What follows belongs to an exercise in optimizing a design on an open flow for small area and a short achievable clock period; a production flow would make more cautious choices.
At most, simulation tests tie the RTL to the original design; equivalence was not proved.
Not every run is shown, and edits may drop behaviour that the tests do not exercise.
Only the layout flow was run in runs 2 and 3; the RTL was not checked for function there.
Power figures rest on the tool's default switching activity, not on a simulated workload.

===== flow/design.v =====
module single_cycle (
   input  logic           clk_i,
   input  logic           rst_ni,
   input  logic  [W-1:0]  io_sw_i,
   input  logic  [W-1:0]  imem_rdata_i,
   output logic  [W-1:0]  pc_debug_o,
   output logic  [W-1:0]  io_lcd_o,
   output logic  [W-1:0]  io_ledg_o,
   output logic  [W-1:0]  io_ledr_o,
   output logic  [W-1:0]  io_hex0_o,
   output logic  [W-1:0]  io_hex1_o,
   output logic  [W-1:0]  io_hex2_o,
   output logic  [W-1:0]  io_hex3_o,
   output logic  [W-1:0]  io_hex4_o,
   output logic  [W-1:0]  io_hex5_o,
   output logic  [W-1:0]  io_hex6_o,
   output logic  [W-1:0]  io_hex7_o
);
parameter W = 32;
logic [31:0] pc, pcD, instrD_r, iD;
logic        bubD;
logic        hazard, taken;
logic [31:0] target;
logic [31:0] opA, opX, opY, pcE;
logic        digA, digB, digBo;
logic        wenE, dmemE, buE, pcselE, brE, jalrE, validE;
logic [1:0]  wbE;
logic [3:0]  aluE;
logic [2:0]  f3E;
logic [4:0]  rdE;
logic [31:0] alu_data;
logic [31:0] alu_dataM, auxM, resM, ld_data;
logic [1:0]  wbM;
logic [2:0]  f3M;
logic [4:0]  rdM;
logic        wenM, dmemM;
logic [31:0] resW, wb_data;
logic [4:0]  rdW;
logic        wenW, hexW;
logic [3:0]  dig;
always_ff @(posedge clk_i or negedge rst_ni) begin
   if (!rst_ni)      pc <= 32'd0;
   else if (!hazard) pc <= taken ? target : pc + 32'd4;
end
assign pc_debug_o = pc;
always_ff @(posedge clk_i or negedge rst_ni) begin
   if (!rst_ni)      bubD <= 1'b1;
   else if (!hazard) bubD <= taken;
end
always_ff @(posedge clk_i) begin
   if (!hazard) instrD_r <= imem_rdata_i;
   pcD <= pc;
end
assign iD = bubD ? 32'd0 : instrD_r;
logic [4:0] opD, rs1D, rs2D, rdD;
logic [2:0] f3D;
assign opD  = iD[6:2];
assign f3D  = iD[14:12];
assign rs1D = iD[19:15];
assign rs2D = iD[24:20];
assign rdD  = iD[11:7];
logic       wenD, dmemD, opaD, opbD, pcselD, brD, buD, jalrD;
logic [1:0] wbD;
logic [3:0] aluD;
always_comb begin
   wenD = 1'b0; dmemD = 1'b0; opaD = 1'b0; opbD = 1'b0;
   pcselD = 1'b0; brD = 1'b0; buD = 1'b0; wbD = 2'b00; aluD = 4'd0;
   case (opD)
      5'b11111: begin wbD = 2'b11; wenD = 1'b1; end                   
      5'b01100: begin                                                 
         wenD = 1'b1;
         case (f3D)
            3'b000: aluD = iD[30] ? 4'd1 : 4'd0;
            3'b001: aluD = 4'd5;
            3'b010: aluD = 4'd8;
            3'b011: begin aluD = 4'd9; buD = 1'b1; end
            3'b100: aluD = 4'd2;
            3'b101: aluD = iD[30] ? 4'd7 : 4'd6;
            3'b110: aluD = 4'd4;
            default: aluD = 4'd3;
         endcase
      end
      5'b00100: begin                                                 
         wenD = 1'b1; opbD = 1'b1;
         case (f3D)
            3'b000: aluD = 4'd0;
            3'b001: aluD = 4'd5;
            3'b010: aluD = 4'd8;
            3'b011: begin aluD = 4'd9; buD = 1'b1; end
            3'b100: aluD = 4'd2;
            3'b101: aluD = iD[30] ? 4'd7 : 4'd6;
            3'b110: aluD = 4'd4;
            default: aluD = 4'd3;
         endcase
      end
      5'b00000: begin wenD = 1'b1; opbD = 1'b1; wbD = 2'b01; end      
      5'b01000: begin dmemD = 1'b1; opbD = 1'b1; end                  
      5'b11000: if (f3D[2:1] != 2'b01) begin                          
         pcselD = 1'b1; brD = 1'b1; buD = f3D[1];
      end
      5'b01101: begin wenD = 1'b1; opbD = 1'b1; aluD = 4'd10; end     
      5'b00101: begin wenD = 1'b1; opaD = 1'b1; opbD = 1'b1; end      
      5'b11011: begin pcselD = 1'b1; wbD = 2'b10; wenD = 1'b1; end    
      5'b11001: begin pcselD = 1'b1; wbD = 2'b10; wenD = 1'b1; end    
      default: ;
   endcase
end
assign jalrD = (iD[6:0] == 7'b1100111);
logic [31:0] immI, immS, immB, immU, immJ, immX, immT, tgtD;
assign immI = {{20{iD[31]}}, iD[31:20]};
assign immS = {{20{iD[31]}}, iD[31:25], iD[11:7]};
assign immB = {{19{iD[31]}}, iD[31], iD[7], iD[30:25], iD[11:8], 1'b0};
assign immU = {iD[31:12], 12'b0};
assign immJ = {{12{iD[31]}}, iD[19:12], iD[20], iD[30:21], 1'b0};
assign immX = opD[0] ? immU : (opD[3] ? immS : immI);
assign immT = !opD[0] ? immB : (opD[1] ? immJ : immI);
assign tgtD = jalrD ? immT : pcD + immT;
logic [31:0] rf [1:31];
logic [31:1] rfv;
logic [31:0] rf_rs1, rf_rs2;
wire         rf_we = wenW & (rdW != 5'd0);
always_ff @(posedge clk_i) begin
   if (rf_we) rf[rdW] <= wb_data;
end
always_ff @(posedge clk_i or negedge rst_ni) begin
   if (!rst_ni)    rfv <= '0;
   else if (rf_we) rfv[rdW] <= 1'b1;
end
always_comb begin
   rf_rs1 = 32'd0;
   rf_rs2 = 32'd0;
   for (int k = 1; k < 32; k++) begin
      if (rs1D == 5'(k) && rfv[k]) rf_rs1 = rf[k];
      if (rs2D == 5'(k) && rfv[k]) rf_rs2 = rf[k];
   end
end
assign hazard = dmemE & validE & ((rdE == rs1D) | (rdE == rs2D));
wire wenEv = wenE & validE;
wire hexM  = (wbM == 2'b11);
wire mA = (rs1D == rdE) & wenEv & (rdE != 5'd0);
wire wA = (rs1D == rdM) & wenM  & (rdM != 5'd0);
wire tA = (rs1D == rdW) & wenM  & (rdW != 5'd0);
wire mB = (rs2D == rdE) & wenEv & (rdE != 5'd0);
wire wB = (rs2D == rdM) & wenM  & (rdM != 5'd0);
wire tB = (rs2D == rdW) & wenM  & (rdW != 5'd0);
wire [31:0] rs1n = wA ? resM : (tA ? wb_data : rf_rs1);
wire [31:0] rs2n = wB ? resM : (tB ? wb_data : rf_rs2);
always_ff @(posedge clk_i) begin
   opA   <= (mA & !opaD)  ? alu_data : (opaD  ? pcD  : rs1n);
   opX   <= (mB & !opbD)  ? alu_data : (opbD  ? immX : rs2n);
   opY   <= (mB & dmemD)  ? alu_data : (dmemD ? rs2n : tgtD);
   pcE   <= pcD;
   digA  <= !opaD & !mA & wA & hexM;
   digB  <= !mB & wB & hexM;
   digBo <= !opbD & !mB & wB & hexM;
   wenE  <= wenD;
   dmemE <= dmemD;
   wbE   <= wbD;
   aluE  <= aluD;
   buE   <= buD;
   pcselE <= pcselD;
   brE   <= brD;
   jalrE <= jalrD;
   f3E   <= f3D;
   rdE   <= rdD;
end
always_ff @(posedge clk_i or negedge rst_ni) begin
   if (!rst_ni) validE <= 1'b0;
   else         validE <= !(taken | hazard);
end
logic [31:0] a, b;
assign a = digA  ? {28'd0, dig} : opA;
assign b = digBo ? {28'd0, dig} : opX;
logic        eq, ltu, lts, lt, cond;
logic [31:0] sum;
assign eq  = (a == b);
assign ltu = (a < b);
assign lts = (a[31] ^ b[31]) ? a[31] : (ltu | (eq & a[31]));
assign lt  = buE ? ltu : lts;
assign sum = (aluE == 4'd1) ? a - b : a + b;
wire [63:0] sra = {{32{a[31]}}, a} >> b[4:0];
always_comb begin
   case (aluE)
      4'd0, 4'd1: alu_data = sum;
      4'd2:       alu_data = a ^ b;
      4'd3:       alu_data = a & b;
      4'd4:       alu_data = a | b;
      4'd5:       alu_data = a << b[4:0];
      4'd6:       alu_data = a >> b[4:0];
      4'd7:       alu_data = sra[31:0];
      4'd8, 4'd9: alu_data = {31'd0, lt};
      4'd10:      alu_data = b;
      default:    alu_data = 32'd0;
   endcase
end
assign cond   = f3E[2] ? (lt ^ f3E[0]) : (eq ^ f3E[0]);
assign taken  = validE & pcselE & (!brE | cond);
assign target = jalrE ? a + opY : opY;
wire [31:0] sdE = digB ? {28'd0, dig} : opY;
always_ff @(posedge clk_i) begin
   alu_dataM <= alu_data;
   auxM      <= (wbE == 2'b10) ? pcE + 32'd4 : sdE;
   wbM       <= wbE;
   f3M       <= f3E;
end
always_ff @(posedge clk_i or negedge rst_ni) begin
   if (!rst_ni) begin
      wenM <= 1'b0; dmemM <= 1'b0; rdM <= 5'd0;
   end else begin
      wenM  <= wenE & validE;
      dmemM <= dmemE & validE;
      rdM   <= validE ? rdE : 5'd0;
   end
end
logic [31:0] dm [0:15];
logic [31:0] io [0:10];
logic [3:0]  mask;
logic [31:0] rw;
logic [7:0]  ld_b;
logic [15:0] ld_h;
wire  [31:0] addr = alu_dataM;
wire         peri_ok = (addr[3:2] == 2'b00) && (addr[7:4] <= 4'hA);
always_comb begin
   case (f3M[1:0])
      2'b00:   mask = 4'b0001 << addr[1:0];
      2'b01:   mask = addr[1] ? 4'b1100 : 4'b0011;
      2'b10:   mask = 4'b1111;
      default: mask = 4'b0000;
   endcase
end
always_ff @(posedge clk_i) begin
   if (dmemM && !addr[11]) begin
      for (int j = 0; j < 4; j++)
         if (mask[j]) dm[addr[5:2]][8*j +: 8] <= auxM[8*j +: 8];
   end
   if (dmemM && addr[11:8] == 4'h8 && peri_ok) begin
      for (int j = 0; j < 4; j++)
         if (mask[j]) io[addr[7:4]][8*j +: 8] <= auxM[8*j +: 8];
   end
end
always_comb begin
   if (!addr[11])                rw = dm[addr[5:2]];
   else if (addr[11:8] == 4'h8)  rw = peri_ok ? io[addr[7:4]] : 32'd0;
   else if (addr[11:8] == 4'h9)  rw = io_sw_i;
   else                          rw = 32'd0;
end
assign ld_b = rw[8*addr[1:0] +: 8];
assign ld_h = addr[1] ? rw[31:16] : rw[15:0];
always_comb begin
   case (f3M[1:0])
      2'b00:   ld_data = {(f3M[2] ? 24'd0 : {24{ld_b[7]}}), ld_b};
      2'b01:   ld_data = {(f3M[2] ? 16'd0 : {16{ld_h[15]}}), ld_h};
      default: ld_data = rw;
   endcase
end
assign resM = (wbM == 2'b01) ? ld_data : ((wbM == 2'b10) ? auxM : alu_dataM);
assign io_hex0_o = io[0];
assign io_hex1_o = io[1];
assign io_hex2_o = io[2];
assign io_hex3_o = io[3];
assign io_hex4_o = io[4];
assign io_hex5_o = io[5];
assign io_hex6_o = io[6];
assign io_hex7_o = io[7];
assign io_ledr_o = io[8];
assign io_ledg_o = io[9];
assign io_lcd_o  = io[10];
always_ff @(posedge clk_i) begin
   resW <= resM;
   hexW <= hexM;
end
always_ff @(posedge clk_i or negedge rst_ni) begin
   if (!rst_ni) begin
      wenW <= 1'b0; rdW <= 5'd0;
   end else begin
      wenW <= wenM; rdW <= rdM;
   end
end
assign wb_data = hexW ? {28'd0, dig} : resW;
localparam CV_IDLE = 2'd0, CV_RUN = 2'd1, CV_GAP = 2'd2, CV_FIN = 2'd3;
logic [1:0]  cph;
logic [4:0]  ccnt;
logic [3:0]  cstg;
logic [4:0]  cacc;
logic [31:0] cquo;
logic [3:0]  digs [0:9];
wire        cstart = (io_sw_i == rf_rs1);
wire        cge    = (cacc >= 5'd10);
wire [3:0]  cred   = cge ? (cacc[3:0] - 4'd10) : cacc[3:0];
always_ff @(posedge clk_i or negedge rst_ni) begin
   if (!rst_ni) begin
      cph  <= CV_IDLE;
      ccnt <= 5'd0;
      cstg <= 4'd0;
      for (int k = 0; k < 10; k++) digs[k] <= 4'd0;
   end else begin
      case (cph)
         CV_IDLE: if (cstart) begin cph <= CV_RUN; ccnt <= 5'd0; cstg <= 4'd0; end
         CV_RUN: begin
            if (ccnt == 5'd31) begin
               digs[cstg] <= cred;
               cph <= (cstg == 4'd9) ? CV_FIN : CV_GAP;
            end else begin
               ccnt <= ccnt + 5'd1;
            end
         end
         CV_GAP: begin cph <= CV_RUN; ccnt <= 5'd0; cstg <= cstg + 4'd1; end
         default: ;
      endcase
   end
end
always_ff @(posedge clk_i) begin
   case (cph)
      CV_IDLE: begin cacc <= {4'd0, rf_rs1[31]}; cquo <= {rf_rs1[30:0], 1'b0}; end
      CV_RUN:  begin cacc <= {cred, cquo[31]};   cquo <= {cquo[30:0], cge}; end
      CV_GAP:  begin cacc <= {4'd0, cquo[31]};   cquo <= {cquo[30:0], 1'b0}; end
      default: ;
   endcase
end
wire [3:0] dsel = imem_rdata_i[31:28];
assign dig = (dsel < 4'd10) ? digs[dsel] : 4'd0;
endmodule

===== flow/run.sh =====
#!/bin/bash
# synth_recipe.tcl (not shown) runs the flow's synth.tcl, then flattens the netlist and writes it again
# the make line also repeats each setting of config.mk as NAME=value (left out here)
make -C /OpenROAD-flow-scripts/flow DESIGN_CONFIG=/design/flow/config.mk WORK_HOME=/design/flow/orfs CLKGATE_MAP_FILE= SYNTH_SCRIPT=/design/flow/synth_recipe.tcl finish

===== flow/config.mk =====
export PLATFORM = sky130hd
export DESIGN_NAME = single_cycle
export DESIGN_NICKNAME = single_cycle
export VERILOG_FILES = /design/flow/design.v
export SDC_FILE = /design/flow/constraint.sdc
export NUM_CORES = 4
export LEC_CHECK = 0
export CAP_MARGIN = 20
export CELL_PAD_IN_SITES_DETAIL_PLACEMENT = 1
export CELL_PAD_IN_SITES_GLOBAL_PLACEMENT = 2
export CORE_MARGIN = 2
export CORE_UTILIZATION = 35
export PLACE_DENSITY = 0.5
export SLEW_MARGIN = 20

===== flow/constraint.sdc =====
create_clock -name core_clock -period 12.0 [get_ports {clk_i}]
set_input_delay 2.4000 -clock core_clock [delete_from_list [all_inputs] [get_ports {clk_i}]]
set_output_delay 2.4000 -clock core_clock [all_outputs]
set_load 0.01 [all_outputs]

==> out/metrics.yaml, run 1 <==
outcome: "no timing/DRC/antenna violations"
place_inst: 14328
dominant_cells: "flip-flops and latches"
crit_chain: "clkdlybuf4s50_1 > nor2b_1 > a22o_1 > a222oi_1 > a21oi_1 > mux2i_1 > ha_1 > nor3_1 > o21a_1 > a2111oi_0 > buf_4 > a211oi_1 > o31ai_1 > a2111oi_0 > o21ai_0 > a21oi_1 > a311oi_1 > xor2_1 > a21oi_1 > o22ai_1 > mux2_2"
holdWs_ns: 0.3490
cp_top_family: "compound AO/OA/AOI/OAI gates"
multi_input_area_share: 0.3318
worstHoldStart: "f3E[1]$_DFF_P_"
dieArea_mm2: 0.3380
placed_cell_area_mm2: 0.1288
ios: 450
synth-seq-cells: 2398
synthFlopType: "edfxtp_1"
synth_top_area_share: 0.5106
avgSynthCellArea_um2: 12.11
maxCapViolCount: 0
switching_share: 0.3967
multi_input_gates: 6415
core_area_mm2: 0.3326
numCtsBuffers: 287
synth_top_family_by_area: "compound AO/OA/AOI/OAI gates"
p_comb_mw: 9.99
layout_common_cells: "1984 x edfxtp_1, 685 x nand2_1, 645 x nor2_1"
clockBufferCount: 366
first_iter_violations: 16492
setup_ws_ns: 2.210
rsz0062_at_grt: "no"
cp.depth: 21
min_to: "f3M[1]$_DFF_P_"
synthDistinctLibCells: 100
cp_max_fo: 24
multi_input_area_mm2: 0.04589
yosysMostFrequentCell: "edfxtp_1"
hold_viol_final: 0
largest_register_ffs: 992
clkTransAtPathRegs_ns: 0.06
fin_crit_ns: 9.790
synth_area_leaders: "edfxtp_1 51%, mux4_2 5.2%, dfxtp_1 4.9%"
p_clk_frac: 0.290
synthCells: 9637
hold_depth: 0
slowest_delay_ns: 0.87
dp_hpwl_um: 509800
yosys.area_share.simple: 0.1093
cts_buffer_depth: 4
die_w_um: 581.4
crit_end: "opX[31]$_DFF_P_"
met3_usage: 0.1271
power.group.top: "sequential cells"
initial_utilization: 0.3508
nets: 10490
power.switching_mw: 12.10
clkCellAreaFrac: 0.06665
path_class: "input pin to flop"
synthArstFlopShare: 0.05379
yosysWarnings: 2
worstPathRequired_ns: 12.79
critPathBufInv: 2
synth-xor-area-share: 0.01111
fin_cells: 14898
worstSetupEndpointType: "flop"
dr.pass1.iters: 9
drive_gt1_frac: 0.1437
finalSetupTns_ns: 0
crit_slowest_cell: "mux2i_1"
yosys.area_share.adder: 0.02052
hold_buffers: 0
finish.instance_area_mm2: 0.1383
fill_cells: 34907
grt_overflow_total: 0
regArea_mm2: 0.06854
wl_um: 701700
start_kind: "input pin"
die_h_um: 581.4
cts_num_sinks: 2398
min_path_type: "flop to flop"
drc: 0
power_mw: 30.50
met1Wirelength_um: 282800
grt_pass1_wl_um: 927700
clockRootBuffer: "clkbuf_16"
cts_max_level: 5
fmax_mhz: 102.1
pre_cts_slack_ns: 1.403
r2r_start: "bubD$_DFFE_PN1N_"
combPwrFrac: 0.328
slew_headroom: 0.09223
met2WireLength_um: 294200
finalCritPeriodShare: 0.8158
synth_edf_count: 1984
netlist_area_mm2: 0.1167
finalMaxSlewViolations: 0
Fig. 1: run 1, cell classes on the final placement
(1 px per µm)
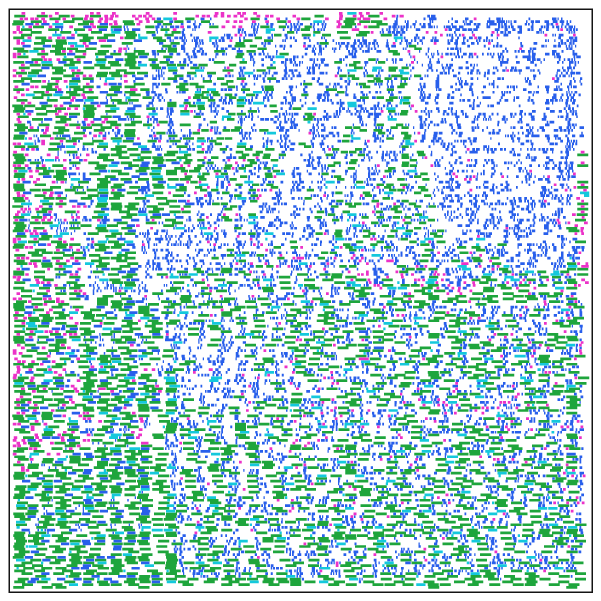
- blue: all other logic (cells 6615; share of their area 35%)
- green: flip-flops (cells 2398; share of their area 52%)
- magenta: other buffers and delay cells (cells 933; share of their area 6.2%)
- cyan: clock drivers and dummy loads (cells 515; share of their area 6.9%)

Fig. 2: run 1, routing congestion map
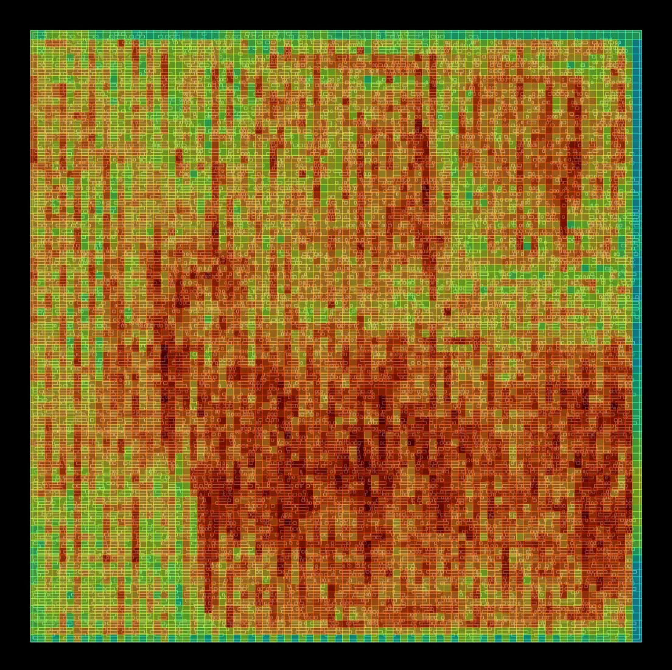
GRT met2 Usage: 0.5810
GRT Total Usage: 0.4036
grt peak-use layer: met2
DR WL/cell: 47.10 µm
post-layout util: 0.4158

Fig. 3: run 1, port wiring
(1 px per µm)
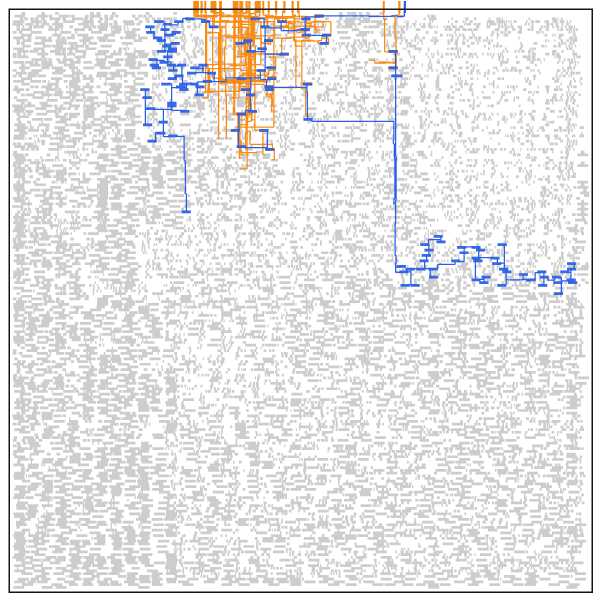
- orange: `pc_debug_o` (direction output; end cells 32; buffers 32; wire 4840 µm)
- blue: `rst_ni` (direction input; end cells 129; buffers 2; wire 1940 µm)

Fig. 4: run 1, clock routing
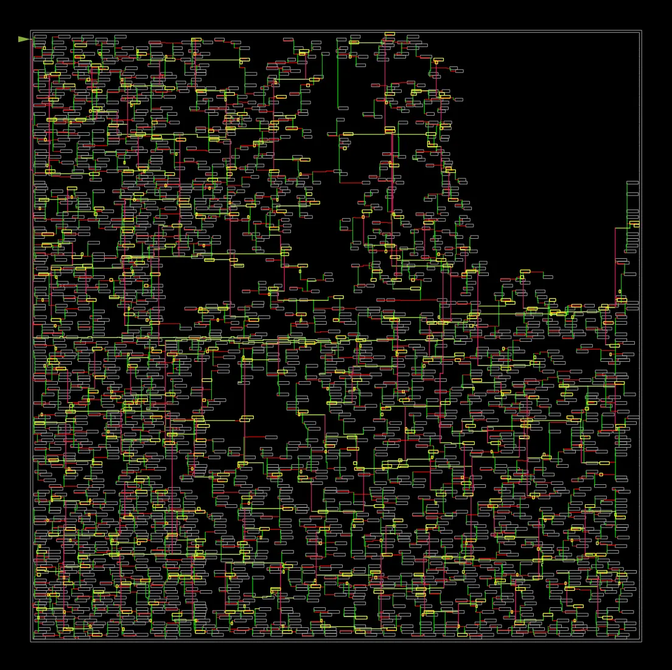

--- run 2 (diff from run 1) ---
--- a/flow/design.v
+++ b/flow/design.v
@@ -22,7 +22,7 @@
 logic        hazard, taken;
 logic [31:0] target;
 logic [31:0] opA, opX, opY, pcE;
-logic        digA, digB, digBo;
+logic        digA, digB, digBo, subE;
 logic        wenE, dmemE, buE, pcselE, brE, jalrE, validE;
 logic [1:0]  wbE;
 logic [3:0]  aluE;
@@ -51,24 +51,28 @@
    if (!hazard) instrD_r <= imem_rdata_i;
    pcD <= pc;
 end
-assign iD = bubD ? 32'd0 : instrD_r;
+assign iD = instrD_r;
 logic [4:0] opD, rs1D, rs2D, rdD;
 logic [2:0] f3D;
 assign opD  = iD[6:2];
 assign f3D  = iD[14:12];
-assign rs1D = iD[19:15];
-assign rs2D = iD[24:20];
-assign rdD  = iD[11:7];
+assign rs1D = bubD ? 5'd0 : iD[19:15];
+assign rs2D = bubD ? 5'd0 : iD[24:20];
+assign rdD  = bubD ? 5'd0 : iD[11:7];
 logic       wenD, dmemD, opaD, opbD, pcselD, brD, buD, jalrD;
+logic       wenDr, dmemDr, pcselDr;
 logic [1:0] wbD;
 logic [3:0] aluD;
+assign wenD   = wenDr | bubD;
+assign dmemD  = dmemDr & !bubD;
+assign pcselD = pcselDr & !bubD;
 always_comb begin
-   wenD = 1'b0; dmemD = 1'b0; opaD = 1'b0; opbD = 1'b0;
-   pcselD = 1'b0; brD = 1'b0; buD = 1'b0; wbD = 2'b00; aluD = 4'd0;
+   wenDr = 1'b0; dmemDr = 1'b0; opaD = 1'b0; opbD = 1'b0;
+   pcselDr = 1'b0; brD = 1'b0; buD = 1'b0; wbD = 2'b00; aluD = 4'd0;
    case (opD)
-      5'b11111: begin wbD = 2'b11; wenD = 1'b1; end                   
+      5'b11111: begin wbD = 2'b11; wenDr = 1'b1; end                   
       5'b01100: begin                                                 
-         wenD = 1'b1;
+         wenDr = 1'b1;
          case (f3D)
             3'b000: aluD = iD[30] ? 4'd1 : 4'd0;
             3'b001: aluD = 4'd5;
@@ -81,7 +85,7 @@
          endcase
       end
       5'b00100: begin                                                 
-         wenD = 1'b1; opbD = 1'b1;
+         wenDr = 1'b1; opbD = 1'b1;
          case (f3D)
             3'b000: aluD = 4'd0;
             3'b001: aluD = 4'd5;
@@ -93,15 +97,15 @@
             default: aluD = 4'd3;
          endcase
       end
-      5'b00000: begin wenD = 1'b1; opbD = 1'b1; wbD = 2'b01; end      
-      5'b01000: begin dmemD = 1'b1; opbD = 1'b1; end                  
+      5'b00000: begin wenDr = 1'b1; opbD = 1'b1; wbD = 2'b01; end      
+      5'b01000: begin dmemDr = 1'b1; opbD = 1'b1; end                  
       5'b11000: if (f3D[2:1] != 2'b01) begin                          
-         pcselD = 1'b1; brD = 1'b1; buD = f3D[1];
+         pcselDr = 1'b1; brD = 1'b1; buD = f3D[1];
       end
-      5'b01101: begin wenD = 1'b1; opbD = 1'b1; aluD = 4'd10; end     
-      5'b00101: begin wenD = 1'b1; opaD = 1'b1; opbD = 1'b1; end      
-      5'b11011: begin pcselD = 1'b1; wbD = 2'b10; wenD = 1'b1; end    
-      5'b11001: begin pcselD = 1'b1; wbD = 2'b10; wenD = 1'b1; end    
+      5'b01101: begin wenDr = 1'b1; opbD = 1'b1; aluD = 4'd10; end     
+      5'b00101: begin wenDr = 1'b1; opaD = 1'b1; opbD = 1'b1; end      
+      5'b11011: begin pcselDr = 1'b1; wbD = 2'b10; wenDr = 1'b1; end    
+      5'b11001: begin pcselDr = 1'b1; wbD = 2'b10; wenDr = 1'b1; end    
       default: ;
    endcase
 end
@@ -126,14 +130,9 @@
    if (!rst_ni)    rfv <= '0;
    else if (rf_we) rfv[rdW] <= 1'b1;
 end
-always_comb begin
-   rf_rs1 = 32'd0;
-   rf_rs2 = 32'd0;
-   for (int k = 1; k < 32; k++) begin
-      if (rs1D == 5'(k) && rfv[k]) rf_rs1 = rf[k];
-      if (rs2D == 5'(k) && rfv[k]) rf_rs2 = rf[k];
-   end
-end
+wire [31:0] rfv0 = {rfv, 1'b0};
+assign rf_rs1 = rfv0[rs1D] ? rf[rs1D] : 32'd0;
+assign rf_rs2 = rfv0[rs2D] ? rf[rs2D] : 32'd0;
 assign hazard = dmemE & validE & ((rdE == rs1D) | (rdE == rs2D));
 wire wenEv = wenE & validE;
 wire hexM  = (wbM == 2'b11);
@@ -146,9 +145,10 @@
 wire [31:0] rs1n = wA ? resM : (tA ? wb_data : rf_rs1);
 wire [31:0] rs2n = wB ? resM : (tB ? wb_data : rf_rs2);
 always_ff @(posedge clk_i) begin
-   opA   <= (mA & !opaD)  ? alu_data : (opaD  ? pcD  : rs1n);
-   opX   <= (mB & !opbD)  ? alu_data : (opbD  ? immX : rs2n);
-   opY   <= (mB & dmemD)  ? alu_data : (dmemD ? rs2n : tgtD);
+   opA   <= (mA & !opaD)  ? alu_data : (opaD  ? pcD  : (wA & hexM ? 32'd0 : rs1n));
+   opX   <= (mB & !opbD)  ? alu_data : (opbD  ? immX : (wB & hexM ? 32'd0 : rs2n));
+   opY   <= (mB & dmemD)  ? alu_data : (dmemD ? (wB & hexM ? 32'd0 : rs2n) : tgtD);
+   subE  <= (aluD == 4'd1);
    pcE   <= pcD;
    digA  <= !opaD & !mA & wA & hexM;
    digB  <= !mB & wB & hexM;
@@ -168,17 +168,30 @@
    if (!rst_ni) validE <= 1'b0;
    else         validE <= !(taken | hazard);
 end
-logic [31:0] a, b;
-assign a = digA  ? {28'd0, dig} : opA;
-assign b = digBo ? {28'd0, dig} : opX;
-logic        eq, ltu, lts, lt, cond;
+logic [3:0]  dA, dB;
+logic [31:0] a, b, bs;
+assign dA = digA  ? dig : 4'd0;
+assign dB = digBo ? dig : 4'd0;
+assign a  = {opA[31:4], opA[3:0] | dA};
+assign b  = {opX[31:4], opX[3:0] | dB};
+assign bs = subE ? ~b : b;
+logic [4:0]  s_lo;
+logic [27:0] s_h0, s_h1;
 logic [31:0] sum;
-assign eq  = (a == b);
-assign ltu = (a < b);
+assign s_lo = {1'b0, a[3:0]} + {1'b0, bs[3:0]} + {4'd0, subE};
+assign s_h0 = a[31:4] + bs[31:4];
+assign s_h1 = a[31:4] + bs[31:4] + 28'd1;
+assign sum  = {({28{s_lo[4]}} & s_h1) | ({28{~s_lo[4]}} & s_h0), s_lo[3:0]};
+logic        eq, ltu, lts, lt, cond, h_eq, h_lt, l_eq, l_lt;
+assign h_eq = (a[31:4] == b[31:4]);
+assign h_lt = (a[31:4] <  b[31:4]);
+assign l_eq = (a[3:0] == b[3:0]);
+assign l_lt = (a[3:0] <  b[3:0]);
+assign eq  = h_eq & l_eq;
+assign ltu = h_lt | (h_eq & l_lt);
 assign lts = (a[31] ^ b[31]) ? a[31] : (ltu | (eq & a[31]));
 assign lt  = buE ? ltu : lts;
-assign sum = (aluE == 4'd1) ? a - b : a + b;
-wire [63:0] sra = {{32{a[31]}}, a} >> b[4:0];
+wire [63:0] srx = {{32{a[31] & (aluE == 4'd7)}}, a} >> b[4:0];
 always_comb begin
    case (aluE)
       4'd0, 4'd1: alu_data = sum;
@@ -186,8 +199,7 @@
       4'd3:       alu_data = a & b;
       4'd4:       alu_data = a | b;
       4'd5:       alu_data = a << b[4:0];
-      4'd6:       alu_data = a >> b[4:0];
-      4'd7:       alu_data = sra[31:0];
+      4'd6, 4'd7: alu_data = srx[31:0];
       4'd8, 4'd9: alu_data = {31'd0, lt};
       4'd10:      alu_data = b;
       default:    alu_data = 32'd0;
@@ -195,8 +207,13 @@
 end
 assign cond   = f3E[2] ? (lt ^ f3E[0]) : (eq ^ f3E[0]);
 assign taken  = validE & pcselE & (!brE | cond);
-assign target = jalrE ? a + opY : opY;
-wire [31:0] sdE = digB ? {28'd0, dig} : opY;
+logic [4:0]  t_lo;
+logic [27:0] t_h0, t_h1;
+assign t_lo = {1'b0, a[3:0]} + {1'b0, opY[3:0]};
+assign t_h0 = a[31:4] + opY[31:4];
+assign t_h1 = a[31:4] + opY[31:4] + 28'd1;
+assign target = jalrE ? {({28{t_lo[4]}} & t_h1) | ({28{~t_lo[4]}} & t_h0), t_lo[3:0]} : opY;
+wire [31:0] sdE = {opY[31:4], opY[3:0] | (digB ? dig : 4'd0)};
 always_ff @(posedge clk_i) begin
    alu_dataM <= alu_data;
    auxM      <= (wbE == 2'b10) ? pcE + 32'd4 : sdE;
--- a/flow/config.mk
+++ b/flow/config.mk
@@ -9,6 +9,6 @@
 export CELL_PAD_IN_SITES_DETAIL_PLACEMENT = 1
 export CELL_PAD_IN_SITES_GLOBAL_PLACEMENT = 2
 export CORE_MARGIN = 2
-export CORE_UTILIZATION = 35
-export PLACE_DENSITY = 0.5
+export CORE_UTILIZATION = 55
+export PLACE_DENSITY = 0.65
 export SLEW_MARGIN = 20
Fig. 5: run 2, clock routing
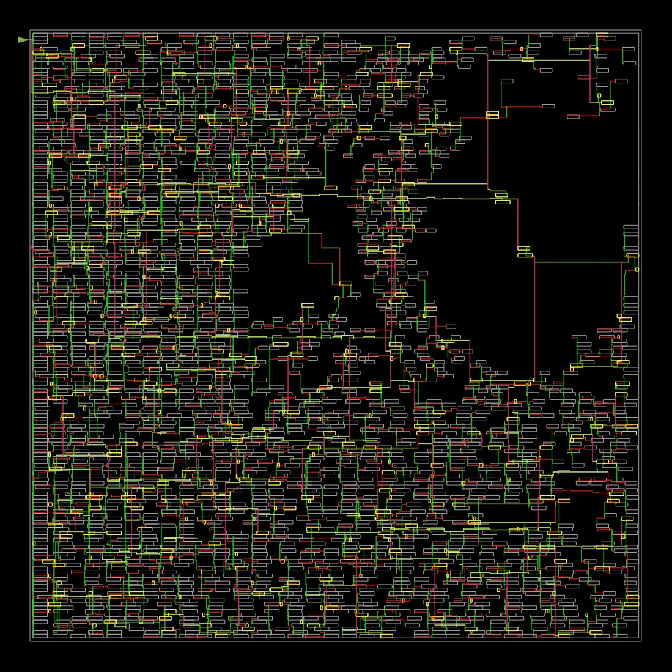
CTS Buf Count: 238
clk latency of the worst-skew pair: 0.97 ns
# clk buffers: 293
Clock Skews: 0.1141 ns
TritonCTS sink count: 2368

Fig. 6: run 2, routing congestion map
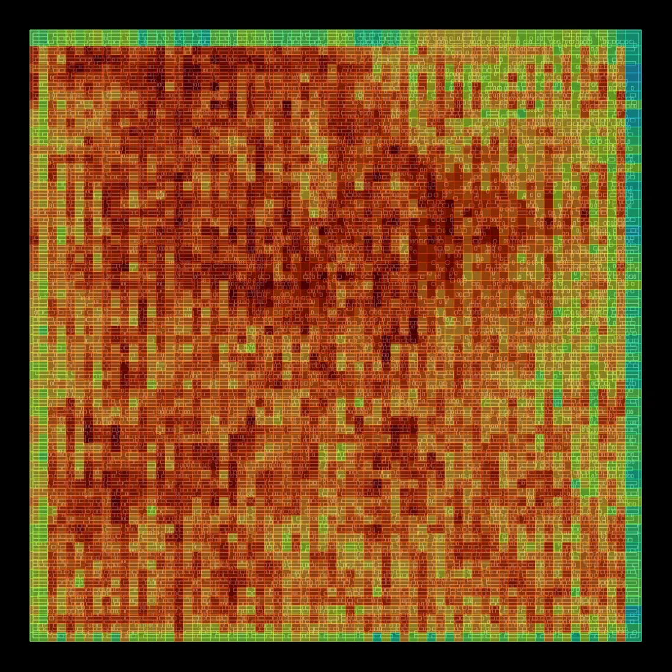
GRT Total Usage: 0.4846
met1 Use GR: 0.6303
GRT met2 Usage: 0.7097
DR WL/cell: 42.40 µm

Fig. 7: run 2, port wiring
(1 px per µm)
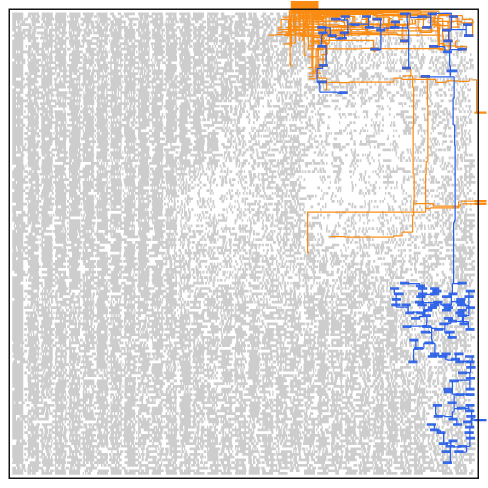
- blue: `rst_ni` (direction input; end cells 129; buffers 2; wire 1500 µm)
- orange: `pc_debug_o` (direction output; end cells 32; buffers 40; wire 5730 µm)

==> run 2 against run 1 <==
Compared with the run above:
- utilization up 21 points
- design area is 2.7% lower
- clock power decreased by 8.7%
- critical path depth is 1 lower
- register-to-register slack improved by 0.93 ns
- critical path type unchanged
==> out/metrics.yaml, run 2 <==
multi_input_gates: 6068
fin_cells: 12719
placed_cell_area_mm2: 0.1262
hold_depth: 0
met1Wirelength_um: 188900
ios: 450
synthCells: 9314
initial_utilization: 0.5517
finalCritPeriodShare: 0.7299
holdWs_ns: 0.3323
hold_viol_final: 0
p_comb_mw: 7.70
multi_input_area_mm2: 0.04729
grt_overflow_total: 0
outcome: "no timing/DRC/antenna violations"
switching_share: 0.3702
finalSetupTns_ns: 0
yosys.area_share.simple: 0.08668
cp_max_fo: 47
met2WireLength_um: 232600
nets: 9938
worstPathRequired_ns: 12.78
power.switching_mw: 10.05
worstHoldStart: "f3E[1]$_DFF_P_"
maxCapViolCount: 0
routed.top_layer: "met5"
final_core_util: 0.6282
synthArstFlopShare: 0.05448
power.group.top: "sequential cells"
synth_top_area_share: 0.4962
largest_register_ffs: 992
die_w_um: 467.5
met3_usage: 0.1431
rsz0062_at_grt: "no"
pre_cts_slack_ns: 2.513
wl_um: 539200
finish.instance_area_mm2: 0.1346
synth-xor-area-share: 0.01653
worst_slew_pin_slew_ns: 1.351
cp.depth: 20
synthFlopType: "edfxtp_1"
clockRootBuffer: "clkbuf_16"
fmax_mhz: 114.2
die_h_um: 467.5
hold_buffers: 0
dr.pass1.iters: 9
cts_buffer_depth: 3
start_kind: "input pin"
cp_top_family: "compound AO/OA/AOI/OAI gates"
crit_slowest_cell: "clkdlybuf4s50_1"
regArea_mm2: 0.06764
synth-seq-cells: 2368
slew_headroom: 0.09941
dp_hpwl_um: 346700
synth_area_leaders: "edfxtp_1 50%, mux4_2 7.7%, dfxtp_1 4.8%"
setup_ws_ns: 3.241
min_path_type: "flop to flop"
crit_end: "opX[25]$_DFF_P_"
netlist_area_mm2: 0.1182
worstSetupEndpointType: "flop"
fin_crit_ns: 8.759
crit_chain: "clkdlybuf4s50_1 > mux4_2 > a211o_1 > a21o_2 > inv_4 > xnor2_1 > ha_1 > a21o_1 > a21o_1 > and4_1 > nand2_1 > or4_1 > nor3_1 > o2111ai_1 > nor4_2 > nand2b_1 > xnor2_1 > o2111ai_1 > o21ai_0 > a21oi_1"
drive_gt1_frac: 0.1392
slowest_delay_ns: 1.13
yosysWarnings: 2
grt_pass1_wl_um: 749000
clkTransAtPathRegs_ns: 0.08
core_area_mm2: 0.2142
dieArea_mm2: 0.2186
clkCellAreaFrac: 0.06149
layout_common_cells: "1953 x edfxtp_1, 713 x nand2_1, 649 x nor2_1"
avgSynthCellArea_um2: 12.69
yosysMostFrequentCell: "edfxtp_1"
synth_edf_count: 1953
grt_busiest_layer: "met2"
path_class: "input pin to flop"
min_to: "f3M[1]$_DFF_P_"
critPathBufInv: 2
p_clk_frac: 0.297
drc: 0
yosys.area_share.adder: 0.02372
finalMaxSlewViolations: 0
synth_top_family_by_area: "multiplexers"
combPwrFrac: 0.284
cts_max_level: 4
--- run 3 (diff from run 2) ---
--- a/flow/config.mk
+++ b/flow/config.mk
@@ -11,4 +11,5 @@
 export CORE_MARGIN = 2
 export CORE_UTILIZATION = 55
 export PLACE_DENSITY = 0.65
+export SETUP_SLACK_MARGIN = 4
 export SLEW_MARGIN = 20
Fig. 8: run 3, routing congestion map
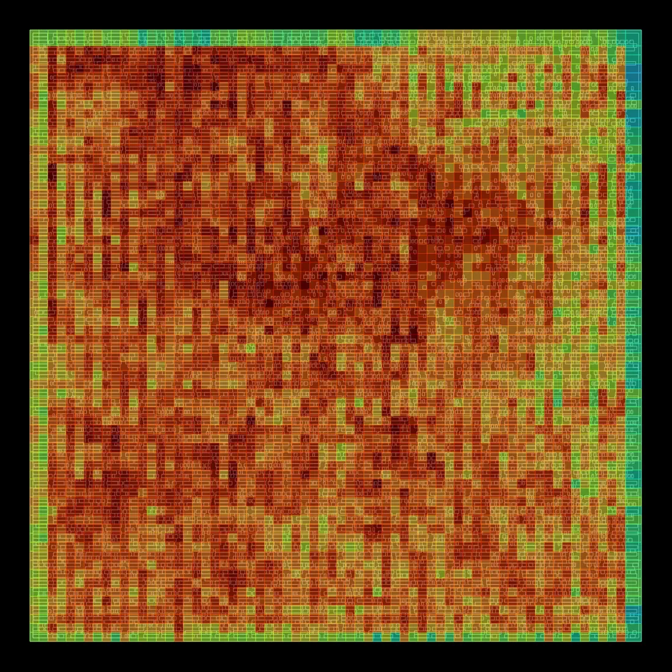
global routing usage on met3: 0.1444
GRT Total Usage: 0.4845
met1 Use GR: 0.6289
DR WL/cell: 42.37 µm

Fig. 9: run 3, port wiring
(1 px per µm)
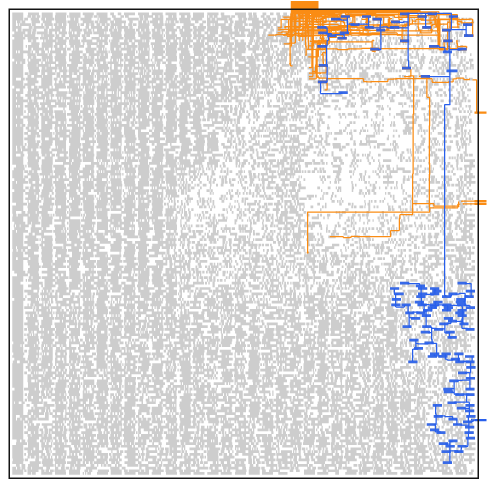
- blue: `rst_ni` (direction input; end cells 129; buffers 2; wire 1510 µm)
- orange: `pc_debug_o` (direction output; end cells 32; buffers 40; wire 5740 µm)

Fig. 10: run 3, cell classes on the final placement
(1 px per µm)
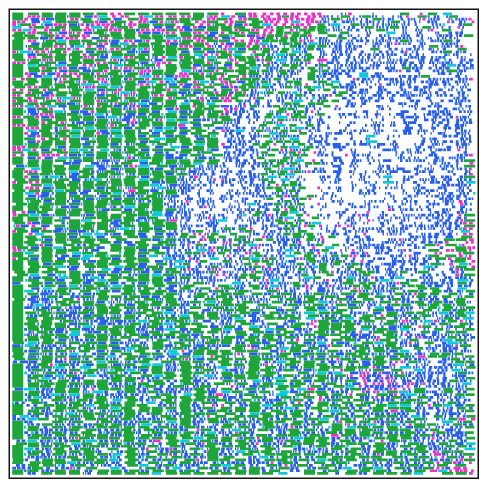
- green: flip-flops (cells 2368; share of their area 52%)
- magenta: other buffers and delay cells (cells 739; share of their area 5.2%)
- cyan: clock drivers and dummy loads (cells 451; share of their area 6.3%)
- blue: all other logic (cells 6304; share of their area 37%)

==> run 3 against run 2 <==
Compared with the run above:
- still clean
- worst setup slack improved by 1.1 ns
- first-iteration DRC count decreased by 0.10%
- non-clock buffer count unchanged
- combinational power about the same
- hold slack got worse by 0.00097 ns
- clock power about the same
==> out/metrics.yaml, run 3 <==
outcome: "no timing/DRC/antenna violations"
largest_register_ffs: 992
slew_headroom: 0.1201
synth_top_area_share: 0.4962
routed.top_layer: "met5"
synth-seq-cells: 2368
grt_pass1_wl_um: 748800
critPathBufInv: 2
cp_top_family: "compound AO/OA/AOI/OAI gates"
fin_crit_ns: 7.625
grt_busiest_layer: "met2"
synthArstFlopShare: 0.05448
slowest_delay_ns: 0.59
clkCellAreaFrac: 0.06148
nets: 9938
yosys.area_share.adder: 0.02372
path_class: "input pin to flop"
clkTransAtPathRegs_ns: 0.08
drive_gt1_frac: 0.1397
grtUsageMet2: 0.7095
min_to: "f3M[1]$_DFF_P_"
dp_hpwl_um: 346700
numCtsBuffers: 238
synthFlopType: "edfxtp_1"
initial_utilization: 0.5517
dr.pass1.iters: 8
worstPathRequired_ns: 12.77
die_h_um: 467.5
met1Wirelength_um: 188400
start_kind: "input pin"
dominant_cells: "flip-flops and latches"
switching_share: 0.3702
avgSynthCellArea_um2: 12.69
placed_cell_area_mm2: 0.1262
worstHoldStart: "f3E[1]$_DFF_P_"
multi_input_area_mm2: 0.04732
place_inst: 12248
die_w_um: 467.5
synth_area_leaders: "edfxtp_1 50%, mux4_2 7.7%, dfxtp_1 4.8%"
synth-xor-area-share: 0.01653
final_core_util: 0.6283
cts_max_level: 4
first_iter_violations: 16407
finalMaxSlewViolations: 0
cp.depth: 20
insertion_delay_ns: 0.97
cts_num_sinks: 2368
power.group.top: "sequential cells"
worstSetupEndpointType: "flop"
p_comb_mw: 7.71
pre_cts_slack_ns: 2.513
grt_overflow_total: 0
clockRootBuffer: "clkbuf_16"
fill_cells: 20388
holdWs_ns: 0.3313
cts_buffer_depth: 3
combPwrFrac: 0.284
crit_chain: "buf_2 > mux4_2 > a211o_1 > a21o_2 > inv_8 > xnor2_1 > ha_1 > a21o_1 > a21o_1 > and4_1 > nand2_1 > or4_1 > nor3_1 > o2111ai_1 > nor4_4 > nand2b_1 > xnor2_1 > o2111ai_1 > o21ai_0 > a21oi_1"
synthCells: 9314
min_path_type: "flop to flop"
clockBufferCount: 293
power.switching_mw: 10.06
multi_input_gates: 6068
crit_end: "opX[25]$_DFF_P_"
p_clk_frac: 0.297
netlist_area_mm2: 0.1182
synth_edf_count: 1953
fin_cells: 12721
==> run 4: a larger rewrite; changed files in full <==
removed: flow/run.sh
==> flow/design.v <==
module single_cycle (
   input  logic           clk_i,
   input  logic           rst_ni,
   input  logic  [W-1:0]  io_sw_i,
   input  logic  [W-1:0]  imem_rdata_i,
   output logic  [W-1:0]  pc_debug_o,
   output logic  [W-1:0]  io_lcd_o,
   output logic  [W-1:0]  io_ledg_o,
   output logic  [W-1:0]  io_ledr_o,
   output logic  [W-1:0]  io_hex0_o,
   output logic  [W-1:0]  io_hex1_o,
   output logic  [W-1:0]  io_hex2_o,
   output logic  [W-1:0]  io_hex3_o,
   output logic  [W-1:0]  io_hex4_o,
   output logic  [W-1:0]  io_hex5_o,
   output logic  [W-1:0]  io_hex6_o,
   output logic  [W-1:0]  io_hex7_o
);
parameter W = 32;
logic [31:0] pc, pcD, instrD_r, iD;
logic        bubD;
logic        hazard, taken;
logic [31:0] target;
logic [31:0] opA, opX, opY, pcE;
logic        digA, digB, digBo, subE;
logic        oAdd, oXor, oAnd, oOr, oSll, oSr, oSra, oSlt, oLui;
logic        wenE, dmemE, buE, pcselE, brE, jalrE, validE;
logic [1:0]  wbE;
logic [2:0]  f3E;
logic [4:0]  rdE;
logic [31:0] alu_data;
logic [31:0] alu_dataM, auxM, resM, ld_data;
logic [1:0]  wbM;
logic [2:0]  f3M;
logic [4:0]  rdM;
logic        wenM, dmemM;
logic [31:0] resW, wb_data;
logic [4:0]  rdW;
logic        wenW, hexW;
logic [3:0]  dig;
logic [31:0] pc_n;
mux_late u_pc (.s(taken), .a(target), .b(hazard ? pc : pc + 32'd4), .y(pc_n));
always_ff @(posedge clk_i or negedge rst_ni) begin
   if (!rst_ni)      pc <= 32'd0;
   else              pc <= pc_n;
end
assign pc_debug_o = pc;
always_ff @(posedge clk_i or negedge rst_ni) begin
   if (!rst_ni)      bubD <= 1'b1;
   else              bubD <= taken | (hazard & bubD);
end
always_ff @(posedge clk_i) begin
   if (!hazard) instrD_r <= imem_rdata_i;
   pcD <= pc;
end
assign iD = instrD_r;
logic [4:0] opD, rs1D, rs2D, rdD;
logic [2:0] f3D;
assign opD  = iD[6:2];
assign f3D  = iD[14:12];
assign rs1D = bubD ? 5'd0 : iD[19:15];
assign rs2D = bubD ? 5'd0 : iD[24:20];
assign rdD  = bubD ? 5'd0 : iD[11:7];
logic       wenD, dmemD, opaD, opbD, pcselD, brD, buD, jalrD;
logic       wenDr, dmemDr, pcselDr;
logic [1:0] wbD;
logic [3:0] aluD;
assign wenD   = wenDr | bubD;
assign dmemD  = dmemDr & !bubD;
assign pcselD = pcselDr & !bubD;
always_comb begin
   wenDr = 1'b0; dmemDr = 1'b0; opaD = 1'b0; opbD = 1'b0;
   pcselDr = 1'b0; brD = 1'b0; buD = 1'b0; wbD = 2'b00; aluD = 4'd0;
   case (opD)
      5'b11111: begin wbD = 2'b11; wenDr = 1'b1; end                   
      5'b01100: begin                                                 
         wenDr = 1'b1;
         case (f3D)
            3'b000: aluD = iD[30] ? 4'd1 : 4'd0;
            3'b001: aluD = 4'd5;
            3'b010: aluD = 4'd8;
            3'b011: begin aluD = 4'd9; buD = 1'b1; end
            3'b100: aluD = 4'd2;
            3'b101: aluD = iD[30] ? 4'd7 : 4'd6;
            3'b110: aluD = 4'd4;
            default: aluD = 4'd3;
         endcase
      end
      5'b00100: begin                                                 
         wenDr = 1'b1; opbD = 1'b1;
         case (f3D)
            3'b000: aluD = 4'd0;
            3'b001: aluD = 4'd5;
            3'b010: aluD = 4'd8;
            3'b011: begin aluD = 4'd9; buD = 1'b1; end
            3'b100: aluD = 4'd2;
            3'b101: aluD = iD[30] ? 4'd7 : 4'd6;
            3'b110: aluD = 4'd4;
            default: aluD = 4'd3;
         endcase
      end
      5'b00000: begin wenDr = 1'b1; opbD = 1'b1; wbD = 2'b01; end      
      5'b01000: begin dmemDr = 1'b1; opbD = 1'b1; end                  
      5'b11000: if (f3D[2:1] != 2'b01) begin                          
         pcselDr = 1'b1; brD = 1'b1; buD = f3D[1];
      end
      5'b01101: begin wenDr = 1'b1; opbD = 1'b1; aluD = 4'd10; end     
      5'b00101: begin wenDr = 1'b1; opaD = 1'b1; opbD = 1'b1; end      
      5'b11011: begin pcselDr = 1'b1; wbD = 2'b10; wenDr = 1'b1; end    
      5'b11001: begin pcselDr = 1'b1; wbD = 2'b10; wenDr = 1'b1; end    
      default: ;
   endcase
end
assign jalrD = (iD[6:0] == 7'b1100111);
logic [31:0] immI, immS, immB, immU, immJ, immX, immT, tgtD;
assign immI = {{20{iD[31]}}, iD[31:20]};
assign immS = {{20{iD[31]}}, iD[31:25], iD[11:7]};
assign immB = {{19{iD[31]}}, iD[31], iD[7], iD[30:25], iD[11:8], 1'b0};
assign immU = {iD[31:12], 12'b0};
assign immJ = {{12{iD[31]}}, iD[19:12], iD[20], iD[30:21], 1'b0};
assign immX = opD[0] ? immU : (opD[3] ? immS : immI);
assign immT = !opD[0] ? immB : (opD[1] ? immJ : immI);
assign tgtD = jalrD ? immT : pcD + immT;
logic [31:0] rf [1:31];
logic [31:1] rfv;
logic [31:0] rf_rs1, rf_rs2;
wire         rf_we = wenW & (rdW != 5'd0);
always_ff @(posedge clk_i) begin
   if (rf_we) rf[rdW] <= wb_data;
end
always_ff @(posedge clk_i or negedge rst_ni) begin
   if (!rst_ni)    rfv <= '0;
   else if (rf_we) rfv[rdW] <= 1'b1;
end
wire [31:0] rfv0 = {rfv, 1'b0};
assign rf_rs1 = rfv0[rs1D] ? rf[rs1D] : 32'd0;
assign rf_rs2 = rfv0[rs2D] ? rf[rs2D] : 32'd0;
assign hazard = dmemE & validE & ((rdE == rs1D) | (rdE == rs2D));
wire wenEv = wenE & validE;
wire hexM  = (wbM == 2'b11);
wire mA = (rs1D == rdE) & wenEv & (rdE != 5'd0);
wire wA = (rs1D == rdM) & wenM  & (rdM != 5'd0);
wire tA = (rs1D == rdW) & wenM  & (rdW != 5'd0);
wire mB = (rs2D == rdE) & wenEv & (rdE != 5'd0);
wire wB = (rs2D == rdM) & wenM  & (rdM != 5'd0);
wire tB = (rs2D == rdW) & wenM  & (rdW != 5'd0);
wire [31:0] rs1n = wA ? resM : (tA ? wb_data : rf_rs1);
wire [31:0] rs2n = wB ? resM : (tB ? wb_data : rf_rs2);
logic [31:0] opA_n, opX_n, opY_n;
mux_late u_mA (.s(mA & !opaD), .a(alu_data),
               .b(opaD  ? pcD  : (wA & hexM ? 32'd0 : rs1n)), .y(opA_n));
mux_late u_mX (.s(mB & !opbD), .a(alu_data),
               .b(opbD  ? immX : (wB & hexM ? 32'd0 : rs2n)), .y(opX_n));
mux_late u_mY (.s(mB & dmemD), .a(alu_data),
               .b(dmemD ? (wB & hexM ? 32'd0 : rs2n) : tgtD), .y(opY_n));
always_ff @(posedge clk_i) begin
   opA   <= opA_n;
   opX   <= opX_n;
   opY   <= opY_n;
   subE  <= (aluD == 4'd1);
   oAdd  <= (aluD == 4'd0) | (aluD == 4'd1);
   oXor  <= (aluD == 4'd2);
   oAnd  <= (aluD == 4'd3);
   oOr   <= (aluD == 4'd4);
   oSll  <= (aluD == 4'd5);
   oSr   <= (aluD == 4'd6) | (aluD == 4'd7);
   oSra  <= (aluD == 4'd7);
   oSlt  <= (aluD == 4'd8) | (aluD == 4'd9);
   oLui  <= (aluD == 4'd10);
   pcE   <= pcD;
   digA  <= !opaD & !mA & wA & hexM;
   digB  <= !mB & wB & hexM;
   digBo <= !opbD & !mB & wB & hexM;
   wenE  <= wenD;
   dmemE <= dmemD;
   wbE   <= wbD;
   buE   <= buD;
   pcselE <= pcselD;
   brE   <= brD;
   jalrE <= jalrD;
   f3E   <= f3D;
   rdE   <= rdD;
end
always_ff @(posedge clk_i or negedge rst_ni) begin
   if (!rst_ni) validE <= 1'b0;
   else         validE <= !(taken | hazard);
end
logic [3:0]  dA, dB, a_lo, b_lo, bs_lo;
logic [27:0] a_hi, b_hi, bs_hi;
assign dA    = dig & {4{digA}};
assign dB    = dig & {4{digBo}};
assign a_hi  = opA[31:4];
assign b_hi  = opX[31:4];
assign a_lo  = opA[3:0] | dA;
assign b_lo  = opX[3:0] | dB;
assign bs_hi = subE ? ~b_hi : b_hi;
assign bs_lo = subE ? ~b_lo : b_lo;
logic [4:0]  s_lo;
logic [27:0] s_h0, s_h1;
add4 u_add_lo (.a(a_lo), .b(bs_lo), .ci(subE), .s(s_lo[3:0]), .co(s_lo[4]));
assign s_h0 = a_hi + bs_hi;
assign s_h1 = a_hi + bs_hi + 28'd1;
logic        eq, lt, h_eq, h_lt, l_eq, l_lt;
assign h_eq = (a_hi == b_hi);
assign h_lt = (a_hi <  b_hi);
assign l_eq = (a_lo == b_lo);
assign l_lt = (a_lo <  b_lo);
ex_cmp u_cmp (
   .h_eq(h_eq), .h_lt(h_lt), .l_eq(l_eq), .l_lt(l_lt),
   .a31(opA[31]), .b31(opX[31]), .bu(buE), .f3(f3E),
   .en(validE & pcselE), .br(brE),
   .eq(eq), .lt(lt), .taken(taken)
);
logic [31:0] sh;
ex_shift u_shift (
   .a(opA), .da(dA), .amt(opX[4:0]), .db(dB), .left(oSll), .arith(oSra), .y(sh)
);
logic [27:0] o_hi, p0_hi, alu_hi;
logic [3:0]  o_lo;
assign o_hi  = ({28{oXor}} & (a_hi ^ b_hi)) | ({28{oAnd}} & (a_hi & b_hi)) |
               ({28{oOr}}  & (a_hi | b_hi)) | ({28{oLui}} & b_hi);
assign p0_hi = oAdd ? s_h0 : o_hi;
ex_fin u_fin (
   .shift(oSll | oSr), .sh(sh[31:4]), .c1(oAdd & s_lo[4]), .h1(s_h1), .h0(p0_hi),
   .y(alu_hi)
);
assign o_lo = ({4{oAdd}} & s_lo[3:0]) | ({4{oXor}} & (a_lo ^ b_lo)) |
              ({4{oAnd}} & (a_lo & b_lo)) | ({4{oOr}} & (a_lo | b_lo)) |
              ({4{oLui}} & b_lo) | {3'd0, oSlt & lt};
assign alu_data = {alu_hi, (oSll | oSr) ? sh[3:0] : o_lo};
logic [4:0]  t_lo;
logic [27:0] t_h0, t_h1, t_hi;
add4 u_tgt_lo (.a(a_lo), .b(opY[3:0]), .ci(1'b0), .s(t_lo[3:0]), .co(t_lo[4]));
assign t_h0 = a_hi + opY[31:4];
assign t_h1 = a_hi + opY[31:4] + 28'd1;
ex_csel u_tgt_sel (.c(t_lo[4]), .h0(t_h0), .h1(t_h1), .y(t_hi));
assign target = jalrE ? {t_hi, t_lo[3:0]} : opY;
wire [31:0] sdE = {opY[31:4], opY[3:0] | (dig & {4{digB}})};
always_ff @(posedge clk_i) begin
   alu_dataM <= alu_data;
   auxM      <= (wbE == 2'b10) ? pcE + 32'd4 : sdE;
   wbM       <= wbE;
   f3M       <= f3E;
end
always_ff @(posedge clk_i or negedge rst_ni) begin
   if (!rst_ni) begin
      wenM <= 1'b0; dmemM <= 1'b0; rdM <= 5'd0;
   end else begin
      wenM  <= wenE & validE;
      dmemM <= dmemE & validE;
      rdM   <= validE ? rdE : 5'd0;
   end
end
logic [31:0] dm [0:15];
logic [31:0] io [0:10];
logic [3:0]  mask;
logic [31:0] rw;
logic [7:0]  ld_b;
logic [15:0] ld_h;
wire  [31:0] addr = alu_dataM;
wire         peri_ok = (addr[3:2] == 2'b00) && (addr[7:4] <= 4'hA);
always_comb begin
   case (f3M[1:0])
      2'b00:   mask = 4'b0001 << addr[1:0];
      2'b01:   mask = addr[1] ? 4'b1100 : 4'b0011;
      2'b10:   mask = 4'b1111;
      default: mask = 4'b0000;
   endcase
end
always_ff @(posedge clk_i) begin
   if (dmemM && !addr[11]) begin
      for (int j = 0; j < 4; j++)
         if (mask[j]) dm[addr[5:2]][8*j +: 8] <= auxM[8*j +: 8];
   end
   if (dmemM && addr[11:8] == 4'h8 && peri_ok) begin
      for (int j = 0; j < 4; j++)
         if (mask[j]) io[addr[7:4]][8*j +: 8] <= auxM[8*j +: 8];
   end
end
always_comb begin
   if (!addr[11])                rw = dm[addr[5:2]];
   else if (addr[11:8] == 4'h8)  rw = peri_ok ? io[addr[7:4]] : 32'd0;
   else if (addr[11:8] == 4'h9)  rw = io_sw_i;
   else                          rw = 32'd0;
end
assign ld_b = rw[8*addr[1:0] +: 8];
assign ld_h = addr[1] ? rw[31:16] : rw[15:0];
always_comb begin
   case (f3M[1:0])
      2'b00:   ld_data = {(f3M[2] ? 24'd0 : {24{ld_b[7]}}), ld_b};
      2'b01:   ld_data = {(f3M[2] ? 16'd0 : {16{ld_h[15]}}), ld_h};
      default: ld_data = rw;
   endcase
end
assign resM = (wbM == 2'b01) ? ld_data : ((wbM == 2'b10) ? auxM : alu_dataM);
assign io_hex0_o = io[0];
assign io_hex1_o = io[1];
assign io_hex2_o = io[2];
assign io_hex3_o = io[3];
assign io_hex4_o = io[4];
assign io_hex5_o = io[5];
assign io_hex6_o = io[6];
assign io_hex7_o = io[7];
assign io_ledr_o = io[8];
assign io_ledg_o = io[9];
assign io_lcd_o  = io[10];
always_ff @(posedge clk_i) begin
   resW <= resM;
   hexW <= hexM;
end
always_ff @(posedge clk_i or negedge rst_ni) begin
   if (!rst_ni) begin
      wenW <= 1'b0; rdW <= 5'd0;
   end else begin
      wenW <= wenM; rdW <= rdM;
   end
end
assign wb_data = hexW ? {28'd0, dig} : resW;
localparam CV_IDLE = 2'd0, CV_RUN = 2'd1, CV_GAP = 2'd2, CV_FIN = 2'd3;
logic [1:0]  cph;
logic [4:0]  ccnt;
logic [3:0]  cstg;
logic [4:0]  cacc;
logic [31:0] cquo;
logic [3:0]  digs [0:9];
wire        cstart = (io_sw_i == rf_rs1);
wire        cge    = (cacc >= 5'd10);
wire [3:0]  cred   = cge ? (cacc[3:0] - 4'd10) : cacc[3:0];
always_ff @(posedge clk_i or negedge rst_ni) begin
   if (!rst_ni) begin
      cph  <= CV_IDLE;
      ccnt <= 5'd0;
      cstg <= 4'd0;
      for (int k = 0; k < 10; k++) digs[k] <= 4'd0;
   end else begin
      case (cph)
         CV_IDLE: if (cstart) begin cph <= CV_RUN; ccnt <= 5'd0; cstg <= 4'd0; end
         CV_RUN: begin
            if (ccnt == 5'd31) begin
               digs[cstg] <= cred;
               cph <= (cstg == 4'd9) ? CV_FIN : CV_GAP;
            end else begin
               ccnt <= ccnt + 5'd1;
            end
         end
         CV_GAP: begin cph <= CV_RUN; ccnt <= 5'd0; cstg <= cstg + 4'd1; end
         default: ;
      endcase
   end
end
always_ff @(posedge clk_i) begin
   case (cph)
      CV_IDLE: begin cacc <= {4'd0, rf_rs1[31]}; cquo <= {rf_rs1[30:0], 1'b0}; end
      CV_RUN:  begin cacc <= {cred, cquo[31]};   cquo <= {cquo[30:0], cge}; end
      CV_GAP:  begin cacc <= {4'd0, cquo[31]};   cquo <= {cquo[30:0], 1'b0}; end
      default: ;
   endcase
end
logic [9:0] dsel_oh;
hex_onehot u_doh (.sel(imem_rdata_i[31:28]), .oh(dsel_oh));
hex_pick u_dig (
   .oh(dsel_oh),
   .d0(digs[0]), .d1(digs[1]), .d2(digs[2]), .d3(digs[3]), .d4(digs[4]),
   .d5(digs[5]), .d6(digs[6]), .d7(digs[7]), .d8(digs[8]), .d9(digs[9]),
   .dig(dig)
);
endmodule
module ex_csel (
   input  logic        c,
   input  logic [27:0] h0,
   input  logic [27:0] h1,
   output logic [27:0] y
);
assign y = c ? h1 : h0;
endmodule
module ex_cmp (
   input  logic       h_eq, h_lt, l_eq, l_lt, a31, b31, bu,
   input  logic [2:0] f3,
   input  logic       en, br,
   output logic       eq, lt, taken
);
logic ltu, lts, cond;
assign eq    = h_eq & l_eq;
assign ltu   = h_lt | (h_eq & l_lt);
assign lts   = (a31 ^ b31) ? a31 : (ltu | (eq & a31));
assign lt    = bu ? ltu : lts;
assign cond  = f3[2] ? (lt ^ f3[0]) : (eq ^ f3[0]);
assign taken = en & (!br | cond);
endmodule
module hex_onehot (
   input  logic [3:0] sel,
   output logic [9:0] oh
);
logic [3:0] lo;
logic [2:0] hi;
logic       hi_unused;
hex_pre2 u_lo (.s(sel[1:0]), .p(lo));
hex_pre2 u_hi (.s(sel[3:2]), .p({hi_unused, hi}));
always_comb begin
   for (int k = 0; k < 10; k++) oh[k] = hi[k / 4] & lo[k % 4];
end
endmodule
module hex_pre2 (
   input  logic [1:0] s,
   output logic [3:0] p
);
assign p = 4'b0001 << s;
endmodule
module hex_pick (
   input  logic [9:0] oh,
   input  logic [3:0] d0, d1, d2, d3, d4, d5, d6, d7, d8, d9,
   output logic [3:0] dig
);
assign dig = ({4{oh[0]}} & d0) | ({4{oh[1]}} & d1) | ({4{oh[2]}} & d2) |
             ({4{oh[3]}} & d3) | ({4{oh[4]}} & d4) | ({4{oh[5]}} & d5) |
             ({4{oh[6]}} & d6) | ({4{oh[7]}} & d7) | ({4{oh[8]}} & d8) |
             ({4{oh[9]}} & d9);
endmodule
module ex_fin (
   input  logic        shift,
   input  logic [27:0] sh,
   input  logic        c1,
   input  logic [27:0] h1,
   input  logic [27:0] h0,
   output logic [27:0] y
);
assign y = shift ? sh : (c1 ? h1 : h0);
endmodule
module ex_shift (
   input  logic [31:0] a,
   input  logic [3:0]  da,
   input  logic [4:0]  amt,
   input  logic [3:0]  db,
   input  logic        left,
   input  logic        arith,
   output logic [31:0] y
);
logic [31:0] x;
logic [4:0]  n;
logic [63:0] r;
assign x = {a[31:4], a[3:0] | da};
assign n = {amt[4], amt[3:0] | db};
assign r = {{32{arith & x[31]}}, x} >> n;
assign y = left ? (x << n) : r[31:0];
endmodule
module add4 (
   input  logic [3:0] a,
   input  logic [3:0] b,
   input  logic       ci,
   output logic [3:0] s,
   output logic       co
);
logic [3:0] g, p;
logic [4:0] c;
assign g = a & b;
assign p = a ^ b;
assign c[0] = ci;
assign c[1] = g[0] | (p[0] & ci);
assign c[2] = g[1] | (p[1] & g[0]) | (p[1] & p[0] & ci);
assign c[3] = g[2] | (p[2] & g[1]) | (p[2] & p[1] & g[0]) | (p[2] & p[1] & p[0] & ci);
assign c[4] = g[3] | (p[3] & g[2]) | (p[3] & p[2] & g[1]) | (p[3] & p[2] & p[1] & g[0]) |
              (p[3] & p[2] & p[1] & p[0] & ci);
assign s  = p ^ c[3:0];
assign co = c[4];
endmodule
module mux_late (
   input  logic        s,
   input  logic [31:0] a,
   input  logic [31:0] b,
   output logic [31:0] y
);
assign y = s ? a : b;
endmodule
==> flow/flow/run.sh <==
#!/bin/bash
set -euo pipefail
bash standard.sh SETUP_SLACK_MARGIN=8 finish > standard_flow.log 2>&1
==> flow/standard.sh <==
#!/bin/bash
# synth_recipe.tcl (not shown) runs the flow's synth.tcl, then flattens the netlist and writes it again
# the make line also repeats each setting of config.mk as NAME=value (left out here)
make -C /OpenROAD-flow-scripts/flow DESIGN_CONFIG=/design/flow/config.mk WORK_HOME=/design/flow/orfs CLKGATE_MAP_FILE= SYNTH_SCRIPT=/design/flow/synth_recipe.tcl "${@:-finish}"
==> flow/config.mk <==
export PLATFORM = sky130hd
export DESIGN_NAME = single_cycle
export DESIGN_NICKNAME = single_cycle
export VERILOG_FILES = /design/flow/design.v
export SDC_FILE = /design/flow/constraint.sdc
export NUM_CORES = 4
export LEC_CHECK = 0
export CAP_MARGIN = 20
export CELL_PAD_IN_SITES_DETAIL_PLACEMENT = 1
export CELL_PAD_IN_SITES_GLOBAL_PLACEMENT = 2
export CORE_MARGIN = 2
export CORE_UTILIZATION = 55
export PLACE_DENSITY = 0.65
export SLEW_MARGIN = 20
export SYNTH_HIERARCHICAL = 1
==> run 4 against run 3 <==
Compared with the run above:
- power increased by 6.0%
- sequential share of layout area fell by 2.4 points
- synthesized area grew 2.2%
- critical path depth fell by 5
- first-iteration DRC count grew 2.2%
- design area increased by 5.1%
- worst setup slack better by 1.9 ns
- fmax up 34%
- combinational power is 23% higher
- count of clock-buffer cells in the layout up 52
- critical endpoint is now opY[20]$_DFF_P_
- highest routed layer unchanged
==> out/metrics.yaml, run 4 <==
layout_common_cells: "1949 x edfxtp_1, 616 x nand2_1, 527 x nor2_1"
numCtsBuffers: 274
hold_viol_final: 0
synthCells: 9120
clkCellAreaFrac: 0.05784
path_class: "flop to flop"
pre_cts_slack_ns: 4.180
first_iter_violations: 16769
min_to: "f3M[1]$_DFF_P_"
rsz0062_at_grt: "yes"
met1Wirelength_um: 191900
holdWs_ns: 0.3412
start_kind: "flop"
nets: 10175
hold_buffers: 0
cts_num_sinks: 2369
power.group.top: "sequential cells"
avgSynthCellArea_um2: 13.24
drc: 0
slowest_delay_ns: 0.58
routed.top_layer: "met5"
wl_um: 570900
grt_pass1_wl_um: 782000
rr_worst_depth: 15
r2r-end: "opY[20]$_DFF_P_"
dr.pass1.iters: 9
clockRootBuffer: "clkbuf_16"
die_h_um: 472.5
maxCapViolCount: 0
fin_cells: 12968
multi_input_area_mm2: 0.05159
place_inst: 12115
fmax_mhz: 175.4
crit_end: "opY[20]$_DFF_P_"
cts_max_level: 5
r2r_start: "instrD_r[20]$_DFFE_PN_"
slew_headroom: 0.1680
netlist_area_mm2: 0.1207
met2WireLength_um: 245100
regArea_mm2: 0.06767
hold_depth: 0
setup_ws_ns: 6.299
fin_crit_ns: 5.701
cts_buffer_depth: 4
finalCritPeriodShare: 0.4751
switching_share: 0.3695
clock_skew_ns: 0.1101
power_mw: 28.80
critPathBufInv: 3
dieArea_mm2: 0.2233
crit_slowest_cell: "a2111oi_0"
clockBufferCount: 345
dp_hpwl_um: 360800
grt_busiest_layer: "met2"
ios: 450
power.switching_mw: 10.64
cp_max_fo: 65
insertion_delay_ns: 0.99
grtUsageMet2: 0.7335
initial_utilization: 0.5549
post_drt_wl_per_cell_um: 44.02
ir_worst_vdd_mv: 0.1880
outcome: "no timing/DRC/antenna violations"
finalSetupTns_ns: 0
die_w_um: 472.5
multi_input_gates: 5947
min_path_type: "flop to flop"
p_comb_mw: 9.51
placed_cell_area_mm2: 0.1286
dominant_cells: "flip-flops and latches"
largest_register_ffs: 992
grt_use_met1: 0.6179
worstSetupEndpointType: "flop"
core_area_mm2: 0.2176
fill_cells: 20353
worstPathRequired_ns: 12.84
combPwrFrac: 0.330
crit_chain: "buf_4 > buf_12 > o21ba_2 > buf_12 > nor2_1 > a2111oi_0 > nor3_1 > a311oi_1 > a21oi_2 > nor3_1 > o21ai_0 > o21ai_0 > nor2_1 > a31oi_2 > mux2_4"
drive_gt1_frac: 0.2791
cp_top_family: "compound AO/OA/AOI/OAI gates"
cp.depth: 15
pg_clk_mw: 8.06
clkTransAtPathRegs_ns: 0.06
p_clk_frac: 0.280
worstHoldStart: "f3E[1]$_DFF_P_"
worst_slew_pin_slew_ns: 1.248
grt_max_degree: 76
grt_overflow_total: 0
yosysWarnings: 10
finalMaxSlewViolations: 0
Fig. 11: run 4, port wiring
(1 px per µm)
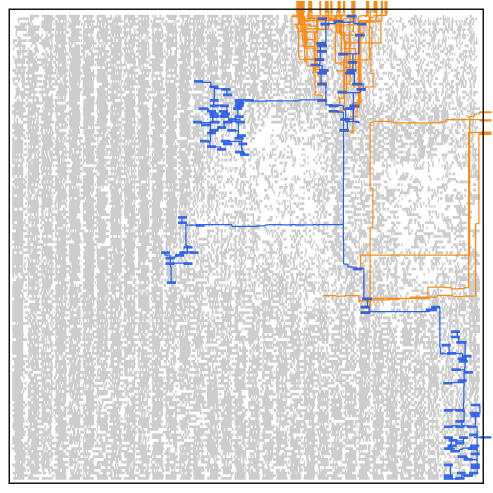
- orange: `pc_debug_o` (direction output; end cells 32; buffers 32; wire 3790 µm)
- blue: `rst_ni` (direction input; end cells 129; buffers 3; wire 1680 µm)

Fig. 12: run 4, routing congestion map
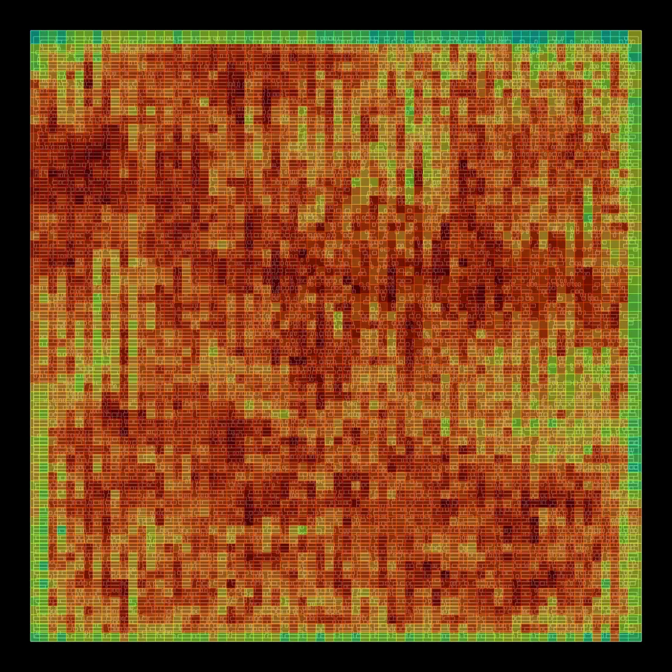
global routing usage on met3: 0.1710
GRT Total Usage: 0.4981
post-layout util: 0.6499

Fig. 13: run 4, cell classes on the final placement
(1 px per µm)
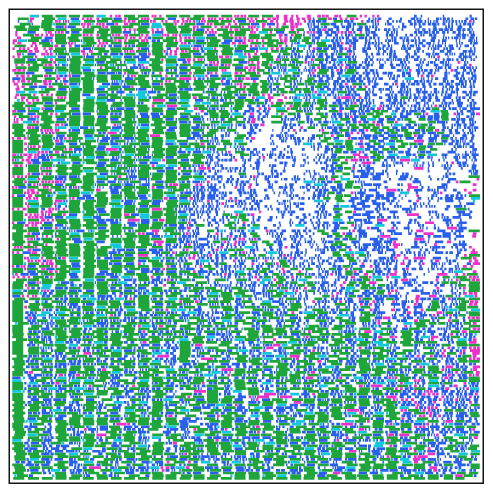
- green: flip-flops (cells 2369; share of their area 49%)
- cyan: clock drivers and dummy loads (cells 465; share of their area 5.9%)
- blue: all other logic (cells 6150; share of their area 38%)
- magenta: other buffers and delay cells (cells 1093; share of their area 6.9%)

Fig. 14: run 4, clock routing
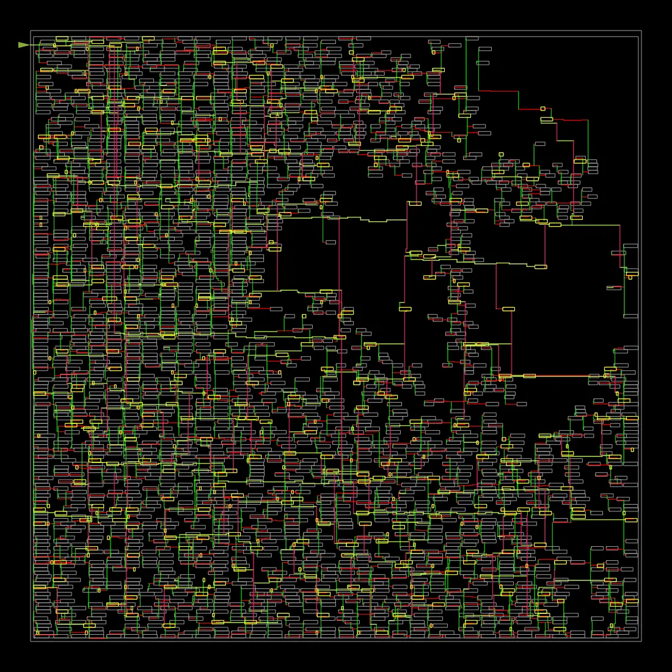

## Run 5: files that changed since run 4, shown whole
==> flow/design.v <==
module single_cycle (
   input  logic           clk_i,
   input  logic           rst_ni,
   input  logic  [W-1:0]  io_sw_i,
   input  logic  [W-1:0]  imem_rdata_i,
   output logic  [W-1:0]  pc_debug_o,
   output logic  [W-1:0]  io_lcd_o,
   output logic  [W-1:0]  io_ledg_o,
   output logic  [W-1:0]  io_ledr_o,
   output logic  [W-1:0]  io_hex0_o,
   output logic  [W-1:0]  io_hex1_o,
   output logic  [W-1:0]  io_hex2_o,
   output logic  [W-1:0]  io_hex3_o,
   output logic  [W-1:0]  io_hex4_o,
   output logic  [W-1:0]  io_hex5_o,
   output logic  [W-1:0]  io_hex6_o,
   output logic  [W-1:0]  io_hex7_o
);
parameter W = 32;
logic [31:0] pc, pcD, instrD_r, iD;
logic        bubD;
logic        hazard, taken;
logic [31:0] target;
logic [31:0] opA, opX, opY, pcE;
logic        fMA, fMB, fMY, fWA, fWB, fWY;
logic        digA, digB, digBo, subE;
logic        oAdd, oXor, oAnd, oOr, oSll, oSr, oSra, oSlt, oLui;
logic        wenE, dmemE, buE, pcselE, brE, jalrE, validE;
logic [1:0]  wbE;
logic [2:0]  f3E;
logic [4:0]  rdE;
logic [31:0] alu_data;
logic [31:0] alu_dataM, auxM, resM, ld_data;
logic [1:0]  wbM;
logic [2:0]  f3M;
logic [4:0]  rdM;
logic        wenM, dmemM;
logic [31:0] resW, wb_data;
logic [4:0]  rdW;
logic        wenW, hexW;
logic [3:0]  dig, dig_wb, dS;
logic [9:0]  dsel_oh;
logic        dsel_none;
logic        takenR;
logic [31:0] targetR, seqR;
assign pc = takenR ? targetR : seqR;
always_ff @(posedge clk_i or negedge rst_ni) begin
   if (!rst_ni) begin
      takenR <= 1'b0;
      seqR   <= 32'd0;
   end else begin
      takenR <= taken;
      seqR   <= hazard ? pc : pc + 32'd4;
   end
end
always_ff @(posedge clk_i) targetR <= target;
assign pc_debug_o = pc;
always_ff @(posedge clk_i or negedge rst_ni) begin
   if (!rst_ni)      bubD <= 1'b1;
   else              bubD <= taken | (hazard & bubD);
end
always_ff @(posedge clk_i) begin
   if (!hazard) instrD_r <= imem_rdata_i;
   pcD <= pc;
end
assign iD = instrD_r;
logic [4:0] opD, rs1D, rs2D, rdD;
logic [2:0] f3D;
assign opD  = iD[6:2];
assign f3D  = iD[14:12];
assign rs1D = bubD ? 5'd0 : iD[19:15];
assign rs2D = bubD ? 5'd0 : iD[24:20];
logic [4:0] rs1R, rs2R;
assign rs1R = iD[19:15];
assign rs2R = iD[24:20];
assign rdD  = bubD ? 5'd0 : iD[11:7];
logic       wenD, dmemD, opaD, opbD, pcselD, brD, buD, jalrD;
logic       wenDr, dmemDr, pcselDr;
logic [1:0] wbD;
logic [3:0] aluD;
assign wenD   = wenDr | bubD;
assign dmemD  = dmemDr & !bubD;
assign pcselD = pcselDr & !bubD;
always_comb begin
   wenDr = 1'b0; dmemDr = 1'b0; opaD = 1'b0; opbD = 1'b0;
   pcselDr = 1'b0; brD = 1'b0; buD = 1'b0; wbD = 2'b00; aluD = 4'd0;
   case (opD)
      5'b11111: begin wbD = 2'b11; wenDr = 1'b1; end                   
      5'b01100: begin                                                 
         wenDr = 1'b1;
         case (f3D)
            3'b000: aluD = iD[30] ? 4'd1 : 4'd0;
            3'b001: aluD = 4'd5;
            3'b010: aluD = 4'd8;
            3'b011: begin aluD = 4'd9; buD = 1'b1; end
            3'b100: aluD = 4'd2;
            3'b101: aluD = iD[30] ? 4'd7 : 4'd6;
            3'b110: aluD = 4'd4;
            default: aluD = 4'd3;
         endcase
      end
      5'b00100: begin                                                 
         wenDr = 1'b1; opbD = 1'b1;
         case (f3D)
            3'b000: aluD = 4'd0;
            3'b001: aluD = 4'd5;
            3'b010: aluD = 4'd8;
            3'b011: begin aluD = 4'd9; buD = 1'b1; end
            3'b100: aluD = 4'd2;
            3'b101: aluD = iD[30] ? 4'd7 : 4'd6;
            3'b110: aluD = 4'd4;
            default: aluD = 4'd3;
         endcase
      end
      5'b00000: begin wenDr = 1'b1; opbD = 1'b1; wbD = 2'b01; end      
      5'b01000: begin dmemDr = 1'b1; opbD = 1'b1; end                  
      5'b11000: if (f3D[2:1] != 2'b01) begin                          
         pcselDr = 1'b1; brD = 1'b1; buD = f3D[1];
      end
      5'b01101: begin wenDr = 1'b1; opbD = 1'b1; aluD = 4'd10; end     
      5'b00101: begin wenDr = 1'b1; opaD = 1'b1; opbD = 1'b1; end      
      5'b11011: begin pcselDr = 1'b1; wbD = 2'b10; wenDr = 1'b1; end    
      5'b11001: begin pcselDr = 1'b1; wbD = 2'b10; wenDr = 1'b1; end    
      default: ;
   endcase
end
assign jalrD = (iD[6:0] == 7'b1100111);
logic [31:0] immI, immS, immB, immU, immJ, immX, immT, tgtD;
assign immI = {{20{iD[31]}}, iD[31:20]};
assign immS = {{20{iD[31]}}, iD[31:25], iD[11:7]};
assign immB = {{19{iD[31]}}, iD[31], iD[7], iD[30:25], iD[11:8], 1'b0};
assign immU = {iD[31:12], 12'b0};
assign immJ = {{12{iD[31]}}, iD[19:12], iD[20], iD[30:21], 1'b0};
assign immX = opD[0] ? immU : (opD[3] ? immS : immI);
assign immT = !opD[0] ? immB : (opD[1] ? immJ : immI);
assign tgtD = jalrD ? immT : pcD + immT;
logic [31:0] rf [1:31];
logic [31:1] rfv;
logic [31:0] rf_rs1, rf_rs2;
wire         rf_we = wenW & (rdW != 5'd0);
always_ff @(posedge clk_i) begin
   if (rf_we) rf[rdW] <= wb_data;
end
always_ff @(posedge clk_i or negedge rst_ni) begin
   if (!rst_ni)    rfv <= '0;
   else if (rf_we) rfv[rdW] <= 1'b1;
end
logic [31:1] rd1_oh, rd2_oh;
always_comb begin
   for (int k = 1; k < 32; k++) begin
      rd1_oh[k] = (rs1R == 5'(k)) & rfv[k];
      rd2_oh[k] = (rs2R == 5'(k)) & rfv[k];
   end
end
always_comb begin
   rf_rs1 = 32'd0;
   rf_rs2 = 32'd0;
   for (int k = 1; k < 32; k++) begin
      rf_rs1 = rf_rs1 | ({32{rd1_oh[k]}} & rf[k]);
      rf_rs2 = rf_rs2 | ({32{rd2_oh[k]}} & rf[k]);
   end
end
assign hazard = dmemE & validE & ((rdE == rs1D) | (rdE == rs2D));
wire wenEv = wenE & validE;
wire hexM  = (wbM == 2'b11);
wire mA = (rs1R == rdE) & wenEv & (rdE != 5'd0);
wire wA = (rs1R == rdM) & wenM  & (rdM != 5'd0);
wire tA = (rs1R == rdW) & wenM  & (rdW != 5'd0);
wire mB = (rs2R == rdE) & wenEv & (rdE != 5'd0);
wire wB = (rs2R == rdM) & wenM  & (rdM != 5'd0);
wire tB = (rs2R == rdW) & wenM  & (rdW != 5'd0);
wire [31:0] rs1n = tA ? wb_data : rf_rs1;
wire [31:0] rs2n = tB ? wb_data : rf_rs2;
logic [31:0] opA_n, opX_n, opY_n;
assign opA_n = opaD  ? pcD  : ((mA | wA) ? 32'd0 : rs1n);
assign opX_n = opbD  ? immX : ((mB | wB) ? 32'd0 : rs2n);
assign opY_n = dmemD ? ((mB | wB) ? 32'd0 : rs2n) : tgtD;
always_ff @(posedge clk_i) begin
   opA   <= opA_n;
   opX   <= opX_n;
   opY   <= opY_n;
   fMA   <= mA & !opaD;
   fMB   <= mB & !opbD;
   fMY   <= mB & dmemD;
   fWA   <= wA & !hexM & !mA & !opaD;
   fWB   <= wB & !hexM & !mB & !opbD;
   fWY   <= wB & !hexM & !mB & dmemD;
   subE  <= (aluD == 4'd1);
   oAdd  <= (aluD == 4'd0) | (aluD == 4'd1);
   oXor  <= (aluD == 4'd2);
   oAnd  <= (aluD == 4'd3);
   oOr   <= (aluD == 4'd4);
   oSll  <= (aluD == 4'd5);
   oSr   <= (aluD == 4'd6) | (aluD == 4'd7);
   oSra  <= (aluD == 4'd7);
   oSlt  <= (aluD == 4'd8) | (aluD == 4'd9);
   oLui  <= (aluD == 4'd10);
   pcE   <= pcD;
   digA  <= !opaD & !mA & wA & hexM;
   digB  <= !mB & wB & hexM;
   digBo <= !opbD & !mB & wB & hexM;
   wenE  <= wenD;
   dmemE <= dmemD;
   wbE   <= wbD;
   buE   <= buD;
   pcselE <= pcselD;
   brE   <= brD;
   jalrE <= jalrD;
   f3E   <= f3D;
   rdE   <= rdD;
end
always_ff @(posedge clk_i or negedge rst_ni) begin
   if (!rst_ni) validE <= 1'b0;
   else         validE <= !(taken | hazard);
end
logic [31:0] opAe, opXe, opYe;
assign opAe = ({32{fMA}} & alu_dataM) | ({32{fWA}} & resW) | opA;
assign opXe = ({32{fMB}} & alu_dataM) | ({32{fWB}} & resW) | opX;
assign opYe = ({32{fMY}} & alu_dataM) | ({32{fWY}} & resW) | opY;
logic [3:0]  dA, dB, a_lo, b_lo, bs_lo;
logic [27:0] a_hi, b_hi, bs_hi;
logic [3:0] dBs;
logic [3:0] gA [0:9];
logic [3:0] gB [0:9];
logic [3:0] gBs [0:9];
logic [3:0] gS [0:9];
always_comb begin
   for (int k = 0; k < 10; k++) begin
      gA[k]  = digs[k] & {4{digA}};
      gB[k]  = digs[k] & {4{digBo}};
      gBs[k] = (digs[k] ^ {4{subE}}) & {4{digBo}};
      gS[k]  = digs[k] & {4{digB}};
   end
end
hex_pick u_pA (.oh(dsel_oh), .d0(gA[0]), .d1(gA[1]), .d2(gA[2]), .d3(gA[3]), .d4(gA[4]),
   .d5(gA[5]), .d6(gA[6]), .d7(gA[7]), .d8(gA[8]), .d9(gA[9]), .dig(dA));
hex_pick u_pB (.oh(dsel_oh), .d0(gB[0]), .d1(gB[1]), .d2(gB[2]), .d3(gB[3]), .d4(gB[4]),
   .d5(gB[5]), .d6(gB[6]), .d7(gB[7]), .d8(gB[8]), .d9(gB[9]), .dig(dB));
hex_pick u_pBs (.oh(dsel_oh), .d0(gBs[0]), .d1(gBs[1]), .d2(gBs[2]), .d3(gBs[3]), .d4(gBs[4]),
   .d5(gBs[5]), .d6(gBs[6]), .d7(gBs[7]), .d8(gBs[8]), .d9(gBs[9]), .dig(dBs));
hex_pick u_pS (.oh(dsel_oh), .d0(gS[0]), .d1(gS[1]), .d2(gS[2]), .d3(gS[3]), .d4(gS[4]),
   .d5(gS[5]), .d6(gS[6]), .d7(gS[7]), .d8(gS[8]), .d9(gS[9]), .dig(dS));
assign a_hi  = opAe[31:4];
assign b_hi  = opXe[31:4];
assign a_lo  = opAe[3:0] | dA;
assign b_lo  = opXe[3:0] | dB;
assign bs_hi = subE ? ~b_hi : b_hi;
assign bs_lo = dBs | ((digBo & dsel_none) ? {4{subE}} : (digBo ? 4'd0 : (opXe[3:0] ^ {4{subE}})));
logic [4:0]  s_lo;
logic [27:0] s_h0, s_h1;
add4 u_add_lo (.a(a_lo), .b(bs_lo), .ci(subE), .s(s_lo[3:0]), .co(s_lo[4]));
add2 u_sum_hi (.a(a_hi), .b(bs_hi), .s0(s_h0), .s1(s_h1), .c0(), .c1());
logic        lt, h_eq, h_lt, l_eq, l_lt;
assign h_eq = (a_hi == b_hi);
assign h_lt = (a_hi <  b_hi);
assign l_eq = (a_lo == b_lo);
assign l_lt = (a_lo <  b_lo);
ex_cmp u_cmp (
   .h_eq(h_eq), .h_lt(h_lt), .l_eq(l_eq), .l_lt(l_lt),
   .a31(opAe[31]), .b31(opXe[31]), .bu(buE), .f3(f3E),
   .en(validE & pcselE), .br(brE),
   .lt(lt), .taken(taken)
);
logic [31:0] sh;
ex_shift u_shift (
   .a(opAe), .da(dA), .amt(opXe[4:0]), .db(dB), .left(oSll), .arith(oSra), .y(sh)
);
logic [27:0] o_hi, p0_hi, alu_hi;
logic [3:0]  o_lo;
assign o_hi  = ({28{oXor}} & (a_hi ^ b_hi)) | ({28{oAnd}} & (a_hi & b_hi)) |
               ({28{oOr}}  & (a_hi | b_hi)) | ({28{oLui}} & b_hi);
assign p0_hi = oAdd ? s_h0 : o_hi;
ex_fin u_fin (
   .shift(oSll | oSr), .sh(sh[31:4]), .c1(oAdd & s_lo[4]), .h1(s_h1), .h0(p0_hi),
   .y(alu_hi)
);
assign o_lo = ({4{oAdd}} & s_lo[3:0]) | ({4{oXor}} & (a_lo ^ b_lo)) |
              ({4{oAnd}} & (a_lo & b_lo)) | ({4{oOr}} & (a_lo | b_lo)) |
              ({4{oLui}} & b_lo) | {3'd0, oSlt & lt};
assign alu_data = {alu_hi, (oSll | oSr) ? sh[3:0] : o_lo};
logic [4:0]  t_lo;
logic [27:0] t_h0, t_h1, t_hi;
add4 u_tgt_lo (.a(a_lo), .b(opY[3:0]), .ci(1'b0), .s(t_lo[3:0]), .co(t_lo[4]));
add2 u_tgt_hi (.a(a_hi), .b(opY[31:4]), .s0(t_h0), .s1(t_h1), .c0(), .c1());
ex_csel u_tgt_sel (.c(jalrE & t_lo[4]), .h0(jalrE ? t_h0 : opY[31:4]), .h1(t_h1), .y(t_hi));
assign target = {t_hi, jalrE ? t_lo[3:0] : opY[3:0]};
wire [31:0] sdE = {opYe[31:4], opYe[3:0] | dS};
always_ff @(posedge clk_i) begin
   alu_dataM <= alu_data;
   auxM      <= (wbE == 2'b10) ? pcE + 32'd4 : sdE;
   wbM       <= wbE;
   f3M       <= f3E;
end
always_ff @(posedge clk_i or negedge rst_ni) begin
   if (!rst_ni) begin
      wenM <= 1'b0; dmemM <= 1'b0; rdM <= 5'd0;
   end else begin
      wenM  <= wenE & validE;
      dmemM <= dmemE & validE;
      rdM   <= validE ? rdE : 5'd0;
   end
end
logic [31:0] dm [0:15];
logic [31:0] io [0:10];
logic [3:0]  mask;
logic [31:0] rw;
logic [7:0]  ld_b;
logic [15:0] ld_h;
wire  [31:0] addr = alu_dataM;
wire         peri_ok = (addr[3:2] == 2'b00) && (addr[7:4] <= 4'hA);
always_comb begin
   case (f3M[1:0])
      2'b00:   mask = 4'b0001 << addr[1:0];
      2'b01:   mask = addr[1] ? 4'b1100 : 4'b0011;
      2'b10:   mask = 4'b1111;
      default: mask = 4'b0000;
   endcase
end
always_ff @(posedge clk_i) begin
   if (dmemM && !addr[11]) begin
      for (int j = 0; j < 4; j++)
         if (mask[j]) dm[addr[5:2]][8*j +: 8] <= auxM[8*j +: 8];
   end
   if (dmemM && addr[11:8] == 4'h8 && peri_ok) begin
      for (int j = 0; j < 4; j++)
         if (mask[j]) io[addr[7:4]][8*j +: 8] <= auxM[8*j +: 8];
   end
end
logic [15:0] dm_oh;
logic [10:0] io_oh;
wire         sw_sel = (addr[11:8] == 4'h9);
always_comb begin
   for (int k = 0; k < 16; k++) dm_oh[k] = !addr[11] & (addr[5:2] == 4'(k));
   for (int k = 0; k < 11; k++) io_oh[k] = (addr[11:8] == 4'h8) & (addr[3:2] == 2'b00) & (addr[7:4] == 4'(k));
end
always_comb begin
   rw = {32{sw_sel}} & io_sw_i;
   for (int k = 0; k < 16; k++) rw = rw | ({32{dm_oh[k]}} & dm[k]);
   for (int k = 0; k < 11; k++) rw = rw | ({32{io_oh[k]}} & io[k]);
end
assign ld_b = rw[8*addr[1:0] +: 8];
assign ld_h = addr[1] ? rw[31:16] : rw[15:0];
always_comb begin
   case (f3M[1:0])
      2'b00:   ld_data = {(f3M[2] ? 24'd0 : {24{ld_b[7]}}), ld_b};
      2'b01:   ld_data = {(f3M[2] ? 16'd0 : {16{ld_h[15]}}), ld_h};
      default: ld_data = rw;
   endcase
end
assign resM = (wbM == 2'b01) ? ld_data : ((wbM == 2'b10) ? auxM : alu_dataM);
assign io_hex0_o = io[0];
assign io_hex1_o = io[1];
assign io_hex2_o = io[2];
assign io_hex3_o = io[3];
assign io_hex4_o = io[4];
assign io_hex5_o = io[5];
assign io_hex6_o = io[6];
assign io_hex7_o = io[7];
assign io_ledr_o = io[8];
assign io_ledg_o = io[9];
assign io_lcd_o  = io[10];
always_ff @(posedge clk_i) begin
   resW <= resM;
   hexW <= hexM;
end
always_ff @(posedge clk_i or negedge rst_ni) begin
   if (!rst_ni) begin
      wenW <= 1'b0; rdW <= 5'd0;
   end else begin
      wenW <= wenM; rdW <= rdM;
   end
end
assign wb_data = hexW ? {28'd0, dig_wb} : resW;
localparam CV_IDLE = 2'd0, CV_RUN = 2'd1, CV_GAP = 2'd2, CV_FIN = 2'd3;
logic [1:0]  cph;
logic [4:0]  ccnt;
logic [3:0]  cstg;
logic [4:0]  cacc;
logic [31:0] cquo;
logic [3:0]  digs [0:9];
wire        cstart = bubD ? (io_sw_i == 32'd0) : (io_sw_i == rf_rs1);
logic       cst_r;
wire        cge    = (cacc >= 5'd10);
wire [3:0]  cred   = cge ? (cacc[3:0] - 4'd10) : cacc[3:0];
always_ff @(posedge clk_i or negedge rst_ni) begin
   if (!rst_ni) begin
      cph  <= CV_IDLE;
      ccnt <= 5'd0;
      cstg <= 4'd0;
      for (int k = 0; k < 10; k++) digs[k] <= 4'd0;
   end else begin
      case (cph)
         CV_IDLE: if (cst_r) begin cph <= CV_RUN; ccnt <= 5'd1; cstg <= 4'd0; end
         CV_RUN: begin
            if (ccnt == 5'd31) begin
               digs[cstg] <= cred;
               cph <= (cstg == 4'd9) ? CV_FIN : CV_GAP;
            end else begin
               ccnt <= ccnt + 5'd1;
            end
         end
         CV_GAP: begin cph <= CV_RUN; ccnt <= 5'd0; cstg <= cstg + 4'd1; end
         default: ;
      endcase
   end
end
always_ff @(posedge clk_i or negedge rst_ni) begin
   if (!rst_ni) cst_r <= 1'b0;
   else         cst_r <= cstart & (cph == CV_IDLE) & !cst_r;
end
always_ff @(posedge clk_i) begin
   case (cph)
      CV_IDLE: if (cst_r) begin cacc <= {cred, cquo[31]}; cquo <= {cquo[30:0], cge}; end
               else        begin cacc <= {4'd0, rf_rs1[31] & !bubD}; cquo <= {rf_rs1[30:0] & {31{!bubD}}, 1'b0}; end
      CV_RUN:  begin cacc <= {cred, cquo[31]};   cquo <= {cquo[30:0], cge}; end
      CV_GAP:  begin cacc <= {4'd0, cquo[31]};   cquo <= {cquo[30:0], 1'b0}; end
      default: ;
   endcase
end
hex_onehot u_doh (.sel(imem_rdata_i[31:28]), .oh(dsel_oh), .none(dsel_none));
hex_pick u_dig_wb (
   .oh(dsel_oh),
   .d0(digs[0]), .d1(digs[1]), .d2(digs[2]), .d3(digs[3]), .d4(digs[4]),
   .d5(digs[5]), .d6(digs[6]), .d7(digs[7]), .d8(digs[8]), .d9(digs[9]),
   .dig(dig_wb)
);
endmodule
module ex_csel (
   input  logic        c,
   input  logic [27:0] h0,
   input  logic [27:0] h1,
   output logic [27:0] y
);
assign y = c ? h1 : h0;
endmodule
module ex_cmp (
   input  logic       h_eq, h_lt, l_eq, l_lt, a31, b31, bu,
   input  logic [2:0] f3,
   input  logic       en, br,
   output logic       lt, taken
);
logic [2:0] lt3, tk3;
ex_cmp_pre u_pre (
   .h_eq(h_eq), .h_lt(h_lt), .a31(a31), .b31(b31), .bu(bu), .f3(f3), .en(en), .br(br),
   .lt3(lt3), .tk3(tk3)
);
ex_cmp_sel u_sel (.l_lt(l_lt), .l_eq(l_eq), .lt3(lt3), .tk3(tk3), .lt(lt), .taken(taken));
endmodule
module ex_cmp_pre (
   input  logic       h_eq, h_lt, a31, b31, bu,
   input  logic [2:0] f3,
   input  logic       en, br,
   output logic [2:0] lt3,
   output logic [2:0] tk3
);
always_comb begin
   for (int k = 0; k < 3; k++) begin
      logic l_lt, l_eq, eq, ltu, lts, lt, cond;
      l_lt  = (k == 0);
      l_eq  = (k == 1);
      eq    = h_eq & l_eq;
      ltu   = h_lt | (h_eq & l_lt);
      lts   = (a31 ^ b31) ? a31 : (ltu | (eq & a31));
      lt    = bu ? ltu : lts;
      cond  = f3[2] ? (lt ^ f3[0]) : (eq ^ f3[0]);
      lt3[k] = lt;
      tk3[k] = en & (!br | cond);
   end
end
endmodule
module ex_cmp_sel (
   input  logic       l_lt, l_eq,
   input  logic [2:0] lt3, tk3,
   output logic       lt, taken
);
assign lt    = l_lt ? lt3[0] : (l_eq ? lt3[1] : lt3[2]);
assign taken = l_lt ? tk3[0] : (l_eq ? tk3[1] : tk3[2]);
endmodule
module hex_onehot (
   input  logic [3:0] sel,
   output logic       none,
   output logic [9:0] oh
);
logic [3:0] lo;
logic [2:0] hi;
logic       hi_unused;
hex_pre2 u_lo (.s(sel[1:0]), .p(lo));
hex_pre2 u_hi (.s(sel[3:2]), .p({hi_unused, hi}));
always_comb begin
   for (int k = 0; k < 10; k++) oh[k] = hi[k / 4] & lo[k % 4];
end
assign none = hi_unused | (hi[2] & (lo[2] | lo[3]));
endmodule
module hex_pre2 (
   input  logic [1:0] s,
   output logic [3:0] p
);
assign p = 4'b0001 << s;
endmodule
module hex_pick (
   input  logic [9:0] oh,
   input  logic [3:0] d0, d1, d2, d3, d4, d5, d6, d7, d8, d9,
   output logic [3:0] dig
);
assign dig = ({4{oh[0]}} & d0) | ({4{oh[1]}} & d1) | ({4{oh[2]}} & d2) |
             ({4{oh[3]}} & d3) | ({4{oh[4]}} & d4) | ({4{oh[5]}} & d5) |
             ({4{oh[6]}} & d6) | ({4{oh[7]}} & d7) | ({4{oh[8]}} & d8) |
             ({4{oh[9]}} & d9);
endmodule
module ex_fin (
   input  logic        shift,
   input  logic [27:0] sh,
   input  logic        c1,
   input  logic [27:0] h1,
   input  logic [27:0] h0,
   output logic [27:0] y
);
assign y = shift ? sh : (c1 ? h1 : h0);
endmodule
module ex_shift (
   input  logic [31:0] a,
   input  logic [3:0]  da,
   input  logic [4:0]  amt,
   input  logic [3:0]  db,
   input  logic        left,
   input  logic        arith,
   output logic [31:0] y
);
logic [31:0] x, xr, r, rr, fill;
logic [4:0]  n;
assign x = {a[31:4], a[3:0] | da};
assign n = {amt[4], amt[3:0] | db};
always_comb for (int i = 0; i < 32; i++) xr[i] = x[31 - i];
assign r    = (left ? xr : x) >> n;
always_comb for (int i = 0; i < 32; i++) rr[i] = r[31 - i];
assign fill = (arith & x[31]) ? ~(32'hFFFFFFFF >> n) : 32'd0;
assign y    = left ? rr : (r | fill);
endmodule
module add4 (
   input  logic [3:0] a,
   input  logic [3:0] b,
   input  logic       ci,
   output logic [3:0] s,
   output logic       co
);
logic [3:0] g, p;
logic [4:0] c;
assign g = a & b;
assign p = a ^ b;
assign c[0] = ci;
assign c[1] = g[0] | (p[0] & ci);
assign c[2] = g[1] | (p[1] & g[0]) | (p[1] & p[0] & ci);
assign c[3] = g[2] | (p[2] & g[1]) | (p[2] & p[1] & g[0]) | (p[2] & p[1] & p[0] & ci);
assign c[4] = g[3] | (p[3] & g[2]) | (p[3] & p[2] & g[1]) | (p[3] & p[2] & p[1] & g[0]) |
              (p[3] & p[2] & p[1] & p[0] & ci);
assign s  = p ^ c[3:0];
assign co = c[4];
endmodule
module mux_late (
   input  logic        s,
   input  logic [31:0] a,
   input  logic [31:0] b,
   output logic [31:0] y
);
assign y = s ? a : b;
endmodule
module add2 (
   input  logic [27:0] a,
   input  logic [27:0] b,
   output logic [27:0] s0,
   output logic [27:0] s1,
   output logic        c0,
   output logic        c1
);
logic [27:0] p, G, P;
always_comb begin
   logic [27:0] Gn, Pn;
   p = a ^ b;
   G = a & b;
   P = p;
   for (int l = 0; l < 5; l++) begin
      Gn = G;
      Pn = P;
      for (int i = 0; i < 28; i++) begin
         if (((i >> l) & 1) == 1) begin
            Gn[i] = G[i] | (P[i] & G[((i >> l) << l) - 1]);
            Pn[i] = P[i] & P[((i >> l) << l) - 1];
         end
      end
      G = Gn;
      P = Pn;
   end
end
assign s0 = p ^ {G[26:0], 1'b0};
assign s1 = p ^ {G[26:0] | P[26:0], 1'b1};
assign c0 = G[27];
assign c1 = G[27] | P[27];
endmodule
==> flow/flow/run.sh <==
#!/bin/bash
set -euo pipefail
bash standard.sh SETUP_SLACK_MARGIN=7 \
   "BUFFER_PORTS_ARGS=-buffer_cell sky130_fd_sc_hd__buf_1" \
   finish > standard_flow.log 2>&1
==> flow/config.mk <==
export PLATFORM = sky130hd
export DESIGN_NAME = single_cycle
export DESIGN_NICKNAME = single_cycle
export VERILOG_FILES = /design/flow/design.v
export SDC_FILE = /design/flow/constraint.sdc
export NUM_CORES = 4
export LEC_CHECK = 0
export CAP_MARGIN = 20
export CELL_PAD_IN_SITES_DETAIL_PLACEMENT = 1
export CELL_PAD_IN_SITES_GLOBAL_PLACEMENT = 2
export CORE_MARGIN = 2
export CORE_UTILIZATION = 55
export CTS_CLUSTER_DIAMETER = 100
export CTS_CLUSTER_SIZE = 20
export PLACE_DENSITY = 0.65
export SLEW_MARGIN = 20
export SYNTH_HIERARCHICAL = 1
Fig. 15: run 5, clock routing
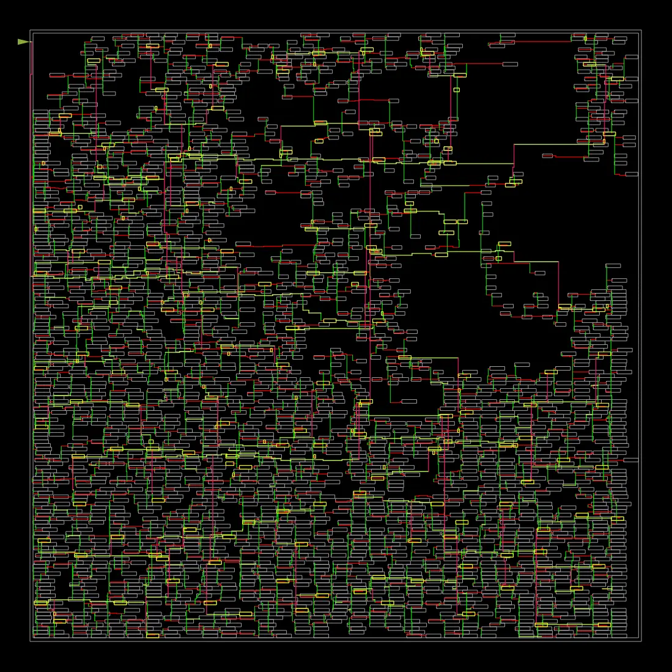
clock group power: 5.15 mW
# clk buffers: 183

Fig. 16: run 5, port wiring
(1 px per µm)
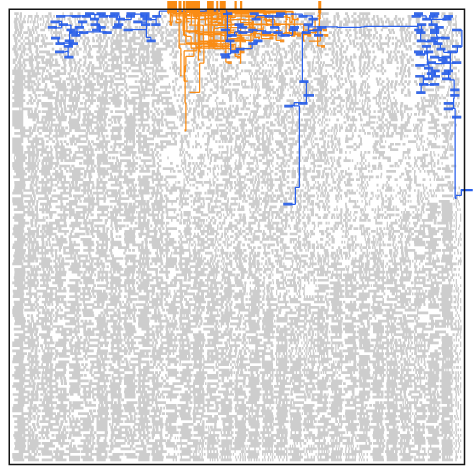
- orange: `pc_debug_o` (direction output; end cells 32; buffers 32; wire 3590 µm)
- blue: `rst_ni` (direction input; end cells 131; buffers 3; wire 1400 µm)

Fig. 17: run 5, routing congestion map
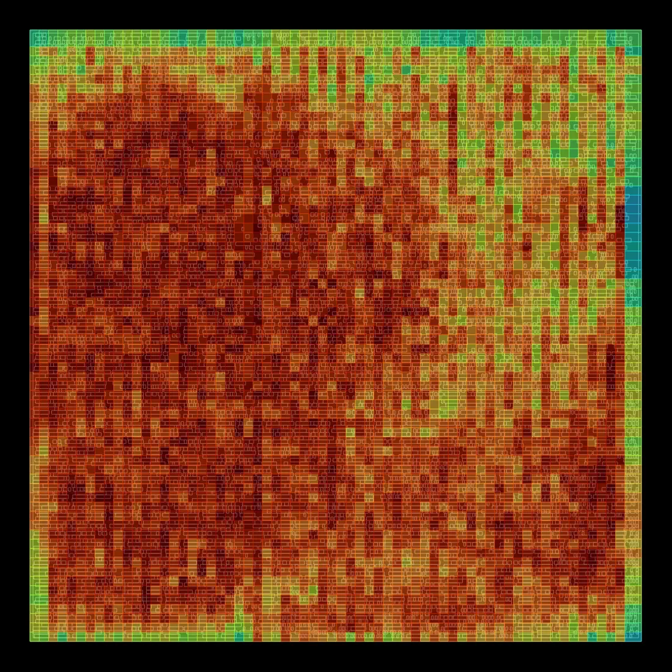
post-layout util: 0.6059
global routing usage on met3: 0.1954
DR WL/cell: 47.03 µm
met1 Use GR: 0.6184

==> run 5 against run 4 <==
Compared with the run above:
- combinational power shrank about 10%
- critical endpoint is now cst_r$_DFF_PN0_
- non-clock buffer count shrank 264
- largest power group unchanged
- die area shrank 7.7%
- critical path type unchanged
- first-iteration DRC count grew 16%
- utilization shrank 4.4 points
- largest cell class unchanged
==> out/metrics.yaml, run 5 <==
rr_worst_depth: 12
rows: 165
die_h_um: 453.9
ios: 450
clkTransAtPathRegs_ns: 0.10
drtAntennaViolNets: 0
nNonClkInverters: 184
met1Wirelength_um: 178800
drc: 0
wl_um: 559100
combPwrFrac: 0.334
first_iter_violations: 19530
numCtsBuffers: 141
gp_congestion: 1.010
power.switching_mw: 10.18
fin_crit_ns: 5.251
multi_input_area_share: 0.3406
antenna_found_initial: 56
min_path_type: "flop to flop"
avgSynthCellArea_um2: 12.73
maxCapViolCount: 0
finalSetupViolCount: 0
netlist_area_mm2: 0.1113
min_to: "f3M[1]$_DFF_P_"
regArea_mm2: 0.06771
multi_input_area_mm2: 0.04163
slowest_delay_ns: 0.80
placed_cell_area_mm2: 0.1168
synthCells: 8741
core_area_mm2: 0.2017
routed.top_layer: "met5"
r2r-end: "cst_r$_DFF_PN0_"
place_inst: 11564
clockRootBuffer: "clkbuf_16"
rsz0062_at_grt: "yes"
grt_pass1_wl_um: 750300
critPathBufInv: 2
crit_chain: "buf_4 > nor4b_2 > and2_2 > buf_4 > a22oi_1 > nand4_1 > or4_1 > xor2_1 > nor4_1 > nand4_1 > nor4_1 > a41o_2"
finalCritPeriodShare: 0.4376
grt_overflow_total: 0
worstPathRequired_ns: 12.79
num_vias: 95920
power.group.top: "sequential cells"
fill_cells: 19715
hold_viol_final: 0
seq-cell-share: 0.5541
cts_max_level: 4
path_class: "flop to flop"
grt_max_degree: 86
cp_top_family: "simple AND/OR/NAND/NOR gates"
largest_register_ffs: 992
multi_input_gates: 5567
setup.reg_to_reg.worst_slack_ns: 6.75
yosysWarnings: 21
initial_utilization: 0.5518
setup_ws_ns: 6.749
outcome: "no timing/DRC/antenna violations"
cp_max_fo: 19
ir_worst_vdd_mv: 0.1958
finalMaxSlewViolations: 0
numPortBuffers: 449
worstHoldStart: "f3E[1]$_DFF_P_"
dp_hpwl_um: 371000
holdWs_ns: 0.3600
buf_share: 0.03859
grt_busiest_layer: "met2"
slew_headroom: 0.1499
r2r_start: "instrD_r[18]$_DFFE_PN_"
dr.pass1.iters: 13
hold_buffers: 0
startpoint: "instrD_r[18]$_DFFE_PN_"
nets: 9403
finish.instance_area_mm2: 0.1222
cts_num_sinks: 2385
nWellTaps: 2672
die_w_um: 453.9
cp.depth: 12
crit_slowest_cell: "nor4b_2"
hold_depth: 0
clkCellAreaFrac: 0.03274
intPower_mw: 15.33
dieArea_mm2: 0.2060
cts_tree: "done"
start_kind: "flop"
cts_buffer_depth: 3
finalSetupTns_ns: 0
power_density_mw_per_mm2: 208.8
switching_share: 0.3991
fmax_mhz: 190.4
postCtsSetupRepairBufs: 20
p_clk_frac: 0.202
layout_common_cells: "1925 x edfxtp_1, 789 x a22oi_1, 444 x buf_1"
power_mw: 25.51
drive_gt1_frac: 0.1257
crit_end: "cst_r$_DFF_PN0_"
pre_cts_slack_ns: 5.304
grt_pass1_vias: 92221
syn_to_final_growth_pct: 9.799
worst_slew_pin_slew_ns: 1.243
insertion_delay_ns: 0.90
met2WireLength_um: 233800
grtUsageTotal: 0.5265
dominant_cells: "flip-flops and latches"
clock_skew_ns: 0.05568
grtUsageMet2: 0.7609
worstSetupEndpointType: "flop"
fin_cells: 11888
p_comb_mw: 8.52
ctsResizeCount: 55
--- run 6 (diff from run 5) ---
--- a/flow/config.mk
+++ b/flow/config.mk
@@ -9,9 +9,9 @@
 export CELL_PAD_IN_SITES_DETAIL_PLACEMENT = 1
 export CELL_PAD_IN_SITES_GLOBAL_PLACEMENT = 2
 export CORE_MARGIN = 2
-export CORE_UTILIZATION = 55
+export CORE_UTILIZATION = 50
 export CTS_CLUSTER_DIAMETER = 100
 export CTS_CLUSTER_SIZE = 20
-export PLACE_DENSITY = 0.65
+export PLACE_DENSITY = 0.6
 export SLEW_MARGIN = 20
 export SYNTH_HIERARCHICAL = 1
Fig. 18: run 6, cell classes on the final placement
(1 px per µm)
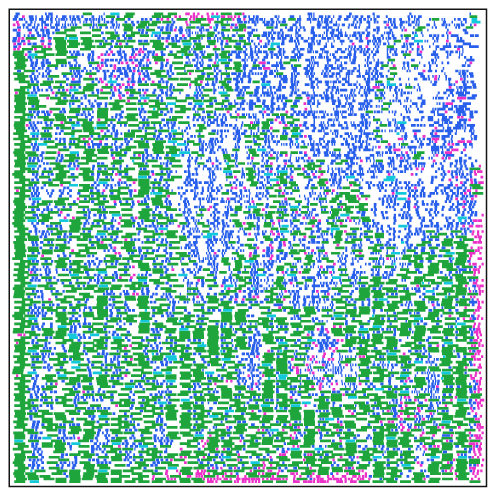
- green: flip-flops (cells 2385; share of their area 57%)
- magenta: other buffers and delay cells (cells 870; share of their area 4.2%)
- blue: all other logic (cells 5747; share of their area 35%)
- cyan: clock drivers and dummy loads (cells 213; share of their area 3.5%)

Fig. 19: run 6, clock routing
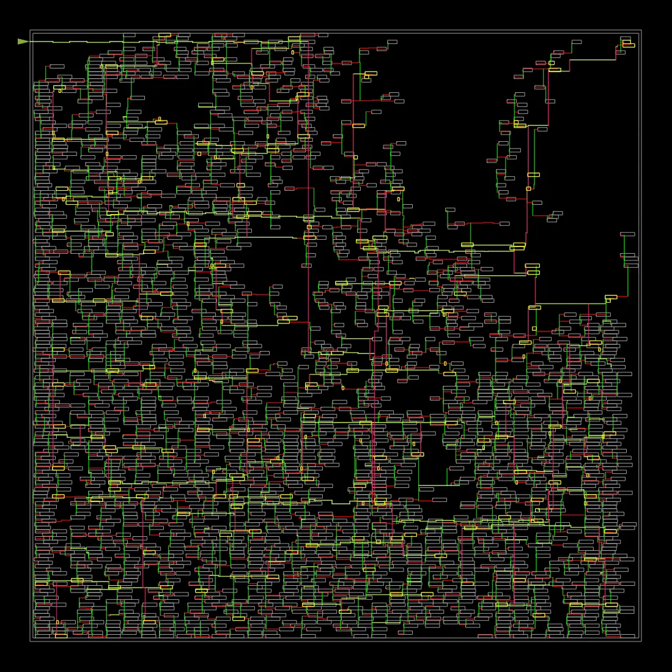
clock group power: 5.20 mW
CTS Buf Count: 141
# clk buffers: 189

Fig. 20: run 6, port wiring
(1 px per µm)
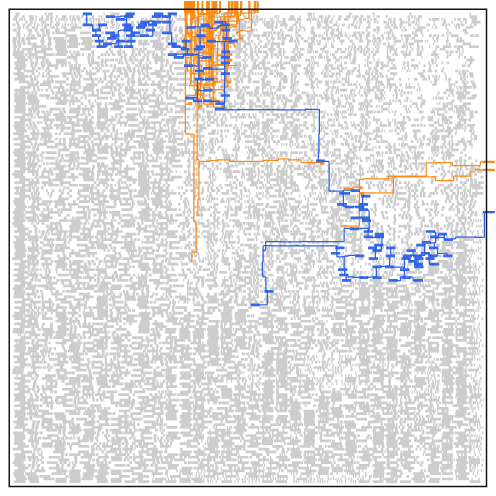
- orange: `pc_debug_o` (direction output; end cells 32; buffers 32; wire 3280 µm)
- blue: `rst_ni` (direction input; end cells 131; buffers 3; wire 1610 µm)

==> run 6 against run 5 <==
Compared with the run above:
- non-clock buffer count increased by 41
- design area increased by 0.54%
- count of clock-buffer cells in the layout increased by 6
- synthesized area unchanged
- critical path type unchanged
- largest power group unchanged
- flip-flop and latch count unchanged
- via count decreased by 2.1%
- first-iteration DRC count decreased by 7.6%
- hold slack improved by 0.0025 ns
- power about the same
- global-route usage decreased by 4.2 points
- clock skew increased by 0.0077 ns
==> out/metrics.yaml, run 6 <==
outcome: "no timing/DRC/antenna violations"
cts_max_level: 4
crit_chain: "buf_4 > and3b_1 > and4b_2 > buf_4 > buf_4 > a22o_1 > a221oi_1 > nand4_1 > mux2i_1 > o21ai_0"
die_h_um: 475.8
regArea_mm2: 0.06771
cts_buffer_depth: 3
antenna_found_initial: 60
met2WireLength_um: 240200
grt_overflow_total: 0
largest_register_ffs: 992
dominant_cells: "flip-flops and latches"
initial_utilization: 0.5017
p_clk_frac: 0.204
synthCells: 8741
r2r-end: "opA[23]$_DFF_P_"
cts_tree: "done"
cts_num_sinks: 2385
power.group.top: "sequential cells"
min_path_type: "flop to flop"
power_mw: 25.52
num_vias: 93896
grt_pass1_vias: 89389
dr.pass1.iters: 9
slowest_delay_ns: 0.98
hold_viol_final: 0
routed.top_layer: "met5"
multi_input_area_share: 0.3374
layout_common_cells: "1925 x edfxtp_1, 788 x a22oi_1, 444 x buf_1"
path_class: "flop to flop"
finalSetupViolCount: 0
met1Wirelength_um: 190200
first_iter_violations: 18042
clkCellAreaFrac: 0.03370
fin_cells: 12238
startpoint: "instrD_r[18]$_DFFE_PN_"
core_area_mm2: 0.2219
netlist_area_mm2: 0.1113
dp_hpwl_um: 377700
grt_busiest_layer: "met2"
worstHoldStart: "f3E[1]$_DFF_P_"
clock_skew_ns: 0.06342
critPathBufInv: 3
hold_buffers: 0
postCtsSetupRepairBufs: 29
crit_end: "opA[23]$_DFF_P_"
grt_max_degree: 86
ctsResizeCount: 54
intPower_mw: 15.37
cp.depth: 10
dieArea_mm2: 0.2264
maxCapViolCount: 0
fill_cells: 22181
fmax_mhz: 191.9
worstPathRequired_ns: 12.68
avgSynthCellArea_um2: 12.73
cp_max_fo: 19
final_core_util: 0.5538
grt_pass1_wl_um: 753300
finish.instance_area_mm2: 0.1229
met3_usage: 0.1508
syn_to_final_growth_pct: 10.40
ios: 450
seq-cell-share: 0.5511
r2r_start: "instrD_r[18]$_DFFE_PN_"
numPortBuffers: 449
pre_cts_slack_ns: 5.146
crit_slowest_cell: "mux2i_1"
grtUsageTotal: 0.4841
yosysWarnings: 21
place_inst: 11909
p_comb_mw: 8.50
rows: 173
multi_input_gates: 5563
start_kind: "flop"
nets: 9440
drive_gt1_frac: 0.1269
hold_depth: 0
rsz0062_at_grt: "yes"
clkTransAtPathRegs_ns: 0.09
rr_worst_depth: 10
placed_cell_area_mm2: 0.1175
buf_share: 0.04089
--- run 7 (diff from run 6) ---
--- a/flow/design.v
+++ b/flow/design.v
@@ -378,8 +378,9 @@
 logic [4:0]  cacc;
 logic [31:0] cquo;
 logic [3:0]  digs [0:9];
-wire        cstart = bubD ? (io_sw_i == 32'd0) : (io_sw_i == rf_rs1);
-logic       cst_r;
+logic [31:0] swR;
+logic        cmp_ok;
+wire         cst_r  = cmp_ok & (cph == CV_IDLE) & (swR == {cacc[0], cquo[31:1]});
 wire        cge    = (cacc >= 5'd10);
 wire [3:0]  cred   = cge ? (cacc[3:0] - 4'd10) : cacc[3:0];
 always_ff @(posedge clk_i or negedge rst_ni) begin
@@ -405,9 +406,10 @@
    end
 end
 always_ff @(posedge clk_i or negedge rst_ni) begin
-   if (!rst_ni) cst_r <= 1'b0;
-   else         cst_r <= cstart & (cph == CV_IDLE) & !cst_r;
+   if (!rst_ni) cmp_ok <= 1'b0;
+   else         cmp_ok <= 1'b1;
 end
+always_ff @(posedge clk_i) swR <= io_sw_i;
 always_ff @(posedge clk_i) begin
    case (cph)
       CV_IDLE: if (cst_r) begin cacc <= {cred, cquo[31]}; cquo <= {cquo[30:0], cge}; end
Fig. 21: run 7, routing congestion map
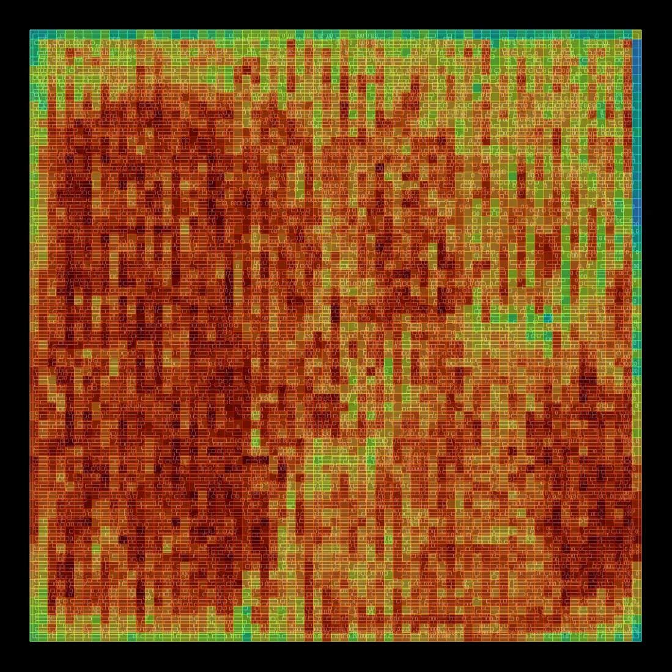
post-layout util: 0.5545
GRT met2 Usage: 0.7124
DR WL/cell: 46.38 µm
global routing usage on met3: 0.1449

Fig. 22: run 7, clock routing
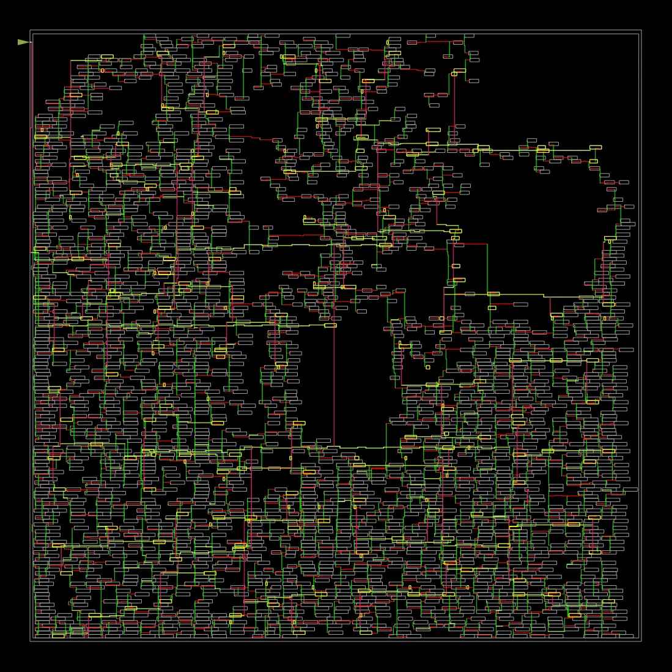
clock group power: 5.22 mW
clk latency of the worst-skew pair: 0.89 ns
# clk buffers: 198
Clock Skews: 0.04607 ns
TritonCTS sink count: 2417

==> run 7 against run 6 <==
Compared with the run above:
- via count fell by 1.3%
- clock skew down 0.017 ns
- synthesized cell count is 0.55% lower
- register-to-register slack barely moved
- count of clock-buffer cells in the layout grew 9
- critical path depth shrank 2
- fmax increased by 0.16%
- power grew 2.3%
- first-iteration DRC count is 4.2% lower
- largest cell class unchanged
- worst setup slack better by 0.0085 ns
- cell count is 0.81% lower
- utilization grew 0.071 points
==> out/metrics.yaml, run 7 <==
gp_congestion: 0.9850
worst_slew_pin_slew_ns: 1.293
rsz0062_at_grt: "yes"
syn_to_final_growth_pct: 10.41
cp.depth: 8
crit_slowest_cell: "edfxtp_1"
avgSynthCellArea_um2: 12.83
yosysWarnings: 21
finish.instance_area_mm2: 0.1231
nNonClkInverters: 184
grt_overflow_total: 0
outcome: "no timing/DRC/antenna violations"
wl_um: 563000
nets: 9358
fin_crit_ns: 5.202
r2r-end: "opA[29]$_DFF_P_"
rows: 173
placed_cell_area_mm2: 0.1175
combPwrFrac: 0.345
cts_max_level: 4
fmax_mhz: 192.2
min_path_type: "flop to flop"
first_iter_violations: 17280
worstPathRequired_ns: 12.69
clockRootBuffer: "clkbuf_16"
met2WireLength_um: 240700
power.switching_mw: 10.45
critPathBufInv: 1
fin_cells: 12139
power_mw: 26.11
place_inst: 11806
power_density_mw_per_mm2: 212.1
largest_register_ffs: 992
regArea_mm2: 0.06835
worstSetupEndpointType: "flop"
grtUsageTotal: 0.4801
die_w_um: 476.3
dominant_cells: "flip-flops and latches"
antenna_found_initial: 53
initial_utilization: 0.5022
maxCapViolCount: 0
ctsResizeCount: 61
worstHoldStart: "f3E[1]$_DFF_P_"
layout_common_cells: "1925 x edfxtp_1, 763 x a22oi_1, 444 x buf_1"
ir_worst_vdd_mv: 0.1761
rr_worst_depth: 8
cts_buffer_depth: 3
finalSetupViolCount: 0
crit_chain: "nor2b_1 > and3_2 > buf_4 > a222oi_1 > nand3_1 > or4_1 > mux2i_1 > o21ai_0"
holdWs_ns: 0.3632
ios: 450
drive_gt1_frac: 0.1263
num_vias: 92657
power.group.top: "sequential cells"
p_comb_mw: 9.00
grt_pass1_vias: 89953
grt_busiest_layer: "met2"
setup.reg_to_reg.worst_slack_ns: 6.80
grt_use_met1: 0.5809
Fig. 23: run 7, cell classes on the final placement
(1 px per µm)
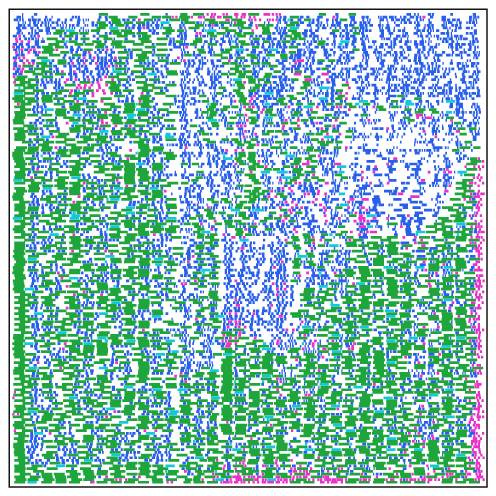
- green: flip-flops (cells 2417; share of their area 57%)
- blue: all other logic (cells 5651; share of their area 35%)
- cyan: clock drivers and dummy loads (cells 221; share of their area 3.5%)
- magenta: other buffers and delay cells (cells 850; share of their area 4.2%)

-- port drivers added, routing unchanged --
In the flow no input, the clock included, has a driving cell. The finished layouts below were timed again as built, in two steps. Step 1, drivers: a clkbuf_16 drives clk_i and a buf_2 each remaining input, both assumed. Step 2, shift: input delay + t, output delay - t, t = (earliest + latest rising clock arrival at the registers) / 2. This alone moves slack from input paths to output paths. Three values: no drivers, after step 1, after step 2; two values: the first two.
| run | t (ns) | slack for setup (ns) | worst setup path after step 2 | cell pins on the clock port's net |
|---|---|---|---|---|
| run 1 | 1.039 | 2.210 / 2.312 / 1.273 | input to register | 1 |
| run 2 | 1.022 | 3.241 / 3.326 / 2.305 | input to register | 1 |
| run 3 | 1.028 | 4.375 / 4.461 / 3.434 | input to register | 1 |
| run 4 | 1.036 | 6.299 / 6.299 / 5.356 | input to register | 1 |
| run 5 | 0.988 | 6.749 / 6.749 / 6.046 | input to register | 1 |
| run 6 | 0.955 | 6.789 / 6.789 / 6.065 | input to register | 1 |
| run 7 | 0.966 | 6.798 / 6.798 / 5.832 | input to register | 1 |
After both steps every run listed still meets setup and hold. For run 7, which loses most, drivers alone change the setup slack by 0.000 ns; drivers and shift together by -0.966 ns.
